From an optimization exercise on the open Yosys and OpenROAD flow, aimed at small area and a short achievable clock period; shortcuts taken in it are not production practice.
At most, simulation tests tie the RTL to the original design; equivalence was not proved.
Not every run is shown, and edits may drop behaviour that the tests do not exercise.
For runs 6 to 8, only the layout was checked, not whether the RTL still works.

==> design.v <==
module divider
(
    input              clk,
    input              reset,
    input  [31:0]      A,
    input  [31:0]      B,
    input              start,
    input  [7:0]       Physical_address_in,
    input  [31:0]      PC_in,
    input              divider_op_in,
    output             divide_zero_exception,
    output [31:0]      Result,
    output [7:0]       Physical_address_out,
    output [31:0]      PC_out,
    output             done
);
    wire [31:0] x0 = A;
    wire [31:0] d0 = B;
    wire [33:0] e0 = {2'b0, B} + {1'b0, B, 1'b0};   
    wire        v0 = start;
    wire        op0 = divider_op_in;
    wire        z0 = (A != 32'd0) && (B == 32'd0);
    wire [7:0]  pa0 = Physical_address_in;
    wire [31:0] pc0 = PC_in;
    wire [31:0] x0_0 = x0;
    wire [1:0] s0_0_x = x0_0[31:30];
    wire [34:0] s0_0_m0 = 35'd0;
    wire [34:0] s0_0_m1 = {3'b0, d0};
    wire s0_0_h1 = ~|s0_0_m1[34:2];
    wire [2:0] s0_0_d1 = {1'b0, s0_0_x} - {1'b0, s0_0_m1[1:0]};
    wire s0_0_c1 = s0_0_h1 & ~s0_0_d1[2];
    wire [34:0] s0_0_m2 = {2'b0, d0, 1'b0};
    wire s0_0_h2 = ~|s0_0_m2[34:2];
    wire [2:0] s0_0_d2 = {1'b0, s0_0_x} - {1'b0, s0_0_m2[1:0]};
    wire s0_0_c2 = s0_0_h2 & ~s0_0_d2[2];
    wire [34:0] s0_0_m3 = {1'b0, e0};
    wire s0_0_h3 = ~|s0_0_m3[34:2];
    wire [2:0] s0_0_d3 = {1'b0, s0_0_x} - {1'b0, s0_0_m3[1:0]};
    wire s0_0_c3 = s0_0_h3 & ~s0_0_d3[2];
    wire [1:0] s0_0_t = s0_0_c3 ? s0_0_d3[1:0] : (s0_0_c2 ? s0_0_d2[1:0] : (s0_0_c1 ? s0_0_d1[1:0] : (s0_0_x)));
    wire [1:0] s0_0_q = s0_0_c3 ? 2'd3 : (s0_0_c2 ? 2'd2 : (s0_0_c1 ? 2'd1 : (0)));
    wire [31:0] x0_1 = {s0_0_t, x0_0[29:0]};
    wire [3:0] s0_1_x = x0_1[31:28];
    wire [34:0] s0_1_m0 = 35'd0;
    wire [34:0] s0_1_m1 = {3'b0, d0};
    wire s0_1_h1 = ~|s0_1_m1[34:4];
    wire [4:0] s0_1_d1 = {1'b0, s0_1_x} - {1'b0, s0_1_m1[3:0]};
    wire s0_1_c1 = s0_1_h1 & ~s0_1_d1[4];
    wire [34:0] s0_1_m2 = {2'b0, d0, 1'b0};
    wire s0_1_h2 = ~|s0_1_m2[34:4];
    wire [4:0] s0_1_d2 = {1'b0, s0_1_x} - {1'b0, s0_1_m2[3:0]};
    wire s0_1_c2 = s0_1_h2 & ~s0_1_d2[4];
    wire [34:0] s0_1_m3 = {1'b0, e0};
    wire s0_1_h3 = ~|s0_1_m3[34:4];
    wire [4:0] s0_1_d3 = {1'b0, s0_1_x} - {1'b0, s0_1_m3[3:0]};
    wire s0_1_c3 = s0_1_h3 & ~s0_1_d3[4];
    wire [3:0] s0_1_t = s0_1_c3 ? s0_1_d3[3:0] : (s0_1_c2 ? s0_1_d2[3:0] : (s0_1_c1 ? s0_1_d1[3:0] : (s0_1_x)));
    wire [1:0] s0_1_q = s0_1_c3 ? 2'd3 : (s0_1_c2 ? 2'd2 : (s0_1_c1 ? 2'd1 : (0)));
    wire [31:0] x0_2 = {s0_1_t, x0_1[27:0]};
    wire [5:0] s0_2_x = x0_2[31:26];
    wire [34:0] s0_2_m0 = 35'd0;
    wire [34:0] s0_2_m1 = {3'b0, d0};
    wire s0_2_h1 = ~|s0_2_m1[34:6];
    wire [6:0] s0_2_d1 = {1'b0, s0_2_x} - {1'b0, s0_2_m1[5:0]};
    wire s0_2_c1 = s0_2_h1 & ~s0_2_d1[6];
    wire [34:0] s0_2_m2 = {2'b0, d0, 1'b0};
    wire s0_2_h2 = ~|s0_2_m2[34:6];
    wire [6:0] s0_2_d2 = {1'b0, s0_2_x} - {1'b0, s0_2_m2[5:0]};
    wire s0_2_c2 = s0_2_h2 & ~s0_2_d2[6];
    wire [34:0] s0_2_m3 = {1'b0, e0};
    wire s0_2_h3 = ~|s0_2_m3[34:6];
    wire [6:0] s0_2_d3 = {1'b0, s0_2_x} - {1'b0, s0_2_m3[5:0]};
    wire s0_2_c3 = s0_2_h3 & ~s0_2_d3[6];
    wire [5:0] s0_2_t = s0_2_c3 ? s0_2_d3[5:0] : (s0_2_c2 ? s0_2_d2[5:0] : (s0_2_c1 ? s0_2_d1[5:0] : (s0_2_x)));
    wire [1:0] s0_2_q = s0_2_c3 ? 2'd3 : (s0_2_c2 ? 2'd2 : (s0_2_c1 ? 2'd1 : (0)));
    wire [31:0] x0_3 = {s0_2_t, x0_2[25:0]};
    wire [5:0] qn0 = {s0_0_q, s0_1_q, s0_2_q};
    reg [31:0] x1, d1;
    reg [33:0] e1;
    reg [5:0] q1;
    reg v1, op1, z1;
    reg [7:0] pa1;
    reg [31:0] pc1;
    always @(posedge clk) begin
        x1 <= x0_3;
        d1 <= d0;
        e1 <= e0;
        q1 <= qn0;
        op1 <= op0;
        z1 <= z0;
        pa1 <= pa0;
        pc1 <= pc0;
        v1 <= v0 & ~reset;
    end
    wire [31:0] x1_0 = x1;
    wire [7:0] s1_0_x = x1_0[31:24];
    wire [34:0] s1_0_m0 = 35'd0;
    wire [34:0] s1_0_m1 = {3'b0, d1};
    wire s1_0_h1 = ~|s1_0_m1[34:8];
    wire [8:0] s1_0_d1 = {1'b0, s1_0_x} - {1'b0, s1_0_m1[7:0]};
    wire s1_0_c1 = s1_0_h1 & ~s1_0_d1[8];
    wire [34:0] s1_0_m2 = {2'b0, d1, 1'b0};
    wire s1_0_h2 = ~|s1_0_m2[34:8];
    wire [8:0] s1_0_d2 = {1'b0, s1_0_x} - {1'b0, s1_0_m2[7:0]};
    wire s1_0_c2 = s1_0_h2 & ~s1_0_d2[8];
    wire [34:0] s1_0_m3 = {1'b0, e1};
    wire s1_0_h3 = ~|s1_0_m3[34:8];
    wire [8:0] s1_0_d3 = {1'b0, s1_0_x} - {1'b0, s1_0_m3[7:0]};
    wire s1_0_c3 = s1_0_h3 & ~s1_0_d3[8];
    wire [7:0] s1_0_t = s1_0_c3 ? s1_0_d3[7:0] : (s1_0_c2 ? s1_0_d2[7:0] : (s1_0_c1 ? s1_0_d1[7:0] : (s1_0_x)));
    wire [1:0] s1_0_q = s1_0_c3 ? 2'd3 : (s1_0_c2 ? 2'd2 : (s1_0_c1 ? 2'd1 : (0)));
    wire [31:0] x1_1 = {s1_0_t, x1_0[23:0]};
    wire [9:0] s1_1_x = x1_1[31:22];
    wire [34:0] s1_1_m0 = 35'd0;
    wire [34:0] s1_1_m1 = {3'b0, d1};
    wire s1_1_h1 = ~|s1_1_m1[34:10];
    wire [10:0] s1_1_d1 = {1'b0, s1_1_x} - {1'b0, s1_1_m1[9:0]};
    wire s1_1_c1 = s1_1_h1 & ~s1_1_d1[10];
    wire [34:0] s1_1_m2 = {2'b0, d1, 1'b0};
    wire s1_1_h2 = ~|s1_1_m2[34:10];
    wire [10:0] s1_1_d2 = {1'b0, s1_1_x} - {1'b0, s1_1_m2[9:0]};
    wire s1_1_c2 = s1_1_h2 & ~s1_1_d2[10];
    wire [34:0] s1_1_m3 = {1'b0, e1};
    wire s1_1_h3 = ~|s1_1_m3[34:10];
    wire [10:0] s1_1_d3 = {1'b0, s1_1_x} - {1'b0, s1_1_m3[9:0]};
    wire s1_1_c3 = s1_1_h3 & ~s1_1_d3[10];
    wire [9:0] s1_1_t = s1_1_c3 ? s1_1_d3[9:0] : (s1_1_c2 ? s1_1_d2[9:0] : (s1_1_c1 ? s1_1_d1[9:0] : (s1_1_x)));
    wire [1:0] s1_1_q = s1_1_c3 ? 2'd3 : (s1_1_c2 ? 2'd2 : (s1_1_c1 ? 2'd1 : (0)));
    wire [31:0] x1_2 = {s1_1_t, x1_1[21:0]};
    wire [11:0] s1_2_x = x1_2[31:20];
    wire [34:0] s1_2_m0 = 35'd0;
    wire [34:0] s1_2_m1 = {3'b0, d1};
    wire s1_2_h1 = ~|s1_2_m1[34:12];
    wire [12:0] s1_2_d1 = {1'b0, s1_2_x} - {1'b0, s1_2_m1[11:0]};
    wire s1_2_c1 = s1_2_h1 & ~s1_2_d1[12];
    wire [34:0] s1_2_m2 = {2'b0, d1, 1'b0};
    wire s1_2_h2 = ~|s1_2_m2[34:12];
    wire [12:0] s1_2_d2 = {1'b0, s1_2_x} - {1'b0, s1_2_m2[11:0]};
    wire s1_2_c2 = s1_2_h2 & ~s1_2_d2[12];
    wire [34:0] s1_2_m3 = {1'b0, e1};
    wire s1_2_h3 = ~|s1_2_m3[34:12];
    wire [12:0] s1_2_d3 = {1'b0, s1_2_x} - {1'b0, s1_2_m3[11:0]};
    wire s1_2_c3 = s1_2_h3 & ~s1_2_d3[12];
    wire [11:0] s1_2_t = s1_2_c3 ? s1_2_d3[11:0] : (s1_2_c2 ? s1_2_d2[11:0] : (s1_2_c1 ? s1_2_d1[11:0] : (s1_2_x)));
    wire [1:0] s1_2_q = s1_2_c3 ? 2'd3 : (s1_2_c2 ? 2'd2 : (s1_2_c1 ? 2'd1 : (0)));
    wire [31:0] x1_3 = {s1_2_t, x1_2[19:0]};
    wire [11:0] qn1 = {q1, s1_0_q, s1_1_q, s1_2_q};
    reg [31:0] x2, d2;
    reg [33:0] e2;
    reg [11:0] q2;
    reg v2, op2, z2;
    reg [7:0] pa2;
    reg [31:0] pc2;
    always @(posedge clk) begin
        x2 <= x1_3;
        d2 <= d1;
        e2 <= e1;
        q2 <= qn1;
        op2 <= op1;
        z2 <= z1;
        pa2 <= pa1;
        pc2 <= pc1;
        v2 <= v1 & ~reset;
    end
    wire [31:0] x2_0 = x2;
    wire [13:0] s2_0_x = x2_0[31:18];
    wire [34:0] s2_0_m0 = 35'd0;
    wire [34:0] s2_0_m1 = {3'b0, d2};
    wire s2_0_h1 = ~|s2_0_m1[34:14];
    wire [14:0] s2_0_d1 = {1'b0, s2_0_x} - {1'b0, s2_0_m1[13:0]};
    wire s2_0_c1 = s2_0_h1 & ~s2_0_d1[14];
    wire [34:0] s2_0_m2 = {2'b0, d2, 1'b0};
    wire s2_0_h2 = ~|s2_0_m2[34:14];
    wire [14:0] s2_0_d2 = {1'b0, s2_0_x} - {1'b0, s2_0_m2[13:0]};
    wire s2_0_c2 = s2_0_h2 & ~s2_0_d2[14];
    wire [34:0] s2_0_m3 = {1'b0, e2};
    wire s2_0_h3 = ~|s2_0_m3[34:14];
    wire [14:0] s2_0_d3 = {1'b0, s2_0_x} - {1'b0, s2_0_m3[13:0]};
    wire s2_0_c3 = s2_0_h3 & ~s2_0_d3[14];
    wire [13:0] s2_0_t = s2_0_c3 ? s2_0_d3[13:0] : (s2_0_c2 ? s2_0_d2[13:0] : (s2_0_c1 ? s2_0_d1[13:0] : (s2_0_x)));
    wire [1:0] s2_0_q = s2_0_c3 ? 2'd3 : (s2_0_c2 ? 2'd2 : (s2_0_c1 ? 2'd1 : (0)));
    wire [31:0] x2_1 = {s2_0_t, x2_0[17:0]};
    wire [15:0] s2_1_x = x2_1[31:16];
    wire [34:0] s2_1_m0 = 35'd0;
    wire [34:0] s2_1_m1 = {3'b0, d2};
    wire s2_1_h1 = ~|s2_1_m1[34:16];
    wire [16:0] s2_1_d1 = {1'b0, s2_1_x} - {1'b0, s2_1_m1[15:0]};
    wire s2_1_c1 = s2_1_h1 & ~s2_1_d1[16];
    wire [34:0] s2_1_m2 = {2'b0, d2, 1'b0};
    wire s2_1_h2 = ~|s2_1_m2[34:16];
    wire [16:0] s2_1_d2 = {1'b0, s2_1_x} - {1'b0, s2_1_m2[15:0]};
    wire s2_1_c2 = s2_1_h2 & ~s2_1_d2[16];
    wire [34:0] s2_1_m3 = {1'b0, e2};
    wire s2_1_h3 = ~|s2_1_m3[34:16];
    wire [16:0] s2_1_d3 = {1'b0, s2_1_x} - {1'b0, s2_1_m3[15:0]};
    wire s2_1_c3 = s2_1_h3 & ~s2_1_d3[16];
    wire [15:0] s2_1_t = s2_1_c3 ? s2_1_d3[15:0] : (s2_1_c2 ? s2_1_d2[15:0] : (s2_1_c1 ? s2_1_d1[15:0] : (s2_1_x)));
    wire [1:0] s2_1_q = s2_1_c3 ? 2'd3 : (s2_1_c2 ? 2'd2 : (s2_1_c1 ? 2'd1 : (0)));
    wire [31:0] x2_2 = {s2_1_t, x2_1[15:0]};
    wire [17:0] s2_2_x = x2_2[31:14];
    wire [34:0] s2_2_m0 = 35'd0;
    wire [34:0] s2_2_m1 = {3'b0, d2};
    wire s2_2_h1 = ~|s2_2_m1[34:18];
    wire [18:0] s2_2_d1 = {1'b0, s2_2_x} - {1'b0, s2_2_m1[17:0]};
    wire s2_2_c1 = s2_2_h1 & ~s2_2_d1[18];
    wire [34:0] s2_2_m2 = {2'b0, d2, 1'b0};
    wire s2_2_h2 = ~|s2_2_m2[34:18];
    wire [18:0] s2_2_d2 = {1'b0, s2_2_x} - {1'b0, s2_2_m2[17:0]};
    wire s2_2_c2 = s2_2_h2 & ~s2_2_d2[18];
    wire [34:0] s2_2_m3 = {1'b0, e2};
    wire s2_2_h3 = ~|s2_2_m3[34:18];
    wire [18:0] s2_2_d3 = {1'b0, s2_2_x} - {1'b0, s2_2_m3[17:0]};
    wire s2_2_c3 = s2_2_h3 & ~s2_2_d3[18];
    wire [17:0] s2_2_t = s2_2_c3 ? s2_2_d3[17:0] : (s2_2_c2 ? s2_2_d2[17:0] : (s2_2_c1 ? s2_2_d1[17:0] : (s2_2_x)));
    wire [1:0] s2_2_q = s2_2_c3 ? 2'd3 : (s2_2_c2 ? 2'd2 : (s2_2_c1 ? 2'd1 : (0)));
    wire [31:0] x2_3 = {s2_2_t, x2_2[13:0]};
    wire [17:0] qn2 = {q2, s2_0_q, s2_1_q, s2_2_q};
    reg [31:0] x3, d3;
    reg [33:0] e3;
    reg [17:0] q3;
    reg v3, op3, z3;
    reg [7:0] pa3;
    reg [31:0] pc3;
    always @(posedge clk) begin
        x3 <= x2_3;
        d3 <= d2;
        e3 <= e2;
        q3 <= qn2;
        op3 <= op2;
        z3 <= z2;
        pa3 <= pa2;
        pc3 <= pc2;
        v3 <= v2 & ~reset;
    end
    wire [31:0] x3_0 = x3;
    wire [19:0] s3_0_x = x3_0[31:12];
    wire [34:0] s3_0_m0 = 35'd0;
    wire [34:0] s3_0_m1 = {3'b0, d3};
    wire s3_0_h1 = ~|s3_0_m1[34:20];
    wire [20:0] s3_0_d1 = {1'b0, s3_0_x} - {1'b0, s3_0_m1[19:0]};
    wire s3_0_c1 = s3_0_h1 & ~s3_0_d1[20];
    wire [34:0] s3_0_m2 = {2'b0, d3, 1'b0};
    wire s3_0_h2 = ~|s3_0_m2[34:20];
    wire [20:0] s3_0_d2 = {1'b0, s3_0_x} - {1'b0, s3_0_m2[19:0]};
    wire s3_0_c2 = s3_0_h2 & ~s3_0_d2[20];
    wire [34:0] s3_0_m3 = {1'b0, e3};
    wire s3_0_h3 = ~|s3_0_m3[34:20];
    wire [20:0] s3_0_d3 = {1'b0, s3_0_x} - {1'b0, s3_0_m3[19:0]};
    wire s3_0_c3 = s3_0_h3 & ~s3_0_d3[20];
    wire [19:0] s3_0_t = s3_0_c3 ? s3_0_d3[19:0] : (s3_0_c2 ? s3_0_d2[19:0] : (s3_0_c1 ? s3_0_d1[19:0] : (s3_0_x)));
    wire [1:0] s3_0_q = s3_0_c3 ? 2'd3 : (s3_0_c2 ? 2'd2 : (s3_0_c1 ? 2'd1 : (0)));
    wire [31:0] x3_1 = {s3_0_t, x3_0[11:0]};
    wire [21:0] s3_1_x = x3_1[31:10];
    wire [34:0] s3_1_m0 = 35'd0;
    wire [34:0] s3_1_m1 = {3'b0, d3};
    wire s3_1_h1 = ~|s3_1_m1[34:22];
    wire [22:0] s3_1_d1 = {1'b0, s3_1_x} - {1'b0, s3_1_m1[21:0]};
    wire s3_1_c1 = s3_1_h1 & ~s3_1_d1[22];
    wire [34:0] s3_1_m2 = {2'b0, d3, 1'b0};
    wire s3_1_h2 = ~|s3_1_m2[34:22];
    wire [22:0] s3_1_d2 = {1'b0, s3_1_x} - {1'b0, s3_1_m2[21:0]};
    wire s3_1_c2 = s3_1_h2 & ~s3_1_d2[22];
    wire [34:0] s3_1_m3 = {1'b0, e3};
    wire s3_1_h3 = ~|s3_1_m3[34:22];
    wire [22:0] s3_1_d3 = {1'b0, s3_1_x} - {1'b0, s3_1_m3[21:0]};
    wire s3_1_c3 = s3_1_h3 & ~s3_1_d3[22];
    wire [21:0] s3_1_t = s3_1_c3 ? s3_1_d3[21:0] : (s3_1_c2 ? s3_1_d2[21:0] : (s3_1_c1 ? s3_1_d1[21:0] : (s3_1_x)));
    wire [1:0] s3_1_q = s3_1_c3 ? 2'd3 : (s3_1_c2 ? 2'd2 : (s3_1_c1 ? 2'd1 : (0)));
    wire [31:0] x3_2 = {s3_1_t, x3_1[9:0]};
    wire [23:0] s3_2_x = x3_2[31:8];
    wire [34:0] s3_2_m0 = 35'd0;
    wire [34:0] s3_2_m1 = {3'b0, d3};
    wire s3_2_h1 = ~|s3_2_m1[34:24];
    wire [24:0] s3_2_d1 = {1'b0, s3_2_x} - {1'b0, s3_2_m1[23:0]};
    wire s3_2_c1 = s3_2_h1 & ~s3_2_d1[24];
    wire [34:0] s3_2_m2 = {2'b0, d3, 1'b0};
    wire s3_2_h2 = ~|s3_2_m2[34:24];
    wire [24:0] s3_2_d2 = {1'b0, s3_2_x} - {1'b0, s3_2_m2[23:0]};
    wire s3_2_c2 = s3_2_h2 & ~s3_2_d2[24];
    wire [34:0] s3_2_m3 = {1'b0, e3};
    wire s3_2_h3 = ~|s3_2_m3[34:24];
    wire [24:0] s3_2_d3 = {1'b0, s3_2_x} - {1'b0, s3_2_m3[23:0]};
    wire s3_2_c3 = s3_2_h3 & ~s3_2_d3[24];
    wire [23:0] s3_2_t = s3_2_c3 ? s3_2_d3[23:0] : (s3_2_c2 ? s3_2_d2[23:0] : (s3_2_c1 ? s3_2_d1[23:0] : (s3_2_x)));
    wire [1:0] s3_2_q = s3_2_c3 ? 2'd3 : (s3_2_c2 ? 2'd2 : (s3_2_c1 ? 2'd1 : (0)));
    wire [31:0] x3_3 = {s3_2_t, x3_2[7:0]};
    wire [23:0] qn3 = {q3, s3_0_q, s3_1_q, s3_2_q};
    reg [31:0] x4, d4;
    reg [33:0] e4;
    reg [23:0] q4;
    reg v4, op4, z4;
    reg [7:0] pa4;
    reg [31:0] pc4;
    always @(posedge clk) begin
        x4 <= x3_3;
        d4 <= d3;
        e4 <= e3;
        q4 <= qn3;
        op4 <= op3;
        z4 <= z3;
        pa4 <= pa3;
        pc4 <= pc3;
        v4 <= v3 & ~reset;
    end
    wire [31:0] x4_0 = x4;
    wire [25:0] s4_0_x = x4_0[31:6];
    wire [34:0] s4_0_m0 = 35'd0;
    wire [34:0] s4_0_m1 = {3'b0, d4};
    wire s4_0_h1 = ~|s4_0_m1[34:26];
    wire [26:0] s4_0_d1 = {1'b0, s4_0_x} - {1'b0, s4_0_m1[25:0]};
    wire s4_0_c1 = s4_0_h1 & ~s4_0_d1[26];
    wire [34:0] s4_0_m2 = {2'b0, d4, 1'b0};
    wire s4_0_h2 = ~|s4_0_m2[34:26];
    wire [26:0] s4_0_d2 = {1'b0, s4_0_x} - {1'b0, s4_0_m2[25:0]};
    wire s4_0_c2 = s4_0_h2 & ~s4_0_d2[26];
    wire [34:0] s4_0_m3 = {1'b0, e4};
    wire s4_0_h3 = ~|s4_0_m3[34:26];
    wire [26:0] s4_0_d3 = {1'b0, s4_0_x} - {1'b0, s4_0_m3[25:0]};
    wire s4_0_c3 = s4_0_h3 & ~s4_0_d3[26];
    wire [25:0] s4_0_t = s4_0_c3 ? s4_0_d3[25:0] : (s4_0_c2 ? s4_0_d2[25:0] : (s4_0_c1 ? s4_0_d1[25:0] : (s4_0_x)));
    wire [1:0] s4_0_q = s4_0_c3 ? 2'd3 : (s4_0_c2 ? 2'd2 : (s4_0_c1 ? 2'd1 : (0)));
    wire [31:0] x4_1 = {s4_0_t, x4_0[5:0]};
    wire [27:0] s4_1_x = x4_1[31:4];
    wire [34:0] s4_1_m0 = 35'd0;
    wire [34:0] s4_1_m1 = {3'b0, d4};
    wire s4_1_h1 = ~|s4_1_m1[34:28];
    wire [28:0] s4_1_d1 = {1'b0, s4_1_x} - {1'b0, s4_1_m1[27:0]};
    wire s4_1_c1 = s4_1_h1 & ~s4_1_d1[28];
    wire [34:0] s4_1_m2 = {2'b0, d4, 1'b0};
    wire s4_1_h2 = ~|s4_1_m2[34:28];
    wire [28:0] s4_1_d2 = {1'b0, s4_1_x} - {1'b0, s4_1_m2[27:0]};
    wire s4_1_c2 = s4_1_h2 & ~s4_1_d2[28];
    wire [34:0] s4_1_m3 = {1'b0, e4};
    wire s4_1_h3 = ~|s4_1_m3[34:28];
    wire [28:0] s4_1_d3 = {1'b0, s4_1_x} - {1'b0, s4_1_m3[27:0]};
    wire s4_1_c3 = s4_1_h3 & ~s4_1_d3[28];
    wire [27:0] s4_1_t = s4_1_c3 ? s4_1_d3[27:0] : (s4_1_c2 ? s4_1_d2[27:0] : (s4_1_c1 ? s4_1_d1[27:0] : (s4_1_x)));
    wire [1:0] s4_1_q = s4_1_c3 ? 2'd3 : (s4_1_c2 ? 2'd2 : (s4_1_c1 ? 2'd1 : (0)));
    wire [31:0] x4_2 = {s4_1_t, x4_1[3:0]};
    wire [29:0] s4_2_x = x4_2[31:2];
    wire [34:0] s4_2_m0 = 35'd0;
    wire [34:0] s4_2_m1 = {3'b0, d4};
    wire s4_2_h1 = ~|s4_2_m1[34:30];
    wire [30:0] s4_2_d1 = {1'b0, s4_2_x} - {1'b0, s4_2_m1[29:0]};
    wire s4_2_c1 = s4_2_h1 & ~s4_2_d1[30];
    wire [34:0] s4_2_m2 = {2'b0, d4, 1'b0};
    wire s4_2_h2 = ~|s4_2_m2[34:30];
    wire [30:0] s4_2_d2 = {1'b0, s4_2_x} - {1'b0, s4_2_m2[29:0]};
    wire s4_2_c2 = s4_2_h2 & ~s4_2_d2[30];
    wire [34:0] s4_2_m3 = {1'b0, e4};
    wire s4_2_h3 = ~|s4_2_m3[34:30];
    wire [30:0] s4_2_d3 = {1'b0, s4_2_x} - {1'b0, s4_2_m3[29:0]};
    wire s4_2_c3 = s4_2_h3 & ~s4_2_d3[30];
    wire [29:0] s4_2_t = s4_2_c3 ? s4_2_d3[29:0] : (s4_2_c2 ? s4_2_d2[29:0] : (s4_2_c1 ? s4_2_d1[29:0] : (s4_2_x)));
    wire [1:0] s4_2_q = s4_2_c3 ? 2'd3 : (s4_2_c2 ? 2'd2 : (s4_2_c1 ? 2'd1 : (0)));
    wire [31:0] x4_3 = {s4_2_t, x4_2[1:0]};
    wire [29:0] qn4 = {q4, s4_0_q, s4_1_q, s4_2_q};
    reg [31:0] x5, d5;
    reg [33:0] e5;
    reg [29:0] q5;
    reg v5, op5, z5;
    reg [7:0] pa5;
    reg [31:0] pc5;
    always @(posedge clk) begin
        x5 <= x4_3;
        d5 <= d4;
        e5 <= e4;
        q5 <= qn4;
        op5 <= op4;
        z5 <= z4;
        pa5 <= pa4;
        pc5 <= pc4;
        v5 <= v4 & ~reset;
    end
    wire [31:0] x5_0 = x5;
    wire [31:0] s5_0_x = x5_0[31:0];
    wire [34:0] s5_0_m0 = 35'd0;
    wire [34:0] s5_0_m1 = {3'b0, d5};
    wire s5_0_h1 = ~|s5_0_m1[34:32];
    wire [32:0] s5_0_d1 = {1'b0, s5_0_x} - {1'b0, s5_0_m1[31:0]};
    wire s5_0_c1 = s5_0_h1 & ~s5_0_d1[32];
    wire [34:0] s5_0_m2 = {2'b0, d5, 1'b0};
    wire s5_0_h2 = ~|s5_0_m2[34:32];
    wire [32:0] s5_0_d2 = {1'b0, s5_0_x} - {1'b0, s5_0_m2[31:0]};
    wire s5_0_c2 = s5_0_h2 & ~s5_0_d2[32];
    wire [34:0] s5_0_m3 = {1'b0, e5};
    wire s5_0_h3 = ~|s5_0_m3[34:32];
    wire [32:0] s5_0_d3 = {1'b0, s5_0_x} - {1'b0, s5_0_m3[31:0]};
    wire s5_0_c3 = s5_0_h3 & ~s5_0_d3[32];
    wire [31:0] s5_0_t = s5_0_c3 ? s5_0_d3[31:0] : (s5_0_c2 ? s5_0_d2[31:0] : (s5_0_c1 ? s5_0_d1[31:0] : (s5_0_x)));
    wire [1:0] s5_0_q = s5_0_c3 ? 2'd3 : (s5_0_c2 ? 2'd2 : (s5_0_c1 ? 2'd1 : (0)));
    wire [31:0] x5_1 = s5_0_t;
    wire [31:0] qn5 = {q5, s5_0_q};
    reg [31:0] res_r;
    reg v_r, z_r;
    reg [7:0] pa_r;
    reg [31:0] pc_r;
    always @(posedge clk) begin
        res_r <= op5 ? qn5 : x5_1;
        z_r <= z5;
        pa_r <= pa5;
        pc_r <= pc5;
        v_r <= v5 & ~reset;
    end
    assign Result = res_r;
    assign divide_zero_exception = z_r;
    assign Physical_address_out = pa_r;
    assign PC_out = pc_r;
    assign done = v_r;
endmodule
==> run.sh <==
#!/bin/bash
# synth_recipe.tcl (not shown) runs the flow's synth.tcl, then flattens the netlist and writes it again
# the make line also repeats each setting of config.mk as NAME=value (left out here)
make -C /OpenROAD-flow-scripts/flow DESIGN_CONFIG=/design/flow/config.mk WORK_HOME=/design/flow/orfs CLKGATE_MAP_FILE= SYNTH_SCRIPT=/design/flow/synth_recipe.tcl finish
==> config.mk <==
export PLATFORM = sky130hd
export DESIGN_NAME = divider
export DESIGN_NICKNAME = divider
export VERILOG_FILES = /design/flow/design.v
export SDC_FILE = /design/flow/constraint.sdc
export NUM_CORES = 8
export LEC_CHECK = 0
export CAP_MARGIN = 20
export CORE_MARGIN = 2
export CORE_UTILIZATION = 40
export SLEW_MARGIN = 20
==> constraint.sdc <==
create_clock -name core_clock -period 8.0 [get_ports {clk}]
set_input_delay 1.6000 -clock core_clock [delete_from_list [all_inputs] [get_ports {clk}]]
set_output_delay 1.6000 -clock core_clock [all_outputs]
set_load 0.01 [all_outputs]
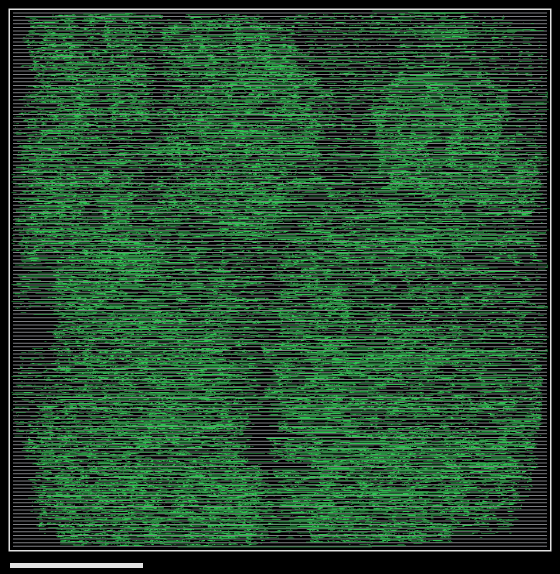
(run_1/m1.png)
The bar under the picture is 100 µm long. Supply wires on this layer in gray.
The wires run mostly horizontal. The layer holds 43% of the routed length. The longest straight run is 145 µm.

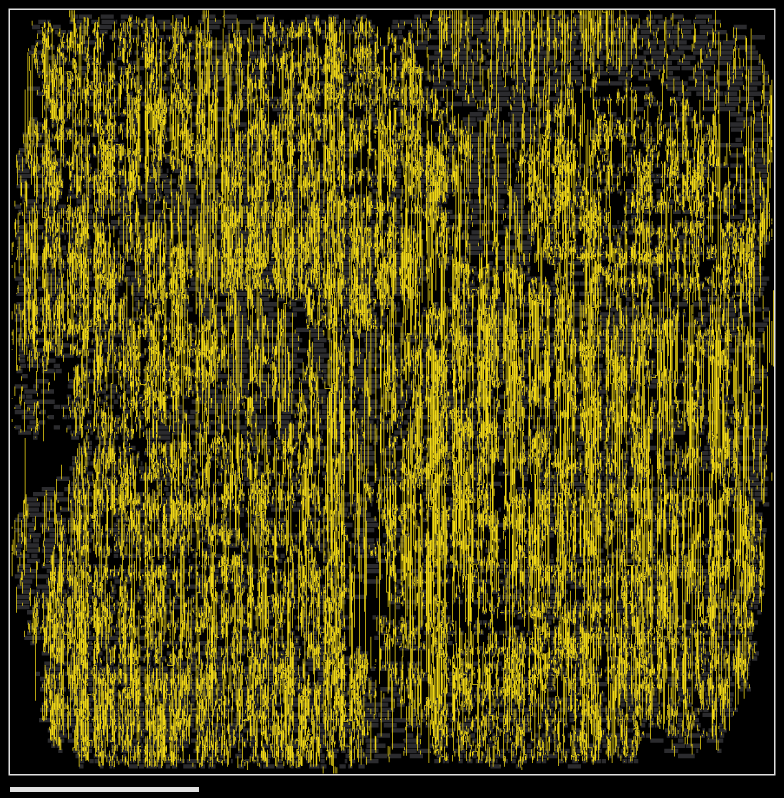
(run_1/m2.png)
The bar under the picture is 100 µm long. Cells faint in the background.
The layer carries 132 mm of wire. The longest straight run is 143 µm. The wires run mostly vertical.
met2 usage in global routing: 56.0%
Routed WL: 294000 µm

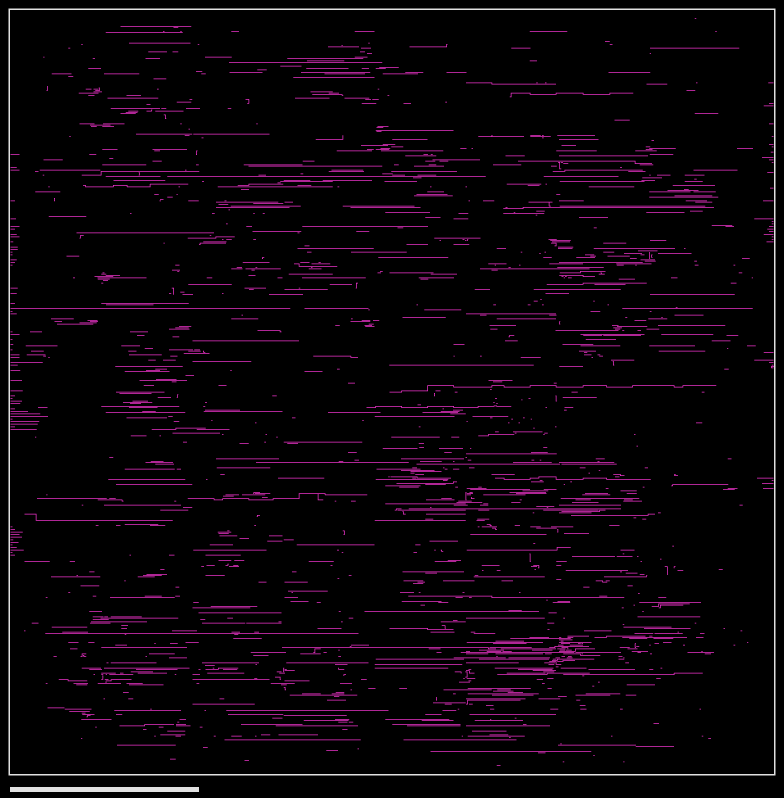
(run_1/m3.png)
The bar under the picture is 100 µm long.
The layer carries 15600 µm of wire. The longest straight run is 168 µm. The layer holds 5.3% of the routed length. 952 nets have wire on it. The wires run mostly horizontal.
met3 usage: 3.53%
vias: 71000

==> qor.yml, run 1 <==
logic_synthesis:
  synth-seq-cells: 864
  syn_area_per_cell_um2: 8.33
  synth_ff_type: "dfxtp_1"
  synth_fp_nets: 8714
  synth.top_cell.area_share_pct: 26.9
  syn_inst: 7712
  synth.distinct_cells: 103
  yosys-top-cells-area: "dfxtp_1, ha_1, xnor2_1"
  synth-edff-count: 0
  yosysTopAreaCell: "dfxtp_1"
  ys_async_sr_fraction_pct: 0
  yosysWarnings: 1
  syn-cell-area_mm2: 0.0642
  synth.yosys.seq_area_share_pct: 26.9
sta:
  max_freq_ghz: 0.117
  drv_slew: 0
  finClkSkew_ns: 0.0461
  rsz0062_at_grt: "true"
  hold_viol_final: 0
  setup-violations-final: 77
  max_slew.worst_pin.slew_ns: 1.06
  min_period_over_period_pct: 107
  relSlewSlack_pct: 28.8
  period_minus_slack_ns: 8.52
  finalWorstSetupSlack_ns: -0.521
  tns_ns: -29.87
cells_and_area:
  post_route_cells_drive_above_1_share_pct: 36.3
  nets: 11700
  layout_common_cells: "buf_4, dfxtp_1, ha_1"
  layout_commonest_cell: "buf_4"
  finish.utilization_pct: 62.5
  syn_to_final_growth_pct: 55.8
setup_path:
  reg2reg_from: "x4[12]"
  worstPathMaxFanout: 8
  slowest_delay_ns: 0.43
  required_ns: 8.65
  crit_start: "x4[12]"
  arrival_ns: 9.18
  worstSetupPathType: "reg -> reg"
  slowest_stage: "dfxtp_2"
  crit_path_end: "x5[11]"
  rrSetupSlack_ns: -0.52
  path_common_cell: "buf_4"
  crit_path_start_kind: "flop"
  rr_worst_depth: 43
  endpoint_kind: "flop"
  rr_endpoint: "x5[11]"
floorplanning:
  rows: 147
  die_h_um: 405
  start_util_pct: 40.1
  die_w_um: 405
  die-area_mm2: 0.164
  ioPinCount: 182
  core_mm2: 0.160
placement:
  globalplace.congestion: 1.04
  dp_hpwl_um: 244000
  buffer_ports.inserted: 181
clock_tree:
  cts_buffers: 93
  path_clk_slew_ns: 0.09
  root_buffer: "clkbuf_16"
  holdBufCountCts: 0
  cts.sinks: 864
  htree_levels: 3
  clock_latency_ns: 0.77
  cts_buffer_depth: 3
  cts_tree: "built"
routing:
  drt-vias-per-instance: 5.50
  final_antenna_net_count: 0
  firstDrtPassIters: 7
  drt-initial-drc-count: 5560
  routedWlPerCell_um: 22.8
  drcViolationCount: 0
global_route:
  first_global_vias: 69200
  grt.overflow.total: 0
  grt_pass1_wl_um: 425000
  grt_max_degree: 50
  grt_antenna_before_repair: 28
  grt_usage_pct: 34.4
run_status:
  status: "complete, but fails checks"
  violations: "negative setup slack"
worst_hold_path:
  hold_path.class: "reg -> reg"
run:
  cap_violations: 0
Testbench counts for the RTL of run 1, summed over its fixed seeds: latency 144,000, ops 24,000.
==> run 1: repair_timing <==
item                                   in CTS  in global routing
pin swaps                                 349                309
setup endpoints to repair                  99                100
endpoints found under the hold margin       0                  0
setup buffers                             209                125
cloned                                     14                  2
gates resized for setup                   785                511
==> run 1: cells in the mapped netlist, types with 27 or more instances <==
cell,number
nand4_1,55
or3_1,54
a211o_1,33
and3_1,60
nand2b_1,115
or2_2,31
xnor2_1,395
nor2_1,564
clkbuf_1,112
a31oi_1,99
a21boi_0,56
nor3_1,162
nor2b_1,119
xor2_1,189
o31ai_1,61
fa_1,48
ha_1,846
o211ai_1,94
a211oi_1,98
o21a_1,161
dfxtp_1,864
nand3_1,168
and2_1,59
a21o_1,266
o21ai_0,500
a21oi_1,666
o31a_1,33
nor4_1,48
a221oi_1,32
o22ai_1,27
nand2_1,485
o21bai_1,84
mux2i_1,77
inv_1,555
==> run 1: how the worst min path moves through the flow <==
| stage | cells after the start | slack, ns | from | end |
|---|---|---|---|---|
| 2_1_floorplan | 0 | 0.31 | op1 | op2 |
| 3_3_place_gp | 0 | 0.31 | pc2[2] | pc3[2] |
| 3_5_place_dp | 0 | 0.31 | pa3[5] | pa4[5] |
| 4_1_cts | 0 | 0.30 | x2[11] | x3[11] |
| 5_1_grt | 0 | 0.31 | x3[0] | x4[0] |
| 6_report | 0 | 0.30 | x2[11] | x3[11] |
==> run 1: registers in the layout (all words and copies together), names as in the netlist, 32 cells and up <==
register	flops
e1	34
e2	34
e3	34
e4	34
e5	34
pc1	32
pc2	32
pc3	32
pc4	32
pc5	32
pc_r	32
res_r	32
x1	32
x2	32
x3	32
x4	32
x5	32
==> run 1: layout make-up <==
| class | instances | area [µm²] |
|---|---|---|
| multi-input combinational | 6155 | 49800 |
| antenna | 10 | 25.0 |
| clock buffer | 115 | 2500 |
| tap | 2086 | 2610 |
| clock inverter | 58 | 763 |
| inverter | 560 | 2150 |
| sequential | 864 | 17300 |
| fill | 13900 | 60000 |
| timing repair buffer | 3057 | 24900 |
==> run 1: stage by stage <==
step,hold slack (ns),setup slack [ns],instance area (µm²),instances
6_report,0.302,-0.521,100000,12900
3_5_place_dp,0.312,-1.64,88300,12400
4_1_cts,0.297,-0.471,96800,12800
5_1_grt,0.313,-0.861,100000,12900
3_3_place_gp,0.310,-1.42,88300,12400
2_1_floorplan,0.310,-0.0143,64800,7712
==> run 1: kinds of logic (layout without fill, tap and decap cells) <==
family | after synthesis | count (layout) | synth area share, %
compound gates | 2568 | 2568 | 26.3
simple gates | 2007 | 2007 | 15.1
mux | 102 | 102 | 1.64
xor+xnor | 584 | 584 | 7.96
other cells | 0 | 10 | 0
buf+inv | 693 | 3790 | 4.08
flops | 864 | 864 | 26.9
fa+ha+maj | 894 | 894 | 18.0
==> run 1: layer usage <==
metal	GRT usage, %	wire, µm
met3	3.53	15600
met2	56.0	132000
met1	44.5	127000
met5	0	123
met4	19.4	19800
==> run 1: worst max-delay path, delay by kind of cell, from the launching register on <==
family	cells	cell delay, ns
compound gates	21	4.19
buf+inv	10	1.59
simple gates	9	1.14
fa+ha+maj	3	1.00
flops	1	0.43
==> run 1 -> run 2 <==
--- a/config.mk
+++ b/config.mk
@@ -7,2 +7,3 @@
 export LEC_CHECK = 0
+export ABC_AREA = 1
 export CAP_MARGIN = 20
@@ -10,2 +11,3 @@
 export CORE_UTILIZATION = 40
+export GPL_TIMING_DRIVEN = 0
 export SLEW_MARGIN = 20
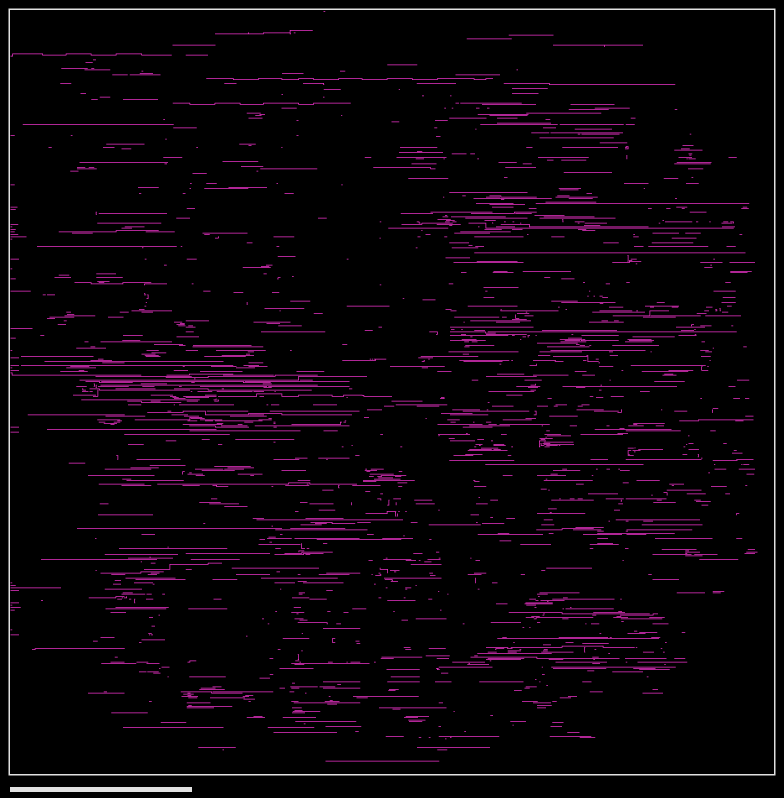
(run_2/m3.png)
The bar under the picture is 100 µm long.
The longest straight run is 149 µm. The wires run mostly horizontal.
met3 usage: 3.69%
vias: 70500
Routed WL: 282000 µm

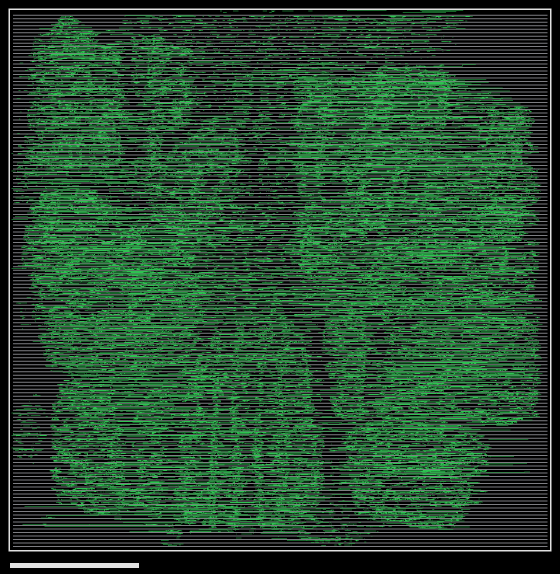
(run_2/m1.png)
The bar under the picture is 100 µm long. Supply wires on this layer in gray.
11225 nets have wire on it. The longest straight run is 124 µm.
GR Util met1: 39.1%

==> qor.yml, run 2 <==
run_status:
  status: "finished clean"
logic_synthesis:
  yosysTopAreaCell: "dfxtp_1"
  synth_top_family_by_area: "simple AND/OR/NAND/NOR gates"
  yosysMostFrequentCell: "nand2_1"
  yosys-top-cells-area: "dfxtp_1, ha_1, nand2_1"
  syn-cell-area_mm2: 0.0693  # +7.8%
  synth_ff_type: "dfxtp_1"
  synthSimpleGateAreaFrac_pct: 26.7  # +12 points
  yosysWarnings: 1  # unchanged
  synth_fp_nets: 11200  # +28%
  yosys.area_share.adder_pct: 16.7  # -1.3 points
  syn_inst: 10200  # +32%
  synthXorXnorAreaFrac_pct: 7.04  # -0.92 points
  netlist_top_cells_count: "nand2_1, inv_1, a21oi_1"
  synth.distinct_cells: 74  # -28%
  muxShareOfSynthArea_pct: 0.0144  # -1.6 points
  synth.top_cell.area_share_pct: 25.0  # -2.0 points
  synth.yosys.seq_area_share_pct: 25.0  # -2.0 points
  syn_area_per_cell_um2: 6.81  # -18%
  synth-edff-count: 0  # unchanged
  synth-compound-area-share_pct: 16.5  # -9.8 points
  synth-seq-cells: 864  # unchanged
  ys_async_sr_fraction_pct: 0  # unchanged
sta:
  min_period_over_period_pct: 97.1  # -9.4 points
  relSlewSlack_pct: 28.7  # -0.16 points
  drv_slew: 0  # unchanged
  finClkSkew_ns: 0.0846  # +0.0385 ns
  hold_viol_final: 0  # unchanged
  tns_ns: 0  # +29.87 ns
  setup-violations-final: 0  # -100%
  max_slew.worst_pin.slew_ns: 1.06  # +0.000586 ns
  max_freq_ghz: 0.129  # +9.7%
  period_minus_slack_ns: 7.77  # -0.751 ns
floorplanning:
  die-area_mm2: 0.177  # +7.8%
  die_h_um: 420  # +3.8%
  rows: 152  # +3.4%
  core_mm2: 0.172  # +7.4%
  die_w_um: 420  # +3.8%
  start_util_pct: 40.3  # +0.15 points
  ioPinCount: 182  # unchanged
cells_and_area:
  layout_commonest_cell: "nand2_1"
  nets: 11600  # -0.95%
  final.fill_count: 17700  # +28%
  syn_to_final_growth_pct: 17.2
  finish.utilization_pct: 47.2  # -15 points
  layout_common_cells: "nand2_1, inv_1, a21oi_1"
  post_route_cells_drive_above_1_share_pct: 9.63  # -27 points
  final-instance-count-excl-fill: 13000  # +0.84%
setup_path:
  worstSetupPathType: "reg -> reg"
  endpoint_kind: "flop"
  rr_endpoint: "x5[25]"
  arrival_ns: 8.45  # -0.73 ns
  slowest_stage: "a21oi_1"
  crit_path_end: "x5[25]"
  slowest_delay_ns: 0.58  # +0.15 ns
  crit_path_start_kind: "flop"
  worstPathMaxFanout: 10  # +2
  required_ns: 8.68  # +0.03 ns
  reg2reg_from: "d4[8]"
  rrSetupSlack_ns: 0.23  # +0.75 ns
  crit_start: "d4[8]"
  rr_worst_depth: 46  # +7.0%
  path_common_cell: "nand2_1"
routing:
  wl_met3_um: 16900  # +8.4%
  wl_met1_um: 120000  # -5.6%
  firstDrtPassIters: 8  # +1
  highest_layer: "met5"
  drt-vias-per-instance: 5.42  # -1.5%
  route.met2.wl_um: 126000  # -4.7%
  drcViolationCount: 0  # unchanged
  routedWlPerCell_um: 21.7  # -4.9%
  drt-initial-drc-count: 5942  # +6.9%
  final_antenna_net_count: 0  # unchanged
worst_hold_path:
  hold_path.class: "reg -> reg"
clock_tree:
  cts_buffers: 93  # unchanged
  root_buffer: "clkbuf_16"
  path_clk_slew_ns: 0.06  # -0.03 ns
  htree_levels: 3  # unchanged
  clock_latency_ns: 0.77  # about the same
  cts_buffer_depth: 3  # unchanged
  cts_tree: "built"
  holdBufCountCts: 0  # unchanged
  cts.sinks: 864  # unchanged
placement:
  globalplace.congestion: 1.04  # about the same
  buffer_ports.inserted: 181  # unchanged
  post-place-cells: 12700  # +2.1%
  dp_hpwl_um: 234000  # -4.2%
global_route:
  grt_pass1_wl_um: 411000  # -3.3%
  grt.overflow.total: 0  # unchanged
  grt_max_degree: 17  # -66%
  grt_antenna_before_repair: 16  # -43%
  first_global_vias: 66500  # -3.9%
  grt_usage_pct: 30.8  # -3.6 points
run:
  cap_violations: 0  # unchanged
-- run 2: cell count changes after synthesis, sizes merged, moves of 152 or more --
cell / delta
a21oi: +331
a21o: -192
nor2: +251
nand2: +1997
xor2: +152
nand3: +500
xnor2: -179
inv: +775
-- run 2: kinds of logic (layout without fill, tap and decap cells) --
group,count (synthesis),count (layout)
other,0,9
flip-flops,864,864
adder cells (fa/ha/maj),894,894
XOR/XNOR,557,557
AND/OR/NAND/NOR,4377,4377
AO/OA/AOI/OAI,2029,2029
multiplexers,1,1
buffers and inverters,1457,1973
-- run 2: cell type report --
cell class / count / area (µm²) / share of cell area, %
multi-input cells: 7858 / 48100 / 59.3
diodes: 9 / 22.5 / 0.0277
clock inverters: 59 / 870 / 1.07
clock buffers: 112 / 2480 / 3.05
repair buffers: 345 / 3310 / 4.08
flip-flops and latches: 864 / 17400 / 21.4
plain buffers: 116 / 792 / 0.976
well taps: 2310 / 2890 / 3.56
inverters: 1341 / 5280 / 6.51
-- run 2: worst min path at each step --
stage | cells after the start | from | endpoint
2_1_floorplan | 0 | op1 | op2
3_3_place_gp | 0 | pc3[23] | pc4[23]
3_5_place_dp | 0 | pa4[1] | pa5[1]
4_1_cts | 0 | e1[30] | e2[30]
5_1_grt | 0 | pc2[21] | pc3[21]
6_report | 0 | pc1[19] | pc2[19]
-- run 2: metrics by stage --
stage	setup WS [ns]	hold slack, ns	instance area, µm²
floorplan	1.44	0.310	69300
global placement	-2.09	0.309	74000
detailed placement	-2.07	0.312	74100
CTS	0.000352	0.309	78900
global route	-0.0840	0.305	81200
finish	0.230	0.295	81200
-- run 2: routing by layer --
layer / up-vias / global-route usage [%]
met2: 2453 / 49.8
met5: - / 0
met4: 6 / 18.9
met1: 32700 / 39.1
met3: 594 / 3.69
li1: 34800 / -
-- run 2: critical path: cells and delay by family (launching register included) --
kind	cells	cell delay (ns)
compound gates	7	1.68
xor+xnor	1	0.13
fa+ha+maj	3	1.04
buf+inv	8	1.09
flops	1	0.42
simple gates	27	3.29
-- run 2: what timing repair did --
| action | in CTS | in global routing |
|---|---|---|
| buffers inserted | 73 | 86 |
| endpoints found under the setup margin | 78 | 97 |
| pin swaps | 7 | 32 |
| gates resized for setup | 268 | 411 |
==> run 2 -> run 3 <==
--- a/config.mk
+++ b/config.mk
@@ -11,3 +11,2 @@
 export CORE_UTILIZATION = 40
-export GPL_TIMING_DRIVEN = 0
 export SLEW_MARGIN = 20
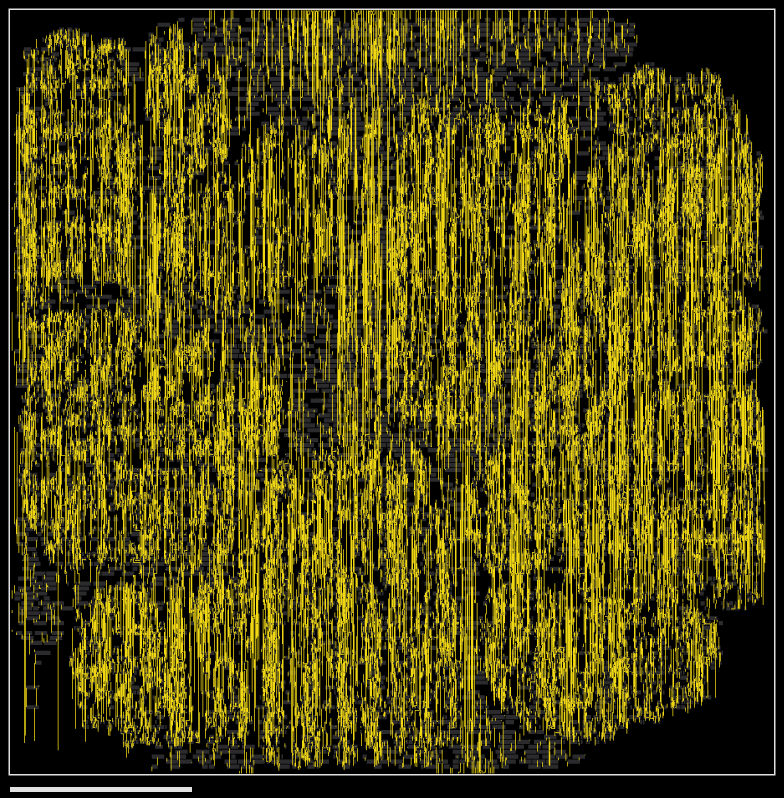
(run_3/m2.png)
The bar under the picture is 100 µm long. Cells faint in the background.
The layer holds 46% of the routed length. The layer carries 133 mm of wire. The wires run mostly vertical. The longest straight run is 190 µm. 10344 nets have wire on it.

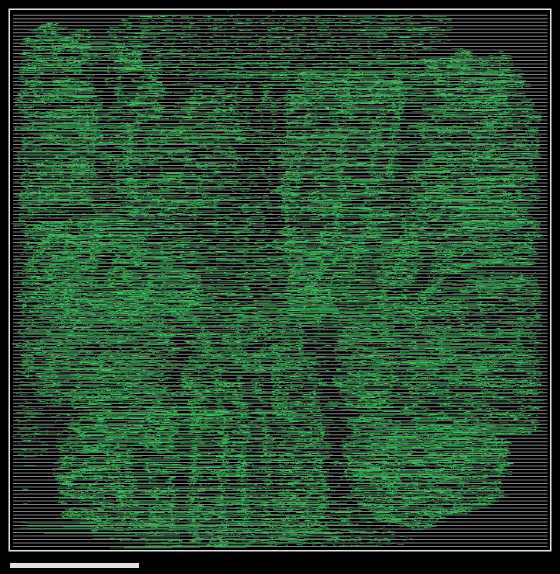
(run_3/m1.png)
The bar under the picture is 100 µm long. Supply wires on this layer in gray.
12123 nets have wire on it. The layer carries 121 mm of wire. The layer holds 42% of the routed length. The wires run mostly horizontal. The longest straight run is 111 µm.
Routed WL: 290000 µm
vias: 73400

==> qor.yml, run 3 <==
run_status:
  status: "finished clean"
logic_synthesis:
  netlist_top_cells_count: "nand2_1, inv_1, a21oi_1"
  synth-edff-count: 0  # unchanged
  syn_inst: 10200  # unchanged
  yosysMostFrequentCell: "nand2_1"
  yosys-top-cells-area: "dfxtp_1, ha_1, nand2_1"
  ys_async_sr_fraction_pct: 0  # unchanged
  syn-cell-area_mm2: 0.0693  # unchanged
  syn_area_per_cell_um2: 6.81  # unchanged
  yosysTopAreaCell: "dfxtp_1"
  synth.distinct_cells: 74  # unchanged
  yosysWarnings: 1  # unchanged
  synth.top_cell.area_share_pct: 25.0  # unchanged
  synth-seq-cells: 864  # unchanged
  synth_ff_type: "dfxtp_1"
  synth_fp_nets: 11200  # unchanged
  synth.yosys.seq_area_share_pct: 25.0  # unchanged
cells_and_area:
  fin_area_mm2: 0.0867  # +6.8%
  layout_commonest_cell: "nand2_1"
  nets: 12600  # +8.2%
  finish.utilization_pct: 50.5  # +3.2 points
  syn_to_final_growth_pct: 25.2
  layout_common_cells: "nand2_1, inv_1, buf_4"
  final-instance-count-excl-fill: 14000  # +7.3%
  post_route_cells_drive_above_1_share_pct: 14.4  # +4.7 points
placement:
  placed_area_mm2: 0.0830  # +12%
  dp_hpwl_um: 250000  # +6.9%
  dp_slack_ns: -0.0741  # +2.00 ns
  globalplace.congestion: 1.03  # -1.6%
  post-place-cells: 13800  # +8.7%
  buffer_ports.inserted: 181  # unchanged
setup_path:
  required_ns: 8.66  # -0.02 ns
  worstSetupPathType: "reg -> reg"
  slowest_delay_ns: 0.44  # -0.14 ns
  arrival_ns: 8.46  # about the same
  worstPathMaxFanout: 12  # +2
  path_common_cell: "nand2_1"
  slowest_stage: "dfxtp_1"
  crit_path_start_kind: "flop"
  endpoint_kind: "flop"
sta:
  max_freq_ghz: 0.128  # -0.40%
  finalWorstSetupSlack_ns: 0.199  # -0.0314 ns
  finClkSkew_ns: 0.111  # +0.0268 ns
  relSlewSlack_pct: 32.9  # +4.2 points
  max_slew.worst_pin.slew_ns: 1.00  # -0.0601 ns
  setup-violations-final: 0  # unchanged
  drv_slew: 0  # unchanged
  hold_viol_final: 0  # unchanged
  min_period_over_period_pct: 97.5  # +0.39 points
  tns_ns: 0  # unchanged
  period_minus_slack_ns: 7.80  # +0.0314 ns
clock_tree:
  clock_latency_ns: 0.77  # about the same
  cts_buffer_depth: 3  # unchanged
  cts_tree: "built"
  cts_buffers: 89  # -4.3%
  path_clk_slew_ns: 0.06  # about the same
  cts.sinks: 864  # unchanged
  root_buffer: "clkbuf_16"
  htree_levels: 3  # unchanged
floorplanning:
  die-area_mm2: 0.177  # unchanged
  die_w_um: 420  # unchanged
  ioPinCount: 182  # unchanged
  rows: 152  # unchanged
  core_mm2: 0.172  # unchanged
  start_util_pct: 40.3  # unchanged
  die_h_um: 420  # unchanged
routing:
  drt-initial-drc-count: 5648  # -4.9%
  firstDrtPassIters: 6  # -2
  drt-vias-per-instance: 5.26  # -2.9%
  wl_met1_um: 121000  # +1.2%
  routedWlPerCell_um: 20.8  # -4.0%
  drcViolationCount: 0  # unchanged
  final_antenna_net_count: 0  # unchanged
  route.met2.wl_um: 133000  # +5.6%
  highest_layer: "met5"
  wl_met3_um: 16300  # -3.7%
global_route:
  first_global_vias: 71400  # +7.3%
  grt.overflow.total: 0  # unchanged
  grt_max_degree: 40  # +23
  grt_pass1_wl_um: 428000  # +4.1%
  grt_antenna_before_repair: 14  # -2
  grt_usage_pct: 32.0  # +1.2 points
run:
  cap_violations: 0  # unchanged
worst_hold_path:
  hold_path.class: "reg -> reg"
run 3: cell count changes in the layout (fill, tap and decap cells not counted), moves of 34 or more:
cell        change
inv_1          +51
ha_4           -36
buf_2          -34
ha_1           +68
buf_4        +1036
a21oi_1        +36
clkinvlp_4     -52
nand2_1        +44
nand2_2        -34
run 3: cell type report:
class / count / area, µm²
repair buffers: 1419 / 11500
multi-input cells: 7858 / 46700
diodes: 4 / 10.0
clock buffers: 111 / 2430
inverters: 1341 / 5060
fillers: 17600 / 85200
flip-flops and latches: 864 / 17300
clock inverters: 52 / 790
well taps: 2310 / 2890
run 3: cells by family (layout without fill, tap and decap cells):
family                   count (synthesis)  in the layout  synth area share, %
flip-flops                             864            864                 25.0
buffers and inverters                 1457           2923                 8.10
XOR/XNOR                               557            557                 7.04
AO/OA/AOI/OAI                         2029           2029                 16.5
adder cells (fa/ha/maj)                894            894                 16.7
other                                    0              4                    0
multiplexers                             1              1               0.0144
AND/OR/NAND/NOR                       4377           4377                 26.7
run 3: worst max-delay path: cells and delay by family (launching register included):
family,cells,cell delay [ns]
AO/OA/AOI/OAI,11,2.25
AND/OR/NAND/NOR,22,2.63
adder cells (fa/ha/maj),3,0.96
flip-flops,1,0.44
buffers and inverters,9,1.43
run 3: metrics by stage:
step                      hold slack, ns
after floorplan                    0.310
after global placement             0.310
after detailed placement           0.312
after CTS                          0.255
after global routing               0.275
final                              0.264
run 3: layer usage:
metal | GRT usage (%) | up-vias
met4 | 19.2 | 22
met1 | 39.4 | 33700
met2 | 53.6 | 2433
met3 | 3.56 | 647
met5 | 0 | -
li1 | - | 36600
run 3: final timing paths:
| kind | start | endpoint | slack, ns | cells past startpoint |
|---|---|---|---|---|
| max | e4[21] | x5[26] | 0.20 | 45 |
| min | pc2[12] | pc3[12] | 0.26 | 0 |
| max reg2reg | e4[21] | x5[26] | 0.20 | 45 |
| min reg2reg | pc2[12] | pc3[12] | 0.26 | 0 |
run 3: timing repair:
item	CTS	global route
buffers inserted	2	10
endpoints found under the setup margin	2	78
pin swaps	0	5
resized for setup	3	110
hold buffers	0	0
==> run 3 -> run 4 <==
--- a/config.mk
+++ b/config.mk
@@ -10,3 +10,3 @@
 export CORE_MARGIN = 2
-export CORE_UTILIZATION = 40
+export CORE_UTILIZATION = 65
 export SLEW_MARGIN = 20
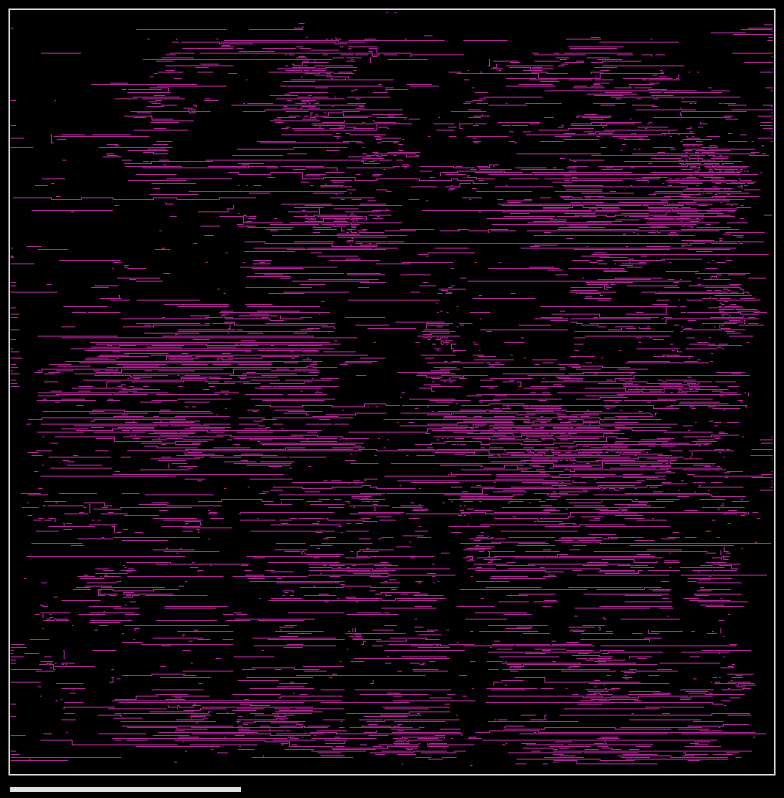
(run_4/m3.png)
The bar under the picture is 100 µm long.
The wires run mostly horizontal. The layer carries 35.8 mm of wire. The longest straight run is 134 µm.

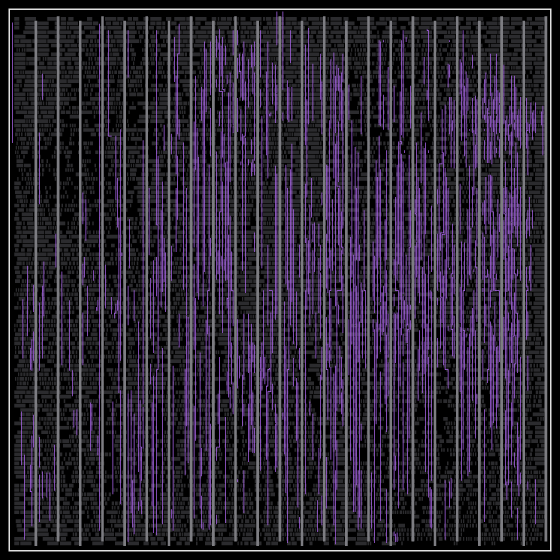
(run_4/m4.png)
Supply wires on this layer in gray. Cells faint in the background.
The wires run mostly vertical. The layer holds 9.0% of the routed length. 508 nets have wire on it.

==> qor.yml, run 4 <==
run_status:
  status: "complete, but fails checks"
  violations: "negative setup slack"
setup_path:
  worstSetupPathType: "reg -> reg"
  arrival_ns: 8.78  # +0.32 ns
  worstPathMaxFanout: 25  # +13
  path_common_cell: "nand2_1"
  crit_path_start_kind: "flop"
  slowest_stage: "nor2_1"
  slowest_delay_ns: 0.37  # -0.07 ns
  endpoint_kind: "flop"
  required_ns: 8.65  # about the same
cells_and_area:
  layout_commonest_cell: "nand2_1"
  post_route_cells_drive_above_1_share_pct: 7.39  # -7.0 points
  nets: 11700  # -6.8%
  syn_to_final_growth_pct: 13.5
  layout_common_cells: "nand2_1, inv_1, a21oi_1"
  fin_area_mm2: 0.0787  # -9.3%
logic_synthesis:
  yosysMostFrequentCell: "nand2_1"
  syn-cell-area_mm2: 0.0693  # unchanged
  synth_ff_type: "dfxtp_1"
  syn_area_per_cell_um2: 6.81  # unchanged
  synth-seq-cells: 864  # unchanged
  synth.top_cell.area_share_pct: 25.0  # unchanged
  synth.yosys.seq_area_share_pct: 25.0  # unchanged
  synth.distinct_cells: 74  # unchanged
  yosys-top-cells-area: "dfxtp_1, ha_1, nand2_1"
  ys_async_sr_fraction_pct: 0  # unchanged
  synth-edff-count: 0  # unchanged
  synth_fp_nets: 11200  # unchanged
  yosysWarnings: 1  # unchanged
  yosysTopAreaCell: "dfxtp_1"
  netlist_top_cells_count: "nand2_1, inv_1, a21oi_1"
  syn_inst: 10200  # unchanged
sta:
  min_period_over_period_pct: 102  # +4.1 points
  hold_viol_final: 0  # unchanged
  relSlewSlack_pct: 26.5  # -6.4 points
  hold_ws_ns: 0.320  # +0.0557 ns
  finClkSkew_ns: 0.0341  # -0.0773 ns
  drv_slew: 0  # unchanged
  period_minus_slack_ns: 8.13  # +0.328 ns
  finalWorstSetupSlack_ns: -0.129  # -0.328 ns
  max_freq_ghz: 0.123  # -4.0%
  max_slew.worst_pin.slew_ns: 1.10  # +0.0977 ns
  setup-violations-final: 24  # +24
floorplanning:
  die-area_mm2: 0.109  # -38%
  die_h_um: 330  # -21%
  rows: 119  # -22%
  start_util_pct: 65.6  # +25 points
  die_w_um: 330  # -21%
  ioPinCount: 182  # unchanged
  core_mm2: 0.106  # -39%
placement:
  dp_hpwl_um: 214000  # -14%
  buffer_ports.inserted: 181  # unchanged
  placed_area_mm2: 0.0752  # -9.5%
  dp_slack_ns: -0.0742  # -0.000107 ns
  globalplace.congestion: 1.19  # +16%
clock_tree:
  cts_buffer_depth: 3  # unchanged
  root_buffer: "clkbuf_16"
  cts_tree: "built"
  htree_levels: 3  # unchanged
  cts_buffers: 85  # -4.5%
  path_clk_slew_ns: 0.07  # about the same
  clock_latency_ns: 0.71  # -0.06 ns
  cts.sinks: 864  # unchanged
global_route:
  grt.overflow.total: 0  # unchanged
  grt_antenna_before_repair: 31  # +17
  grt_busiest_layer: "met2"
  grt_pass1_wl_um: 400000  # -6.4%
  use_met1_pct: 58.6  # +19 points
  grt_usage_pct: 47.8  # +16 points
  first_global_vias: 69600  # -2.5%
  met2_usage_pct: 70.2  # +17 points
  grt_max_degree: 47  # +18%
  use_met3_pct: 15.2  # +12 points
run:
  cap_violations: 0  # unchanged
routing:
  drt-vias-per-instance: 6.21  # +18%
  wl_um: 271000  # -6.6%
  drt-initial-drc-count: 10400  # +84%
  firstDrtPassIters: 12  # +6
  final_antenna_net_count: 0  # unchanged
  drcViolationCount: 0  # unchanged
  routedWlPerCell_um: 22.3  # +7.0%
  vias: 75600  # +3.0%
worst_hold_path:
  hold_path.class: "reg -> reg"
-- run 4: layout make-up --
cell class,instances,area (µm²)
clock inverters,41,641
diodes,17,42.5
inverters,1341,5080
clock buffers,110,2320
multi-input cells,7858,46600
flip-flops and latches,864,17300
repair buffers,563,4860
repair inverters,1,7.51
well taps,1391,1740
fillers,8380,26900
-- run 4: cell families after synthesis --
group                      synth area share [%]
AOI/OAI and AO/OA                          16.5
xor gates and xnor gates                   7.04
adders and majority gates                  16.7
buffers and inverters                      8.10
DFF                                        25.0
muxes                                    0.0144
and+or+nand+nor                            26.7
-- run 4: worst paths after layout --
kind	cells after the start	start	slack, ns	to
worst min register to register	0	q3[0]	0.32	q4[6]
worst max register to register	44	d4[31]	-0.13	x5[7]
worst min-delay path	0	q3[0]	0.32	q4[6]
worst max-delay path	44	d4[31]	-0.13	x5[7]
-- run 4: worst max-delay path, delay by kind of cell, from the launching register on --
| kind | cells | cell delay, ns |
|---|---|---|
| DFF | 1 | 0.34 |
| and+or+nand+nor | 28 | 4.77 |
| AOI/OAI and AO/OA | 6 | 1.20 |
| buffers and inverters | 8 | 1.17 |
| adders and majority gates | 2 | 0.57 |
-- run 4: through the flow --
step	instances	util [%]	TNS, ns
after floorplan	10200	-	0
after global placement	12000	71.2	0
after detailed placement	12000	71.2	-0.122
after CTS	12100	74.0	0
after global routing	12200	74.5	-2.47
final	12200	74.5	-1.60
-- run 4: what timing repair did --
item	in CTS	in global routing
buffers inserted	0	22
gates resized for setup	1	139
pin swaps	0	9
hold buffers	0	0
cloned	0	1
endpoints found under the hold margin	0	0
setup endpoints to repair	12	90
-- run 4: routing by layer --
layer  wire length [µm]  vias up
met2             110000     5275
met3              35800     1340
met4              24400       22
li1                   -    34800
met1             101000    34100
met5                204        -
==> run 4 -> run 5 <==
--- a/design.v
+++ b/design.v
@@ -393,18 +393,7 @@
     wire [31:0] qn5 = {q5, s5_0_q};
-    reg [31:0] res_r;
-    reg v_r, z_r;
-    reg [7:0] pa_r;
-    reg [31:0] pc_r;
-    always @(posedge clk) begin
-        res_r <= op5 ? qn5 : x5_1;
-        z_r <= z5;
-        pa_r <= pa5;
-        pc_r <= pc5;
-        v_r <= v5 & ~reset;
-    end
-    assign Result = res_r;
-    assign divide_zero_exception = z_r;
-    assign Physical_address_out = pa_r;
-    assign PC_out = pc_r;
-    assign done = v_r;
+    assign Result = op5 ? qn5 : x5_1;
+    assign divide_zero_exception = z5;
+    assign Physical_address_out = pa5;
+    assign PC_out = pc5;
+    assign done = v5;
 endmodule
--- a/config.mk
+++ b/config.mk
@@ -10,3 +10,4 @@
 export CORE_MARGIN = 2
-export CORE_UTILIZATION = 65
+export CORE_UTILIZATION = 40
+export GPL_TIMING_DRIVEN = 0
 export SLEW_MARGIN = 20
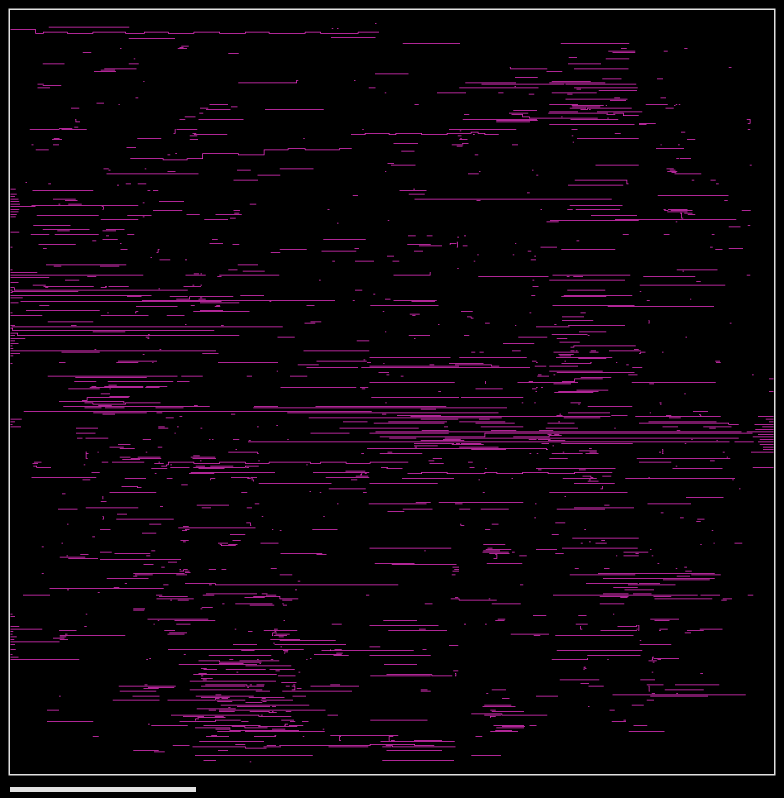
(run_5/m3.png)
The bar under the picture is 100 µm long.
Routed WL: 288000 µm
vias: 67300
met3 usage: 4.54%

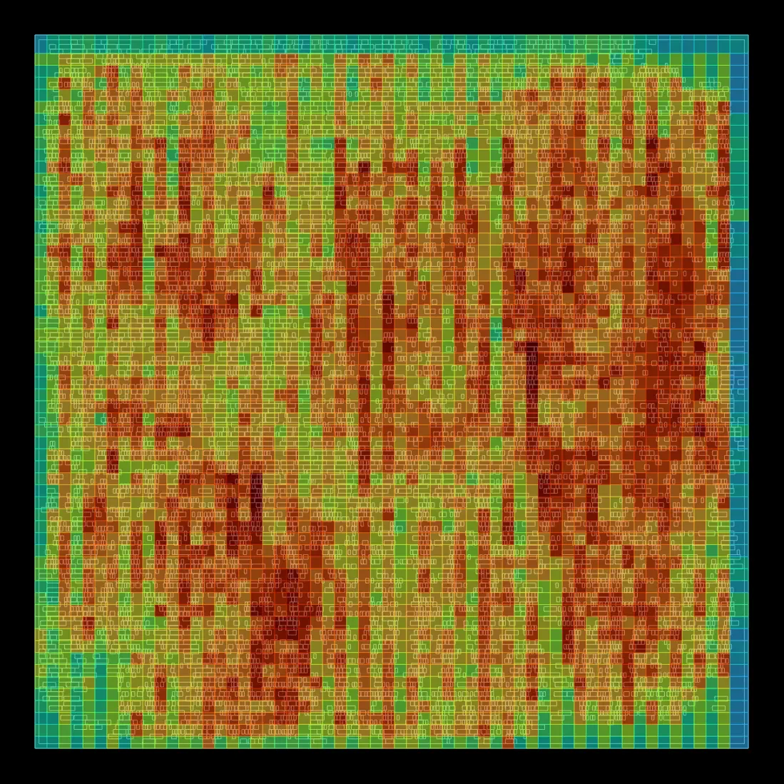
(run_5/congestion_map.png)
Finished Core Util: 47.6%
GR Util met1: 40.5%
drt wl/cell: 23.2 µm
GRT Total Usage: 32.9%

==> qor.yml, run 5 <==
run_status:
  status: "finished clean"
logic_synthesis:
  synth-edff-count: 0  # unchanged
  netlist_top_cells_count: "nand2_1, inv_1, a21oi_1"
  synth_ff_type: "dfxtp_1"
  ys_async_sr_fraction_pct: 0  # unchanged
  synth.yosys.seq_area_share_pct: 23.9  # -1.1 points
  yosysTopAreaCell: "dfxtp_1"
  syn_area_per_cell_um2: 6.86  # +0.82%
  synth-seq-cells: 790  # -8.6%
  synth.distinct_cells: 78  # +5.4%
  yosys-top-cells-area: "dfxtp_1, ha_1, nand2_1"
  yosysWarnings: 1  # unchanged
  synth.top_cell.area_share_pct: 23.9  # -1.1 points
  syn_inst: 9644  # -5.3%
  syn-cell-area_mm2: 0.0662  # -4.5%
  synth_fp_nets: 10600  # -4.8%
  yosysMostFrequentCell: "nand2_1"
sta:
  min_period_over_period_pct: 97.6  # -4.0 points
  drv_slew: 0  # unchanged
  period_minus_slack_ns: 7.81  # -0.319 ns
  finalWorstSetupSlack_ns: 0.189  # +0.319 ns
  relSlewSlack_pct: 35.7  # +9.3 points
  hold_viol_final: 0  # unchanged
  finClkSkew_ns: 0.0662  # +0.0321 ns
  setup-violations-final: 0  # -100%
  max_freq_ghz: 0.128  # +4.1%
  max_slew.worst_pin.slew_ns: 0.955  # -0.143 ns
  rsz0062_at_grt: "true"
floorplanning:
  die-area_mm2: 0.169  # +54%
  rows: 149  # +25%
  die_h_um: 411  # +24%
  die_w_um: 411  # +24%
  core_mm2: 0.165  # +56%
  ioPinCount: 182  # unchanged
  start_util_pct: 40.2  # -25 points
clock_tree:
  clock_latency_ns: 0.77  # +0.06 ns
  holdBufCountCts: 0  # unchanged
  cts_buffer_depth: 3  # unchanged
  cts.sinks: 790  # -8.6%
  cts_tree: "built"
  path_clk_slew_ns: 0.06  # about the same
  htree_levels: 3  # unchanged
  root_buffer: "clkbuf_16"
  cts_buffers: 88  # +3.5%
cells_and_area:
  syn_to_final_growth_pct: 18.4
  layout_common_cells: "nand2_1, inv_1, a21oi_1"
  nets: 11100  # -5.1%
  final-instance-count-excl-fill: 12400  # +1.6%
  final.fill_count: 16900  # +100%
  fin_area_mm2: 0.0784  # -0.38%
  post_route_cells_drive_above_1_share_pct: 11.3  # +3.9 points
  multi_input_area_mm2: 0.0472  # +1.3%
  final-seq-area_mm2: 0.0159  # -8.1%
  layout_commonest_cell: "nand2_1"
placement:
  buffer_ports.inserted: 181  # unchanged
  placed_area_mm2: 0.0708  # -5.8%
  globalplace.congestion: 0.995  # -17%
  dp_slack_ns: -2.02  # -1.94 ns
  post-place-cells: 12000  # +0.21%
  dp_hpwl_um: 239000  # +12%
routing:
  final_antenna_net_count: 0  # unchanged
  drt-vias-per-instance: 5.43  # -12%
  drt-initial-drc-count: 5226  # -50%
  firstDrtPassIters: 8  # -4
  drcViolationCount: 0  # unchanged
setup_path:
  path_common_cell: "nand2_1"
  cp_top_family: "simple AND/OR/NAND/NOR gates"
  worstPathMaxFanout: 10  # -60%
  worstPathBufferInverterCount: 9  # +1
  arrival_ns: 8.40  # -0.38 ns
  worstSetupPathType: "reg -> reg"
  rrSetupSlack_ns: 0.19  # +0.32 ns
  rr_endpoint: "x5[16]"
  required_ns: 8.58  # -0.07 ns
  crit_path_start_kind: "flop"
  slowest_stage: "o211ai_1"
  reg2reg_from: "d4[30]"
  endpoint_kind: "flop"
  rr_worst_depth: 43  # -2.3%
  slowest_delay_ns: 0.59  # +0.22 ns
worst_hold_path:
  hold_path.class: "reg -> reg"
  hold_start: "pc1[28]"
  hold_end: "pc2[28]"
  hold_path_depth: 0  # unchanged
global_route:
  grt_max_degree: 16  # -66%
  first_global_vias: 65600  # -5.8%
  grt_antenna_before_repair: 5  # -84%
  grt_pass1_wl_um: 414000  # +3.4%
  grt.overflow.total: 0  # unchanged
run:
  cap_violations: 0  # unchanged
Testbench counts for the RTL of run 5, summed over its fixed seeds: latency 120,000, ops 24,000.
[run 5: cell count changes after synthesis, sizes merged, moves of 35 or more]
| cell | before | now |
|---|---|---|
| xnor2 | 216 | 251 |
| o21ai | 548 | 600 |
| nand2 | 2482 | 2263 |
| dfxtp | 864 | 790 |
| nand3 | 668 | 611 |
| inv | 1331 | 1192 |
| nor2 | 816 | 717 |
[run 5: cell families after synthesis]
kind of cell,share of synthesized area (%)
adders and majority gates,17.4
muxes,0.0321
AOI/OAI and AO/OA,17.7
buffers and inverters,7.82
xor gates and xnor gates,7.46
DFF,23.9
and+or+nand+nor,25.6
[run 5: final cells by class]
class                      instances  area share [%]
clock buffer                     112            3.08
inverter                        1198            6.17
antenna                            3         0.00958
timing repair buffer             382            4.65
tap                             2189            3.50
multi-input combinational       7539            60.3
sequential                       790            20.4
clock inverter                    50           0.880
buffer                           118            1.08
[run 5: repair_timing]
| item | in CTS | in global routing |
|---|---|---|
| gates cloned | 0 | 1 |
| hold endpoints to repair | 0 | 0 |
| pin swaps | 18 | 53 |
| setup buffers | 115 | 80 |
| endpoints found under the setup margin | 82 | 99 |
| gates resized for setup | 276 | 461 |
[run 5: how the worst max path moves through the flow]
| stage | startpoint | endpoint | slack, ns | cells after the start |
|---|---|---|---|---|
| finish | d4[30] | x5[16] | 0.19 | 43 |
| global route | x2[18] | x3[24] | -0.1 | 44 |
| CTS | d3[4] | x4[28] | 0.001 | 42 |
| detailed placement | d4[1] | x5[29] | -2.02 | 41 |
| global placement | e4[31] | x5[6] | -2.88 | 33 |
| floorplan | B[1] | x1[27] | 1.19 | 47 |
[run 5: metrics by stage]
step	hold slack [ns]	setup TNS (ns)
2_1_floorplan	0.310	0
3_3_place_gp	0.309	-156.27
3_5_place_dp	0.312	-116.68
4_1_cts	0.300	0
5_1_grt	0.309	-1.56
6_report	0.301	0
[run 5: worst reg2reg max path: cells and delay by family, from the launching register on]
family | cells | cell delay, ns
buffers and inverters | 9 | 1.14
AND/OR/NAND/NOR | 27 | 4.00
adder cells (fa/ha/maj) | 2 | 0.77
AO/OA/AOI/OAI | 5 | 1.48
flip-flops | 1 | 0.31
[run 5: routing by layer]
metal	track usage, %	part of all wire [%]	up-vias
li1	-	-	33300
met1	40.5	42	31300
met2	55.4	46	2120
met3	4.54	5.9	556
met4	18.2	6.2	2
met5	0	0.0035	-
## Run 6: large edit since run 5, in outline
design.v: 399 -> 391 lines; modules unchanged: 0
  divider: edited, 399 -> 391 lines
--- a/config.mk
+++ b/config.mk
@@ -10,4 +10,3 @@
 export CORE_MARGIN = 2
 export CORE_UTILIZATION = 40
-export GPL_TIMING_DRIVEN = 0
 export SLEW_MARGIN = 20
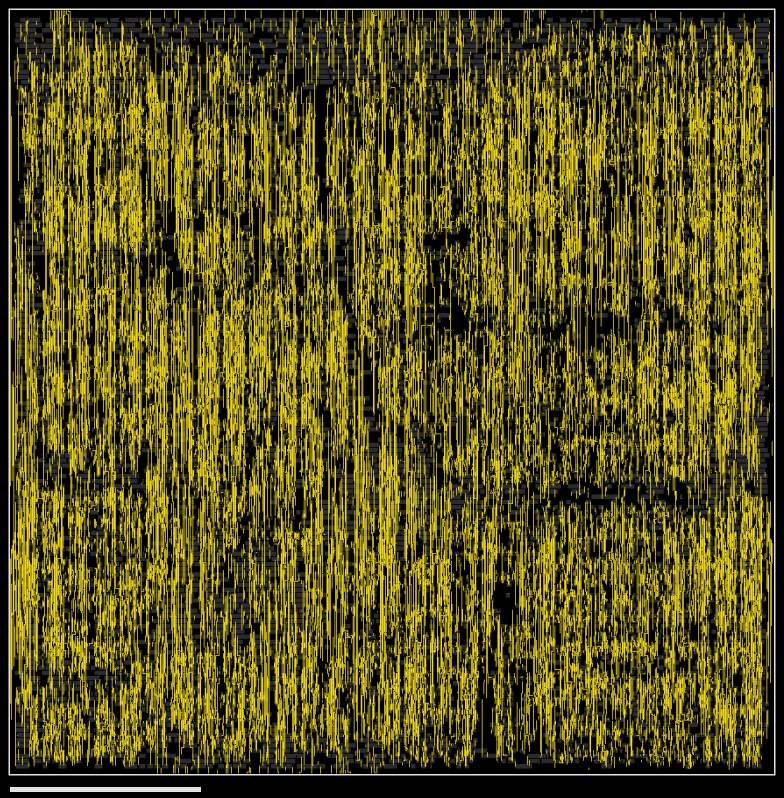
(run_6/m2.png)
The bar under the picture is 100 µm long. Cells faint in the background.
The longest straight run is 215 µm. 11272 nets have wire on it. The layer carries 140 mm of wire.
vias: 75600
Routed WL: 308000 µm
met2 usage in global routing: 60.6%

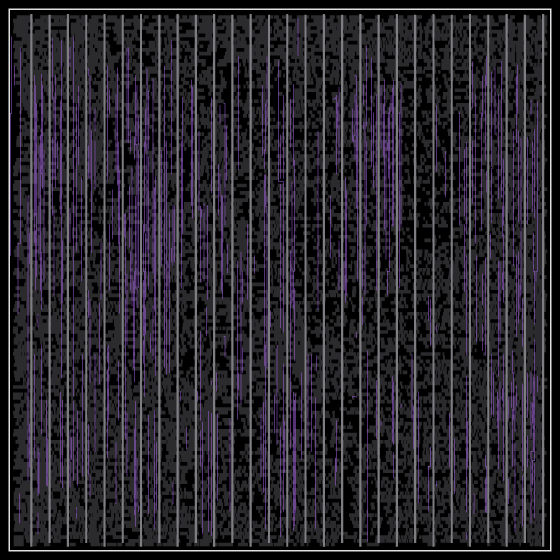
(run_6/m4.png)
Supply wires on this layer in gray. Cells faint in the background.
The longest straight run is 267 µm. 289 nets have wire on it. The layer holds 6.5% of the routed length. The wires run mostly vertical. The layer carries 20000 µm of wire.

==> qor.yml, run 6 <==
global_route:
  grt_pass1_wl_um: 444000  # +7.3%
  grt_max_degree: 31  # +15
  grt.overflow.total: 0  # unchanged
  first_global_vias: 73400  # +12%
  grt_antenna_before_repair: 13  # +8
  grt_usage_pct: 36.4  # +3.5 points
logic_synthesis:
  synth_fp_nets: 10200  # -4.2%
  yosysMostFrequentCell: "nand2_1"
  ys_async_sr_fraction_pct: 0  # unchanged
  synthSimpleGateAreaFrac_pct: 24.5  # -1.1 points
  synth.distinct_cells: 64  # -18%
  synth.yosys.seq_area_share_pct: 22.2  # -1.7 points
  synth_ff_type: "dfxtp_1"
  yosysTopAreaCell: "dfxtp_1"
  synth-edff-count: 0  # unchanged
  synth.top_cell.area_share_pct: 22.2  # -1.7 points
  yosysWarnings: 1  # unchanged
  netlist_top_cells_count: "nand2_1, inv_1, a21oi_1"
  yosys-top-cells-area: "dfxtp_1, ha_1, nand2_1"
  muxShareOfSynthArea_pct: 0  # -0.032 points
  yosys.area_share.adder_pct: 18.3  # +0.87 points
  syn_area_per_cell_um2: 6.86  # about the same
  synthXorXnorAreaFrac_pct: 8.44  # +0.97 points
  synth-seq-cells: 698  # -12%
  synth-compound-area-share_pct: 19.0  # +1.3 points
  syn-cell-area_mm2: 0.0630  # -4.8%
  syn_inst: 9193  # -4.7%
  synth_top_family_by_area: "simple AND/OR/NAND/NOR gates"
clock_tree:
  cts.sinks: 698  # -12%
  cts_tree: "built"
  cts_buffer_depth: 3  # unchanged
  clock_latency_ns: 0.74  # -0.03 ns
  root_buffer: "clkbuf_16"
  cts_buffers: 77  # -13%
  path_clk_slew_ns: 0.08  # +0.02 ns
  htree_levels: 3  # unchanged
sta:
  min_period_over_period_pct: 101  # +3.7 points
  finClkSkew_ns: 0.0572  # -0.00905 ns
  hold_viol_final: 0  # unchanged
  rsz0062_at_grt: "true"
  tns_ns: -0.436  # -0.436 ns
  drv_slew: 0  # unchanged
  period_minus_slack_ns: 8.11  # +0.298 ns
  setup-violations-final: 11  # +11
  max_slew.worst_pin.slew_ns: 1.19  # +0.237 ns
  finalWorstSetupSlack_ns: -0.109  # -0.298 ns
  relSlewSlack_pct: 19.9  # -16 points
  max_freq_ghz: 0.123  # -3.7%
placement:
  dp_hpwl_um: 260000  # +9.0%
  buffer_ports.inserted: 181  # unchanged
  dp_slack_ns: -0.873  # +1.14 ns
  globalplace.congestion: 1.06  # +6.3%
  placed_area_mm2: 0.0879  # +24%
setup_path:
  endpoint_kind: "flop"
  arrival_ns: 8.75  # +0.35 ns
  rr_worst_depth: 58  # +35%
  path_depth: 58  # +35%
  slowest_delay_ns: 0.39  # -0.20 ns
  cp_top_family: "compound AO/OA/AOI/OAI gates"
  crit_path_end: "x3[18]"
  required_ns: 8.64  # +0.06 ns
  reg2reg_from: "x2[18]"
  worstPathBufferInverterCount: 14  # +5
  rr_endpoint: "x3[18]"
  crit_path_start_kind: "flop"
  worstSetupPathType: "reg -> reg"
  rrSetupSlack_ns: -0.11  # -0.30 ns
  worstPathMaxFanout: 7  # -3
  slowest_stage: "fa_2"
  crit_start: "x2[18]"
floorplanning:
  start_util_pct: 40.3  # +0.098 points
  rows: 145  # -2.7%
  core_mm2: 0.156  # -5.0%
  ioPinCount: 182  # unchanged
  die_w_um: 401  # -2.4%
  die-area_mm2: 0.161  # -4.7%
  die_h_um: 401  # -2.4%
run:
  cap_violations: 0  # unchanged
cells_and_area:
  finish.utilization_pct: 61.9  # +14 points
  syn_to_final_growth_pct: 53.7
  layout_commonest_cell: "buf_4"
  layout_common_cells: "buf_4, nand2_1, inv_1"
  nets: 13200  # +19%
  post_route_cells_drive_above_1_share_pct: 32.8  # +22 points
  fin_area_mm2: 0.0968  # +24%
run_status:
  violations: "negative setup slack"
  status: "complete, but fails checks"
routing:
  drcViolationCount: 0  # unchanged
  final_antenna_net_count: 0  # unchanged
  drt-vias-per-instance: 5.27  # -3.0%
  drt-initial-drc-count: 6012  # +15%
  firstDrtPassIters: 8  # unchanged
  routedWlPerCell_um: 21.4  # -7.7%
worst_hold_path:
  hold_path.class: "reg -> reg"
-- run 6: cell count changes in the layout (fill, tap and decap cells not counted), moves of 58 or more --
cell | before | now
nand2_2 | 73 | 137
dfxtp_1 | 733 | 657
nand3_1 | 590 | 467
buf_4 | 198 | 2749
nor2_1 | 677 | 574
a21oi_2 | 67 | 149
nand3_2 | 18 | 79
clkinvlp_4 | 96 | 21
o21ai_1 | 68 | 126
o21ai_0 | 491 | 392
nand2_1 | 2179 | 1903
a21oi_1 | 942 | 827
-- run 6: worst min-delay path by stage --
stage | start | end | slack, ns | cells after the start
3_3_place_gp | pc2[26] | pc3[26] | 0.31 | 0
6_report | pc4[19] | pc_r[19] | 0.31 | 0
2_1_floorplan | op1 | op2 | 0.31 | 0
4_1_cts | pc4[19] | pc_r[19] | 0.31 | 0
5_1_grt | q3[0] | q4[6] | 0.31 | 0
3_5_place_dp | pa4[6] | pa_r[6] | 0.31 | 0
-- run 6: logic make-up after synthesis --
family,after synthesis
and+or+nand+nor,3650
AOI/OAI and AO/OA,2113
buffers and inverters,1231
adders and majority gates,894
DFF,698
xor gates and xnor gates,607
-- run 6: per-stage QoR --
stage                     hold WS, ns  instances
after floorplan                 0.310       9193
after global placement          0.310      14100
after detailed placement        0.312      14100
after CTS                       0.311      14200
after global routing            0.310      14400
final                           0.309      14400
-- run 6: layout make-up --
| type | instances | area [µm²] |
|---|---|---|
| Antenna cell | 13 | 32.5 |
| Clock buffer | 100 | 2130 |
| Clock inverter | 38 | 579 |
| Fill cell | 14500 | 59500 |
| Inverter | 1120 | 4320 |
| Multi-Input combinational cell | 7266 | 48800 |
| Sequential cell | 698 | 14000 |
| Tap cell | 2058 | 2570 |
| Timing Repair Buffer | 3063 | 24300 |
| Timing Repair inverter | 2 | 12.5 |
-- run 6: timing repair --
action / 4_1_cts / 5_1_grt
endpoints found under the hold margin: 0 / 0
gates cloned: 2 / 9
gates resized for setup: 343 / 901
setup buffers: 49 / 97
pin swaps: 73 / 275
endpoints found under the setup margin: 82 / 100
hold buffers: 0 / 0
-- run 6: metal layers --
metal,wire length [µm],track usage (%),up-vias
met1,128000,45.4,35300
met4,20000,19.4,2
met3,19800,5.28,748
met5,11,0,-
met2,140000,60.6,2465
li1,-,-,37100
==> run 7: too many edits to list; what changed since run 6 <==
design.v: 391 -> 590 lines; modules unchanged: 0
  divider: edited, 391 -> 590 lines
--- a/config.mk
+++ b/config.mk
@@ -6,5 +6,4 @@
 export NUM_CORES = 8
 export LEC_CHECK = 0
-export ABC_AREA = 1
 export CAP_MARGIN = 20
 export CORE_MARGIN = 2
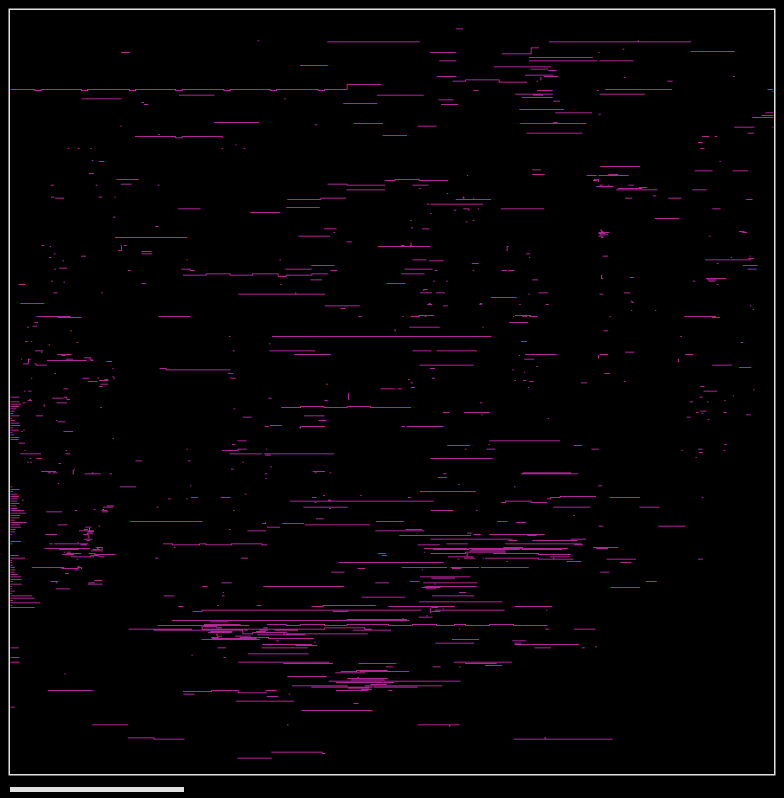
(run_7/m3.png)
The bar under the picture is 100 µm long.
450 nets have wire on it. The longest straight run is 136 µm. The layer holds 3.7% of the routed length. The layer carries 8110 µm of wire. The wires run mostly horizontal.

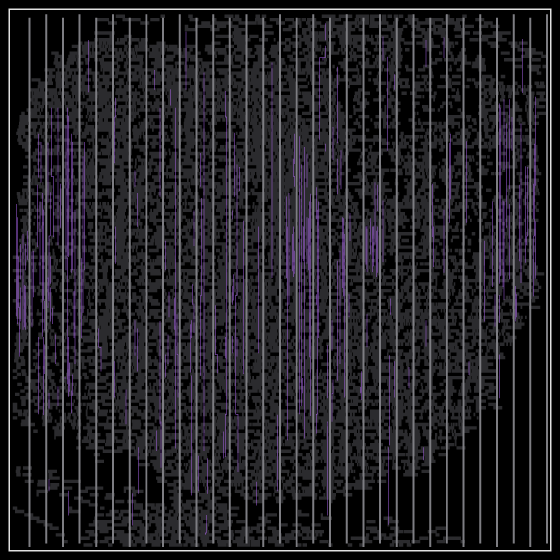
(run_7/m4.png)
Supply wires on this layer in gray. Cells faint in the background.
vias: 57500
Routed WL: 220000 µm

==> qor.yml, run 7 <==
sta:
  drv_slew: 0  # unchanged
  relSlewSlack_pct: 27.3  # +7.5 points
  finalWorstSetupSlack_ns: -4.14  # -4.04 ns
  max_slew.worst_pin.slew_ns: 1.09  # -0.105 ns
  setup-violations-final: 448  # +437
  max_freq_ghz: 0.0823  # -33%
  min_period_over_period_pct: 152  # +50 points
  hold_ws_ns: 0.300  # -0.00892 ns
  rsz0062_at_grt: "true"
  period_minus_slack_ns: 12.14  # +4.04 ns
  finClkSkew_ns: 0.0452  # -0.0119 ns
  hold_viol_final: 0  # unchanged
global_route:
  first_global_vias: 61800  # -16%
  grt_pass1_wl_um: 346000  # -22%
  grt_max_degree: 60  # +94%
  grt_antenna_before_repair: 4  # -9
  grt.overflow.total: 0  # unchanged
  grt_usage_pct: 22.9  # -13 points
logic_synthesis:
  yosys-top-cells-area: "dfxtp_1, fa_1, a21oi_1"
  syn_area_per_cell_um2: 9.47  # +38%
  syn_inst: 7991  # -13%
  synth-edff-count: 0  # unchanged
  ys_async_sr_fraction_pct: 0  # unchanged
  synth.yosys.seq_area_share_pct: 32.5  # +10 points
  yosysMostFrequentCell: "dfxtp_1"
  synth.top_cell.area_share_pct: 32.5  # +10 points
  synth.distinct_cells: 80  # +25%
  yosysWarnings: 1  # unchanged
  yosysTopAreaCell: "dfxtp_1"
  netlist_top_cells_count: "dfxtp_1, inv_1, fa_1"
  syn-cell-area_mm2: 0.0757  # +20%
  synth_fp_nets: 9400  # -7.8%
  synth_ff_type: "dfxtp_1"
  synth-seq-cells: 1229  # +76%
clock_tree:
  cts_buffer_depth: 3  # unchanged
  cts_buffers: 135  # +75%
  holdBufCountCts: 0  # unchanged
  path_clk_slew_ns: 0.06  # -0.02 ns
  cts_tree: "built"
  root_buffer: "clkbuf_16"
  cts.sinks: 1229  # +76%
  clock_latency_ns: 0.82  # +0.08 ns
  htree_levels: 4  # +1
run:
  cap_violations: 0  # unchanged
cells_and_area:
  antenna_cells: 0  # -13
  nets: 10400  # -21%
  post_route_cells_drive_above_1_share_pct: 26.7  # -6.2 points
  final.fill_count: 16800  # +16%
  fin_area_mm2: 0.0986  # +1.8%
  layout_commonest_cell: "dfxtp_1"
  layout_common_cells: "dfxtp_1, inv_1, buf_4"
  final-seq-area_mm2: 0.0246  # +76%
  syn_to_final_growth_pct: 30.2
  final-instance-count-excl-fill: 11600  # -19%
  multi_input_area_mm2: 0.0499  # +2.3%
floorplanning:
  rows: 159  # +9.7%
  die_w_um: 439  # +9.5%
  die-area_mm2: 0.193  # +20%
  die_h_um: 439  # +9.5%
  core_mm2: 0.188  # +20%
  start_util_pct: 40.3  # about the same
  ioPinCount: 182  # unchanged
run_status:
  violations: "negative setup slack"
  status: "complete, but fails checks"
routing:
  final_antenna_net_count: 0  # unchanged
  drt-initial-drc-count: 2829  # -53%
  drcViolationCount: 0  # unchanged
  routedWlPerCell_um: 18.9  # -12%
  drt-vias-per-instance: 4.94  # -6.2%
  firstDrtPassIters: 6  # -2
placement:
  dp_hpwl_um: 170000  # -35%
  globalplace.congestion: 0.927  # -12%
  post-place-cells: 11100  # -21%
  placed_area_mm2: 0.0881  # +0.24%
  buffer_ports.inserted: 181  # unchanged
setup_path:
  worstSetupPathType: "reg -> reg"
  arrival_ns: 12.83  # +4.08 ns
  slowest_delay_ns: 0.49  # +0.10 ns
  crit_path_start_kind: "flop"
  slowest_stage: "fa_2"
  worstPathMaxFanout: 7  # unchanged
  endpoint_kind: "flop"
  required_ns: 8.68  # +0.04 ns
worst_hold_path:
  hold_path.class: "reg -> reg"
==> run 7: changes by cell type after synthesis, moves of 191 or more <==
cell	delta
nor2_1	+297
xor2_1	-265
ha_1	-600
dfxtp_1	+531
clkbuf_1	+416
mux2i_1	+191
nand3_1	-484
fa_1	+1007
nand2_1	-1471
==> run 7: kinds of logic after synthesis <==
group                      after synthesis  share of synthesized area, %
buffers and inverters                 1664                          8.30
DFF                                   1229                          32.5
AOI/OAI and AO/OA                     1633                          11.9
xor gates and xnor gates               193                          2.30
muxes                                  248                          3.85
and+or+nand+nor                       1723                          9.18
adders and majority gates             1301                          32.0
==> run 7: routing by layer <==
layer / share of wire, % / vias to the layer above / global-route usage, %
li1: - / 27400 / -
met4: 5.3 / 0 / 11.0
met2: 51 / 1174 / 41.9
met1: 40 / 28500 / 26.3
met5: 0 / - / 0
met3: 3.7 / 448 / 3.03
==> run 7: worst paths after layout <==
check | startpoint | to | slack [ns] | cells after the start
worst min register to register | pcx5[10] | pcx6[10] | 0.30 | 0
worst min-delay path | pcx5[10] | pcx6[10] | 0.30 | 0
worst max register to register | pc6_[30] | res_r[26] | -4.14 | 65
worst max-delay path | pc6_[30] | res_r[26] | -4.14 | 65
==> run 7: critical path: cells and delay by family (launching register included) <==
family	cells	cell delay, ns
AO/OA/AOI/OAI	24	4.00
AND/OR/NAND/NOR	14	1.99
flip-flops	1	0.35
buffers and inverters	9	0.91
XOR/XNOR	6	1.06
adder cells (fa/ha/maj)	12	3.72
==> run 7: timing repair <==
action	CTS	global route
gates cloned	20	4
endpoints found under the setup margin	443	450
setup buffers	259	71
pin swaps	249	238
resized for setup	408	304
==> run 7: per-stage QoR <==
stage	setup WS [ns]	utilization [%]	setup TNS [ns]
5_1_grt	-4.74	52.5	-922.42
6_report	-4.14	52.5	-716.50
3_5_place_dp	-4.91	46.9	-836.27
3_3_place_gp	-4.87	46.9	-771.71
2_1_floorplan	-5.06	-	-1141.40
4_1_cts	-4.00	51.6	-682.64
==> run 7: cell type report <==
cell class / instances / area share [%]
tap: 2495 / 3.17
sequential: 1229 / 25.0
multi-input combinational: 5098 / 50.7
timing repair buffer: 1382 / 12.0
clock inverter: 66 / 0.951
clock buffer: 174 / 3.75
inverter: 1182 / 4.51
==> run 7 -> run 8 <==
--- a/design.v
+++ b/design.v
@@ -67,15 +67,4 @@
     wire [33:0] C0_2 = {t0_1_m[32:0], t0_1_qp};
-    wire t0_2_b = st0[29];
-    wire [34:0] t0_2_us = {S0_2, t0_2_b};
-    wire [34:0] t0_2_uc = {C0_2, 1'b0};
-    wire [3:0]  t0_2_y = t0_2_us[34:31] + t0_2_uc[34:31];
-    wire        t0_2_qp = ~t0_2_y[3];
-    wire        t0_2_qn = t0_2_y[3] & ~&t0_2_y[2:0];
-    wire [34:0] t0_2_t = ({35{t0_2_qp}} & dp0) | ({35{t0_2_qn}} & dm0);
-    wire [34:0] t0_2_s = t0_2_us ^ t0_2_uc ^ t0_2_t;
-    wire [34:0] t0_2_m = (t0_2_us & t0_2_uc) | (t0_2_us & t0_2_t) | (t0_2_uc & t0_2_t);
-    wire [33:0] S0_3 = t0_2_s[33:0];
-    wire [33:0] C0_3 = {t0_2_m[32:0], t0_2_qp};
-    wire [2:0] qpn0 = {t0_0_qp, t0_1_qp, t0_2_qp};
-    wire [2:0] qnn0 = {t0_0_qn, t0_1_qn, t0_2_qn};
+    wire [1:0] qpn0 = {t0_0_qp, t0_1_qp};
+    wire [1:0] qnn0 = {t0_0_qn, t0_1_qn};
     reg [33:0] ps1, pc1_;
@@ -83,3 +72,3 @@
     reg [31:0] st1;
-    reg [2:0] qp1, qn1;
+    reg [1:0] qp1, qn1;
     reg [4:0] s1;
@@ -89,4 +78,4 @@
     always @(posedge clk) begin
-        ps1 <= S0_3;
-        pc1_ <= C0_3;
+        ps1 <= S0_2;
+        pc1_ <= C0_2;
         dn1 <= dn0;
@@ -106,3 +95,3 @@
     wire [33:0] C1_0 = pc1_;
-    wire t1_0_b = st1[28];
+    wire t1_0_b = st1[29];
     wire [34:0] t1_0_us = {S1_0, t1_0_b};
@@ -117,3 +106,3 @@
     wire [33:0] C1_1 = {t1_0_m[32:0], t1_0_qp};
-    wire t1_1_b = st1[27];
+    wire t1_1_b = st1[28];
     wire [34:0] t1_1_us = {S1_1, t1_1_b};
@@ -128,3 +117,3 @@
     wire [33:0] C1_2 = {t1_1_m[32:0], t1_1_qp};
-    wire t1_2_b = st1[26];
+    wire t1_2_b = st1[27];
     wire [34:0] t1_2_us = {S1_2, t1_2_b};
@@ -139,3 +128,3 @@
     wire [33:0] C1_3 = {t1_2_m[32:0], t1_2_qp};
-    wire t1_3_b = st1[25];
+    wire t1_3_b = st1[26];
     wire [34:0] t1_3_us = {S1_3, t1_3_b};
@@ -150,15 +139,4 @@
     wire [33:0] C1_4 = {t1_3_m[32:0], t1_3_qp};
-    wire t1_4_b = st1[24];
-    wire [34:0] t1_4_us = {S1_4, t1_4_b};
-    wire [34:0] t1_4_uc = {C1_4, 1'b0};
-    wire [3:0]  t1_4_y = t1_4_us[34:31] + t1_4_uc[34:31];
-    wire        t1_4_qp = ~t1_4_y[3];
-    wire        t1_4_qn = t1_4_y[3] & ~&t1_4_y[2:0];
-    wire [34:0] t1_4_t = ({35{t1_4_qp}} & dp1) | ({35{t1_4_qn}} & dm1);
-    wire [34:0] t1_4_s = t1_4_us ^ t1_4_uc ^ t1_4_t;
-    wire [34:0] t1_4_m = (t1_4_us & t1_4_uc) | (t1_4_us & t1_4_t) | (t1_4_uc & t1_4_t);
-    wire [33:0] S1_5 = t1_4_s[33:0];
-    wire [33:0] C1_5 = {t1_4_m[32:0], t1_4_qp};
-    wire [7:0] qpn1 = {qp1, t1_0_qp, t1_1_qp, t1_2_qp, t1_3_qp, t1_4_qp};
-    wire [7:0] qnn1 = {qn1, t1_0_qn, t1_1_qn, t1_2_qn, t1_3_qn, t1_4_qn};
+    wire [5:0] qpn1 = {qp1, t1_0_qp, t1_1_qp, t1_2_qp, t1_3_qp};
+    wire [5:0] qnn1 = {qn1, t1_0_qn, t1_1_qn, t1_2_qn, t1_3_qn};
     reg [33:0] ps2, pc2_;
@@ -166,3 +144,3 @@
     reg [31:0] st2;
-    reg [7:0] qp2, qn2;
+    reg [5:0] qp2, qn2;
     reg [4:0] s2;
@@ -172,4 +150,4 @@
     always @(posedge clk) begin
-        ps2 <= S1_5;
-        pc2_ <= C1_5;
+        ps2 <= S1_4;
+        pc2_ <= C1_4;
         dn2 <= dn1;
@@ -189,3 +167,3 @@
     wire [33:0] C2_0 = pc2_;
-    wire t2_0_b = st2[23];
+    wire t2_0_b = st2[25];
     wire [34:0] t2_0_us = {S2_0, t2_0_b};
@@ -200,3 +178,3 @@
     wire [33:0] C2_1 = {t2_0_m[32:0], t2_0_qp};
-    wire t2_1_b = st2[22];
+    wire t2_1_b = st2[24];
     wire [34:0] t2_1_us = {S2_1, t2_1_b};
@@ -211,3 +189,3 @@
     wire [33:0] C2_2 = {t2_1_m[32:0], t2_1_qp};
-    wire t2_2_b = st2[21];
+    wire t2_2_b = st2[23];
     wire [34:0] t2_2_us = {S2_2, t2_2_b};
@@ -222,3 +200,3 @@
     wire [33:0] C2_3 = {t2_2_m[32:0], t2_2_qp};
-    wire t2_3_b = st2[20];
+    wire t2_3_b = st2[22];
     wire [34:0] t2_3_us = {S2_3, t2_3_b};
@@ -233,3 +211,3 @@
     wire [33:0] C2_4 = {t2_3_m[32:0], t2_3_qp};
-    wire t2_4_b = st2[19];
+    wire t2_4_b = st2[21];
     wire [34:0] t2_4_us = {S2_4, t2_4_b};
@@ -244,4 +222,4 @@
     wire [33:0] C2_5 = {t2_4_m[32:0], t2_4_qp};
-    wire [12:0] qpn2 = {qp2, t2_0_qp, t2_1_qp, t2_2_qp, t2_3_qp, t2_4_qp};
-    wire [12:0] qnn2 = {qn2, t2_0_qn, t2_1_qn, t2_2_qn, t2_3_qn, t2_4_qn};
+    wire [10:0] qpn2 = {qp2, t2_0_qp, t2_1_qp, t2_2_qp, t2_3_qp, t2_4_qp};
+    wire [10:0] qnn2 = {qn2, t2_0_qn, t2_1_qn, t2_2_qn, t2_3_qn, t2_4_qn};
     reg [33:0] ps3, pc3_;
@@ -249,3 +227,3 @@
     reg [31:0] st3;
-    reg [12:0] qp3, qn3;
+    reg [10:0] qp3, qn3;
     reg [4:0] s3;
@@ -272,3 +250,3 @@
     wire [33:0] C3_0 = pc3_;
-    wire t3_0_b = st3[18];
+    wire t3_0_b = st3[20];
     wire [34:0] t3_0_us = {S3_0, t3_0_b};
@@ -283,3 +261,3 @@
     wire [33:0] C3_1 = {t3_0_m[32:0], t3_0_qp};
-    wire t3_1_b = st3[17];
+    wire t3_1_b = st3[19];
     wire [34:0] t3_1_us = {S3_1, t3_1_b};
@@ -294,3 +272,3 @@
     wire [33:0] C3_2 = {t3_1_m[32:0], t3_1_qp};
-    wire t3_2_b = st3[16];
+    wire t3_2_b = st3[18];
     wire [34:0] t3_2_us = {S3_2, t3_2_b};
@@ -305,3 +283,3 @@
     wire [33:0] C3_3 = {t3_2_m[32:0], t3_2_qp};
-    wire t3_3_b = st3[15];
+    wire t3_3_b = st3[17];
     wire [34:0] t3_3_us = {S3_3, t3_3_b};
@@ -316,3 +294,3 @@
     wire [33:0] C3_4 = {t3_3_m[32:0], t3_3_qp};
-    wire t3_4_b = st3[14];
+    wire t3_4_b = st3[16];
     wire [34:0] t3_4_us = {S3_4, t3_4_b};
@@ -327,4 +305,4 @@
     wire [33:0] C3_5 = {t3_4_m[32:0], t3_4_qp};
-    wire [17:0] qpn3 = {qp3, t3_0_qp, t3_1_qp, t3_2_qp, t3_3_qp, t3_4_qp};
-    wire [17:0] qnn3 = {qn3, t3_0_qn, t3_1_qn, t3_2_qn, t3_3_qn, t3_4_qn};
+    wire [15:0] qpn3 = {qp3, t3_0_qp, t3_1_qp, t3_2_qp, t3_3_qp, t3_4_qp};
+    wire [15:0] qnn3 = {qn3, t3_0_qn, t3_1_qn, t3_2_qn, t3_3_qn, t3_4_qn};
     reg [33:0] ps4, pc4_;
@@ -332,3 +310,3 @@
     reg [31:0] st4;
-    reg [17:0] qp4, qn4;
+    reg [15:0] qp4, qn4;
     reg [4:0] s4;
@@ -355,3 +333,3 @@
     wire [33:0] C4_0 = pc4_;
-    wire t4_0_b = st4[13];
+    wire t4_0_b = st4[15];
     wire [34:0] t4_0_us = {S4_0, t4_0_b};
@@ -366,3 +344,3 @@
     wire [33:0] C4_1 = {t4_0_m[32:0], t4_0_qp};
-    wire t4_1_b = st4[12];
+    wire t4_1_b = st4[14];
     wire [34:0] t4_1_us = {S4_1, t4_1_b};
@@ -377,3 +355,3 @@
     wire [33:0] C4_2 = {t4_1_m[32:0], t4_1_qp};
-    wire t4_2_b = st4[11];
+    wire t4_2_b = st4[13];
     wire [34:0] t4_2_us = {S4_2, t4_2_b};
@@ -388,3 +366,3 @@
     wire [33:0] C4_3 = {t4_2_m[32:0], t4_2_qp};
-    wire t4_3_b = st4[10];
+    wire t4_3_b = st4[12];
     wire [34:0] t4_3_us = {S4_3, t4_3_b};
@@ -399,3 +377,3 @@
     wire [33:0] C4_4 = {t4_3_m[32:0], t4_3_qp};
-    wire t4_4_b = st4[9];
+    wire t4_4_b = st4[11];
     wire [34:0] t4_4_us = {S4_4, t4_4_b};
@@ -410,4 +388,4 @@
     wire [33:0] C4_5 = {t4_4_m[32:0], t4_4_qp};
-    wire [22:0] qpn4 = {qp4, t4_0_qp, t4_1_qp, t4_2_qp, t4_3_qp, t4_4_qp};
-    wire [22:0] qnn4 = {qn4, t4_0_qn, t4_1_qn, t4_2_qn, t4_3_qn, t4_4_qn};
+    wire [20:0] qpn4 = {qp4, t4_0_qp, t4_1_qp, t4_2_qp, t4_3_qp, t4_4_qp};
+    wire [20:0] qnn4 = {qn4, t4_0_qn, t4_1_qn, t4_2_qn, t4_3_qn, t4_4_qn};
     reg [33:0] ps5, pc5_;
@@ -415,3 +393,3 @@
     reg [31:0] st5;
-    reg [22:0] qp5, qn5;
+    reg [20:0] qp5, qn5;
     reg [4:0] s5;
@@ -438,3 +416,3 @@
     wire [33:0] C5_0 = pc5_;
-    wire t5_0_b = st5[8];
+    wire t5_0_b = st5[10];
     wire [34:0] t5_0_us = {S5_0, t5_0_b};
@@ -449,3 +427,3 @@
     wire [33:0] C5_1 = {t5_0_m[32:0], t5_0_qp};
-    wire t5_1_b = st5[7];
+    wire t5_1_b = st5[9];
     wire [34:0] t5_1_us = {S5_1, t5_1_b};
@@ -460,3 +438,3 @@
     wire [33:0] C5_2 = {t5_1_m[32:0], t5_1_qp};
-    wire t5_2_b = st5[6];
+    wire t5_2_b = st5[8];
     wire [34:0] t5_2_us = {S5_2, t5_2_b};
@@ -471,3 +449,3 @@
     wire [33:0] C5_3 = {t5_2_m[32:0], t5_2_qp};
-    wire t5_3_b = st5[5];
+    wire t5_3_b = st5[7];
     wire [34:0] t5_3_us = {S5_3, t5_3_b};
@@ -482,3 +460,3 @@
     wire [33:0] C5_4 = {t5_3_m[32:0], t5_3_qp};
-    wire t5_4_b = st5[4];
+    wire t5_4_b = st5[6];
     wire [34:0] t5_4_us = {S5_4, t5_4_b};
@@ -493,4 +471,4 @@
     wire [33:0] C5_5 = {t5_4_m[32:0], t5_4_qp};
-    wire [27:0] qpn5 = {qp5, t5_0_qp, t5_1_qp, t5_2_qp, t5_3_qp, t5_4_qp};
-    wire [27:0] qnn5 = {qn5, t5_0_qn, t5_1_qn, t5_2_qn, t5_3_qn, t5_4_qn};
+    wire [25:0] qpn5 = {qp5, t5_0_qp, t5_1_qp, t5_2_qp, t5_3_qp, t5_4_qp};
+    wire [25:0] qnn5 = {qn5, t5_0_qn, t5_1_qn, t5_2_qn, t5_3_qn, t5_4_qn};
     reg [33:0] ps6, pc6_;
@@ -498,3 +476,3 @@
     reg [31:0] st6;
-    reg [27:0] qp6, qn6;
+    reg [25:0] qp6, qn6;
     reg [4:0] s6;
@@ -521,3 +499,3 @@
     wire [33:0] C6_0 = pc6_;
-    wire t6_0_b = st6[3];
+    wire t6_0_b = st6[5];
     wire [34:0] t6_0_us = {S6_0, t6_0_b};
@@ -532,3 +510,3 @@
     wire [33:0] C6_1 = {t6_0_m[32:0], t6_0_qp};
-    wire t6_1_b = st6[2];
+    wire t6_1_b = st6[4];
     wire [34:0] t6_1_us = {S6_1, t6_1_b};
@@ -543,3 +521,3 @@
     wire [33:0] C6_2 = {t6_1_m[32:0], t6_1_qp};
-    wire t6_2_b = st6[1];
+    wire t6_2_b = st6[3];
     wire [34:0] t6_2_us = {S6_2, t6_2_b};
@@ -554,3 +532,3 @@
     wire [33:0] C6_3 = {t6_2_m[32:0], t6_2_qp};
-    wire t6_3_b = st6[0];
+    wire t6_3_b = st6[2];
     wire [34:0] t6_3_us = {S6_3, t6_3_b};
@@ -565,10 +543,60 @@
     wire [33:0] C6_4 = {t6_3_m[32:0], t6_3_qp};
-    wire [31:0] qpn6 = {qp6, t6_0_qp, t6_1_qp, t6_2_qp, t6_3_qp};
-    wire [31:0] qnn6 = {qn6, t6_0_qn, t6_1_qn, t6_2_qn, t6_3_qn};
-    wire [32:0] pr = S6_4[32:0] + C6_4[32:0];
+    wire [29:0] qpn6 = {qp6, t6_0_qp, t6_1_qp, t6_2_qp, t6_3_qp};
+    wire [29:0] qnn6 = {qn6, t6_0_qn, t6_1_qn, t6_2_qn, t6_3_qn};
+    reg [33:0] ps7, pc7_;
+    reg [31:0] dn7;
+    reg [31:0] st7;
+    reg [29:0] qp7, qn7;
+    reg [4:0] s7;
+    reg v7, op7, bz7;
+    reg [7:0] pa7;
+    reg [31:0] pcx7;
+    always @(posedge clk) begin
+        ps7 <= S6_4;
+        pc7_ <= C6_4;
+        dn7 <= dn6;
+        st7 <= st6;
+        qp7 <= qpn6;
+        qn7 <= qnn6;
+        s7 <= s6;
+        op7 <= op6;
+        bz7 <= bz6;
+        pa7 <= pa6;
+        pcx7 <= pcx6;
+        v7 <= v6 & ~reset;
+    end
+    wire [34:0] dp7 = {3'b111, ~dn7};
+    wire [34:0] dm7 = {3'b000, dn7};
+    wire [33:0] S7_0 = ps7;
+    wire [33:0] C7_0 = pc7_;
+    wire t7_0_b = st7[1];
+    wire [34:0] t7_0_us = {S7_0, t7_0_b};
+    wire [34:0] t7_0_uc = {C7_0, 1'b0};
+    wire [3:0]  t7_0_y = t7_0_us[34:31] + t7_0_uc[34:31];
+    wire        t7_0_qp = ~t7_0_y[3];
+    wire        t7_0_qn = t7_0_y[3] & ~&t7_0_y[2:0];
+    wire [34:0] t7_0_t = ({35{t7_0_qp}} & dp7) | ({35{t7_0_qn}} & dm7);
+    wire [34:0] t7_0_s = t7_0_us ^ t7_0_uc ^ t7_0_t;
+    wire [34:0] t7_0_m = (t7_0_us & t7_0_uc) | (t7_0_us & t7_0_t) | (t7_0_uc & t7_0_t);
+    wire [33:0] S7_1 = t7_0_s[33:0];
+    wire [33:0] C7_1 = {t7_0_m[32:0], t7_0_qp};
+    wire t7_1_b = st7[0];
+    wire [34:0] t7_1_us = {S7_1, t7_1_b};
+    wire [34:0] t7_1_uc = {C7_1, 1'b0};
+    wire [3:0]  t7_1_y = t7_1_us[34:31] + t7_1_uc[34:31];
+    wire        t7_1_qp = ~t7_1_y[3];
+    wire        t7_1_qn = t7_1_y[3] & ~&t7_1_y[2:0];
+    wire [34:0] t7_1_t = ({35{t7_1_qp}} & dp7) | ({35{t7_1_qn}} & dm7);
+    wire [34:0] t7_1_s = t7_1_us ^ t7_1_uc ^ t7_1_t;
+    wire [34:0] t7_1_m = (t7_1_us & t7_1_uc) | (t7_1_us & t7_1_t) | (t7_1_uc & t7_1_t);
+    wire [33:0] S7_2 = t7_1_s[33:0];
+    wire [33:0] C7_2 = {t7_1_m[32:0], t7_1_qp};
+    wire [31:0] qpn7 = {qp7, t7_0_qp, t7_1_qp};
+    wire [31:0] qnn7 = {qn7, t7_0_qn, t7_1_qn};
+    wire [32:0] pr = S7_2[32:0] + C7_2[32:0];
     wire        rneg = pr[32];
-    wire [31:0] pfx = S6_4[31:0] + C6_4[31:0] + dn6;
+    wire [31:0] pfx = S7_2[31:0] + C7_2[31:0] + dn7;
     wire [31:0] rn = rneg ? pfx : pr[31:0];
-    wire [31:0] rem = rn >> s6;
-    wire [31:0] quo = bz6 ? 32'hffffffff : (qpn6 + ~qnn6 + {31'd0, ~rneg});
+    wire [31:0] rem = rn >> s7;
+    wire [31:0] quo = bz7 ? 32'hffffffff : (qpn7 + ~qnn7 + {31'd0, ~rneg});
     reg [31:0] res_r;
@@ -578,7 +606,7 @@
     always @(posedge clk) begin
-        res_r <= op6 ? quo : rem;
-        z_r <= bz6 & (|rem);
-        pa_r <= pa6;
-        pc_r <= pcx6;
-        v_r <= v6 & ~reset;
+        res_r <= op7 ? quo : rem;
+        z_r <= bz7 & (|rem);
+        pa_r <= pa7;
+        pc_r <= pcx7;
+        v_r <= v7 & ~reset;
     end
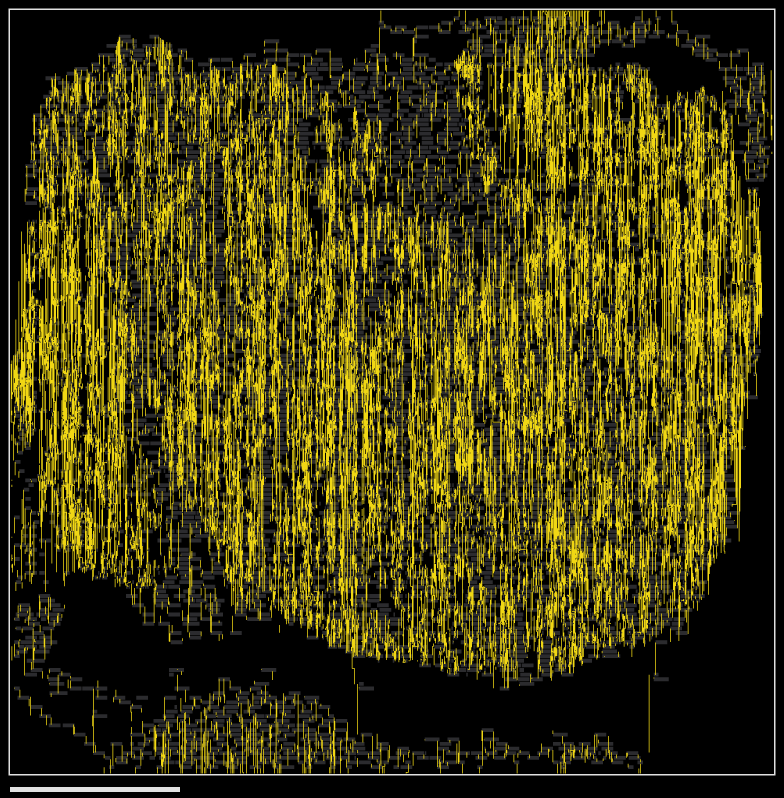
(run_8/m2.png)
The bar under the picture is 100 µm long. Cells faint in the background.
The layer holds 52% of the routed length. The wires run mostly vertical. The layer carries 113 mm of wire. 8558 nets have wire on it. The longest straight run is 184 µm.

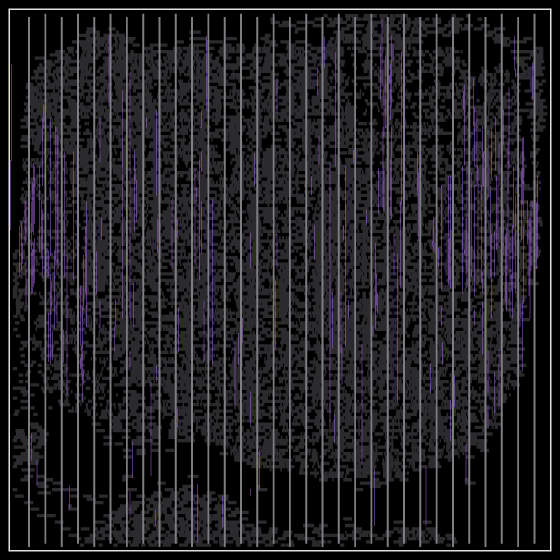
(run_8/m4.png)
Supply wires on this layer in gray. Cells faint in the background.
The layer holds 4.7% of the routed length. 154 nets have wire on it. The longest straight run is 225 µm. The wires run mostly vertical. The layer carries 10200 µm of wire.

==> qor.yml, run 8 <==
clock_tree:
  holdBufCountCts: 0  # unchanged
  cts.sinks: 1425  # +16%
  htree_levels: 4  # unchanged
  clock_latency_ns: 0.81  # about the same
  root_buffer: "clkbuf_16"
  cts_buffer_depth: 3  # unchanged
  cts_tree: "built"
  path_clk_slew_ns: 0.06  # about the same
sta:
  hold_ws_ns: 0.301  # +0.000654 ns
  max_slew.worst_pin.slew_ns: 1.12  # +0.0331 ns
  rsz0062_at_grt: "true"
  min_period_over_period_pct: 124  # -28 points
  period_minus_slack_ns: 9.93  # -2.22 ns
  relSlewSlack_pct: 25.2  # -2.1 points
  setup-violations-final: 362  # -19%
  finalWorstSetupSlack_ns: -1.93  # +2.22 ns
run_status:
  status: "complete, but fails checks"
  violations: "negative setup slack"
floorplanning:
  die_w_um: 450  # +2.4%
  ioPinCount: 182  # unchanged
  start_util_pct: 40.3  # about the same
  rows: 163  # +2.5%
  die_h_um: 450  # +2.4%
  die-area_mm2: 0.202  # +4.9%
routing:
  drt-initial-drc-count: 2678  # -5.3%
  route.met2.wl_um: 113000  # -0.34%
  drt-vias-per-instance: 4.93  # -0.31%
  final_antenna_net_count: 0  # unchanged
  wl_met1_um: 85900  # -1.4%
  vias: 57700  # +0.44%
  drcViolationCount: 0  # unchanged
  routedWlPerCell_um: 18.5  # -2.5%
logic_synthesis:
  syn_area_per_cell_um2: 9.74  # +2.9%
  syn_inst: 8147  # +2.0%
  synth_fp_nets: 9542  # +1.5%
  synth-seq-cells: 1425  # +16%
  synth_ff_type: "dfxtp_1"
  synth.yosys.seq_area_share_pct: 35.9  # +3.4 points
  ys_async_sr_fraction_pct: 0  # unchanged
  synth-edff-count: 0  # unchanged
  syn-cell-area_mm2: 0.0794  # +4.9%
  synth.distinct_cells: 96  # +20%
  yosysTopAreaCell: "dfxtp_1"
cells_and_area:
  syn_to_final_growth_pct: 29.1
  nets: 10300  # -0.88%
  layout_common_cells: "dfxtp_1, inv_1, fa_1"
  layout_commonest_cell: "dfxtp_1"
worst_hold_path:
  hold_path_depth: 0  # unchanged
placement:
  dp_hpwl_um: 168000  # -0.91%
  buffer_ports.inserted: 181  # unchanged
setup_path:
  arrival_ns: 10.57  # -2.26 ns
  crit_path_start_kind: "flop"
  worstSetupPathType: "reg -> reg"
  slowest_stage: "fa_1"
  slowest_delay_ns: 0.56  # +0.07 ns
global_route:
  grt_antenna_before_repair: 9  # +5
  grt_usage_pct: 20.9  # -2.1 points
  grt_max_degree: 57  # -5.0%
run 8: changes by cell type in the layout (fill, tap and decap cells not counted), sizes merged, moves of 46 or more:
cell and change:
nand2 +134, a21oi -90, o21ai +153, dfxtp +196, clkbuf +46, buf -241, inv -172, nor2 -126
run 8: logic make-up after synthesis:
family | synth area share [%]
fa+ha+maj | 30.1
flops | 35.9
mux | 3.03
xor+xnor | 2.46
compound gates | 12.1
simple gates | 9.21
buf+inv | 7.23
run 8: critical path: cells and delay by family (launching register included):
kind                     cells  cell delay, ns
adder cells (fa/ha/maj)     10            3.56
AO/OA/AOI/OAI               20            3.05
XOR/XNOR                     9            1.45
buffers and inverters       13            1.22
flip-flops                   1            0.36
AND/OR/NAND/NOR              2            0.13
run 8: what timing repair did:
| action | CTS | global route |
|---|---|---|
| gates cloned | 11 | 19 |
| setup buffers | 86 | 152 |
| setup endpoints to repair | 411 | 444 |
| pin swaps | 121 | 379 |
| gates resized for setup | 177 | 641 |
run 8: metrics by stage:
stage          cell area (µm²)  worst slack [ns]  cells  utilization [%]  setup TNS, ns
2_1_floorplan            82900             -2.63   8147                -        -752.63
3_3_place_gp             91300             -1.72  11200             46.3        -445.72
3_5_place_dp             91300             -1.88  11200             46.3        -499.56
4_1_cts                  98400             -1.80  11600             49.9        -467.39
5_1_grt                 103000             -2.30  11700             52.0        -604.34
6_report                103000             -1.93  11700             52.0        -470.26
run 8: final timing paths:
path	from	end	slack [ns]
setup / recovery	ps5[31]	ps6[13]	-1.93
hold / removal	st4[9]	st5[9]	0.30
setup reg to reg	ps5[31]	ps6[13]	-1.93
hold reg to reg	st4[9]	st5[9]	0.30
run 8: final cells by class:
cell class / count / area, µm²
antenna: 2 / 5.00
clock buffer: 208 / 4270
clock inverter: 69 / 1100
fill: 17400 / 94700
inverter: 1006 / 3800
multi-input combinational: 5211 / 51100
sequential: 1425 / 28600
tap: 2640 / 3300
timing repair buffer: 1152 / 10400
run 8: layer usage:
| layer | track usage, % | vias up |
|---|---|---|
| li1 | - | 27700 |
| met1 | 24.3 | 28300 |
| met2 | 38.3 | 1198 |
| met3 | 2.31 | 448 |
| met4 | 9.56 | 0 |
| met5 | 0 | - |

==> gallery <==
Metal 3.
The bar under the picture is 100 µm long.
panel A
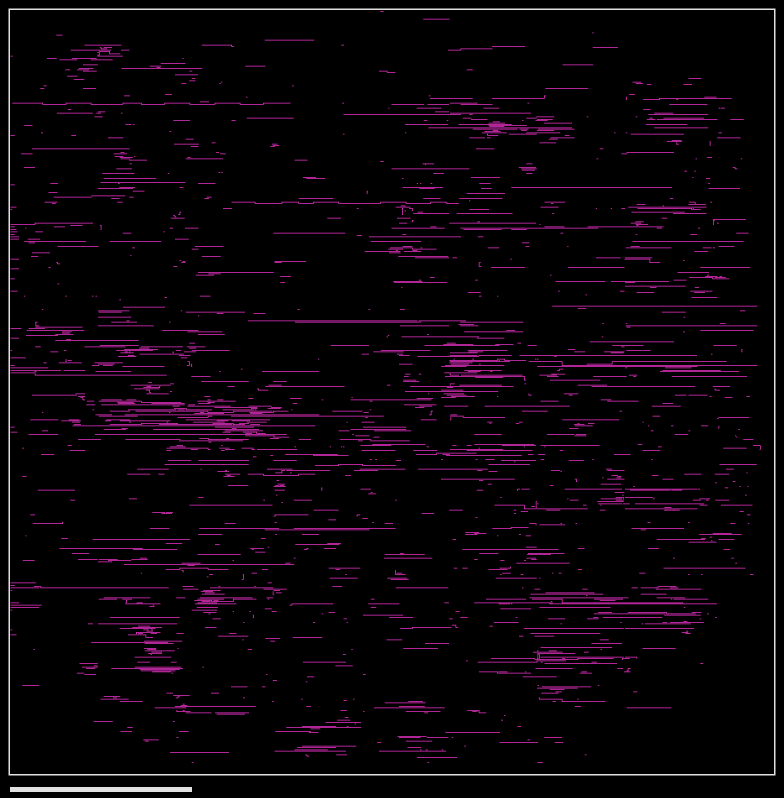
panel B
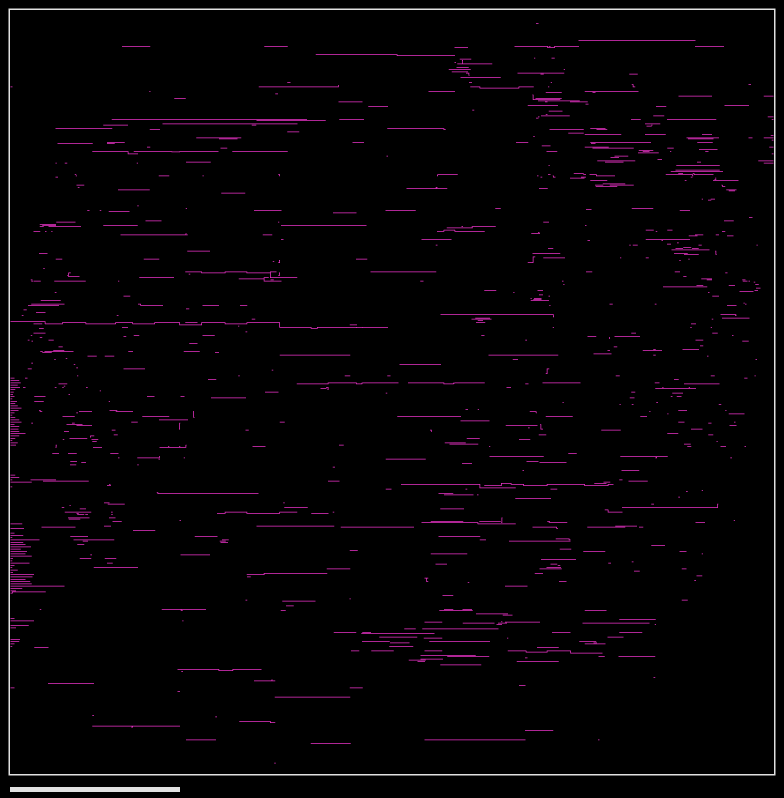
panel C
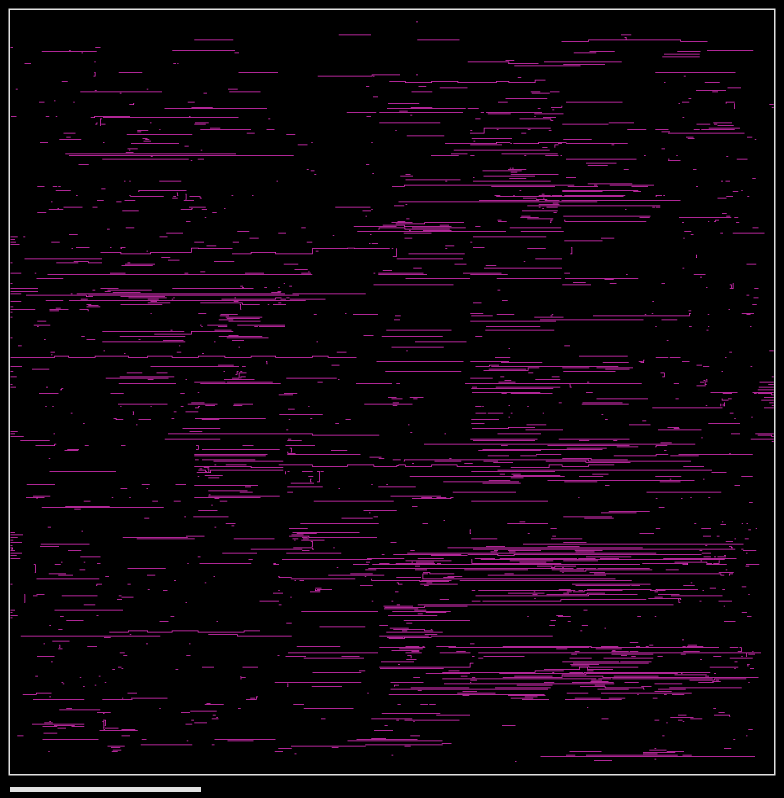
- run 6 = panel C
- run 3 = panel A
- run 8 = panel B

Key to panel B:
The layer carries 7230 µm of wire. The longest straight run is 115 µm. 470 nets have wire on it. The wires run mostly horizontal. The layer holds 3.3% of the routed length.


==> gallery <==
The metal 1 layer.
The bar under the picture is 100 µm long. Supply wires on this layer in gray.
Plate I
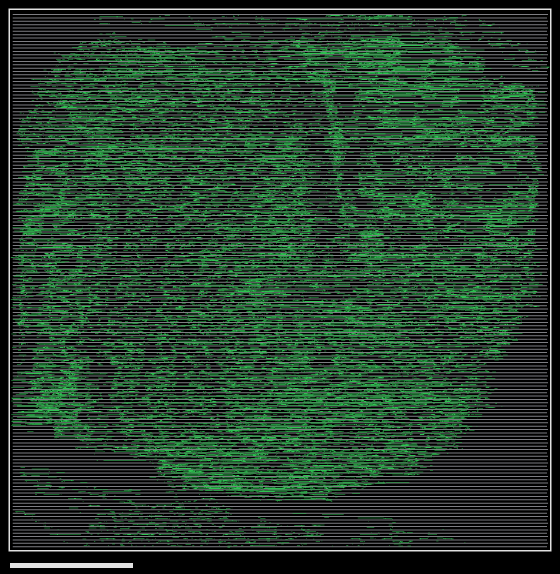
Plate II
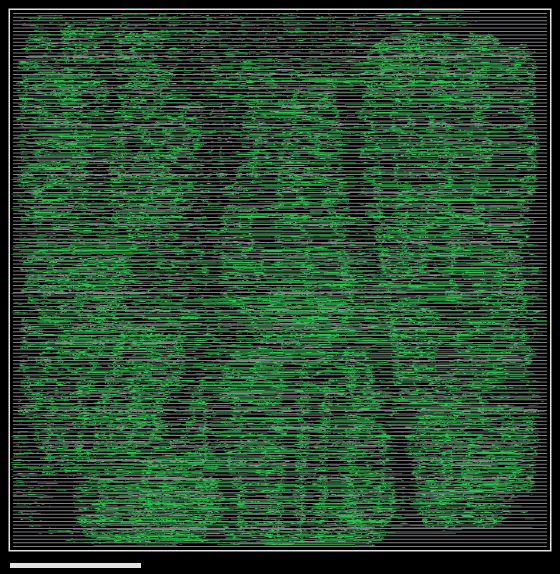
Plate III
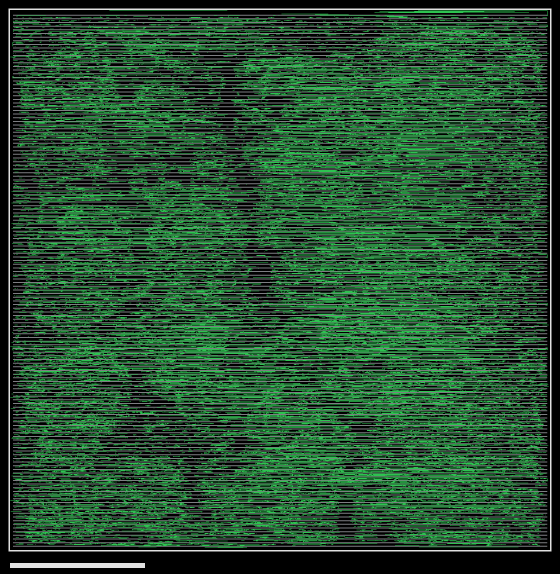
Plate III: run 6
Plate II: run 5
Plate I: run 7

Key to Plate II:
The layer holds 42% of the routed length. 10691 nets have wire on it. The layer carries 120 mm of wire.

what the ideal ports hide:
Ports are ideal in the flow. The routed layouts listed here were re-timed in OpenROAD. Step 1: set_driving_cell puts a clkbuf_16 on clk and a buf_2 on each other input, an assumption about the parent block. Step 2, shift: input delay + t, output delay - t, t = (earliest + latest rising clock arrival at the registers) / 2. This alone moves slack from input paths to output paths. a / b / c = no drivers / after step 1 / after step 2; a / b = the first two.
run	t, ns	slack for setup (ns)	pins driven straight from the clock port
run 1	0.837	-0.521 / -0.521 / -0.628	1
run 2	0.817	0.230 / 0.230 / -0.363	1
run 3	0.797	0.199 / 0.199 / 0.085	1
run 4	0.780	-0.129 / -0.129 / -0.129	1
run 5	0.809	0.189 / 0.189 / -0.344	1
run 6	0.799	-0.109 / -0.109 / -0.147	1
run 7	0.881	-4.144 / -4.144 / -4.144	1
run 8	0.873	-1.927 / -1.927 / -1.927	1
With both steps, setup timing fails in run 2 and run 5, where it was met with ideal ports. For run 2, which loses most, drivers alone change the setup slack by 0.000 ns; drivers and shift together by -0.593 ns.
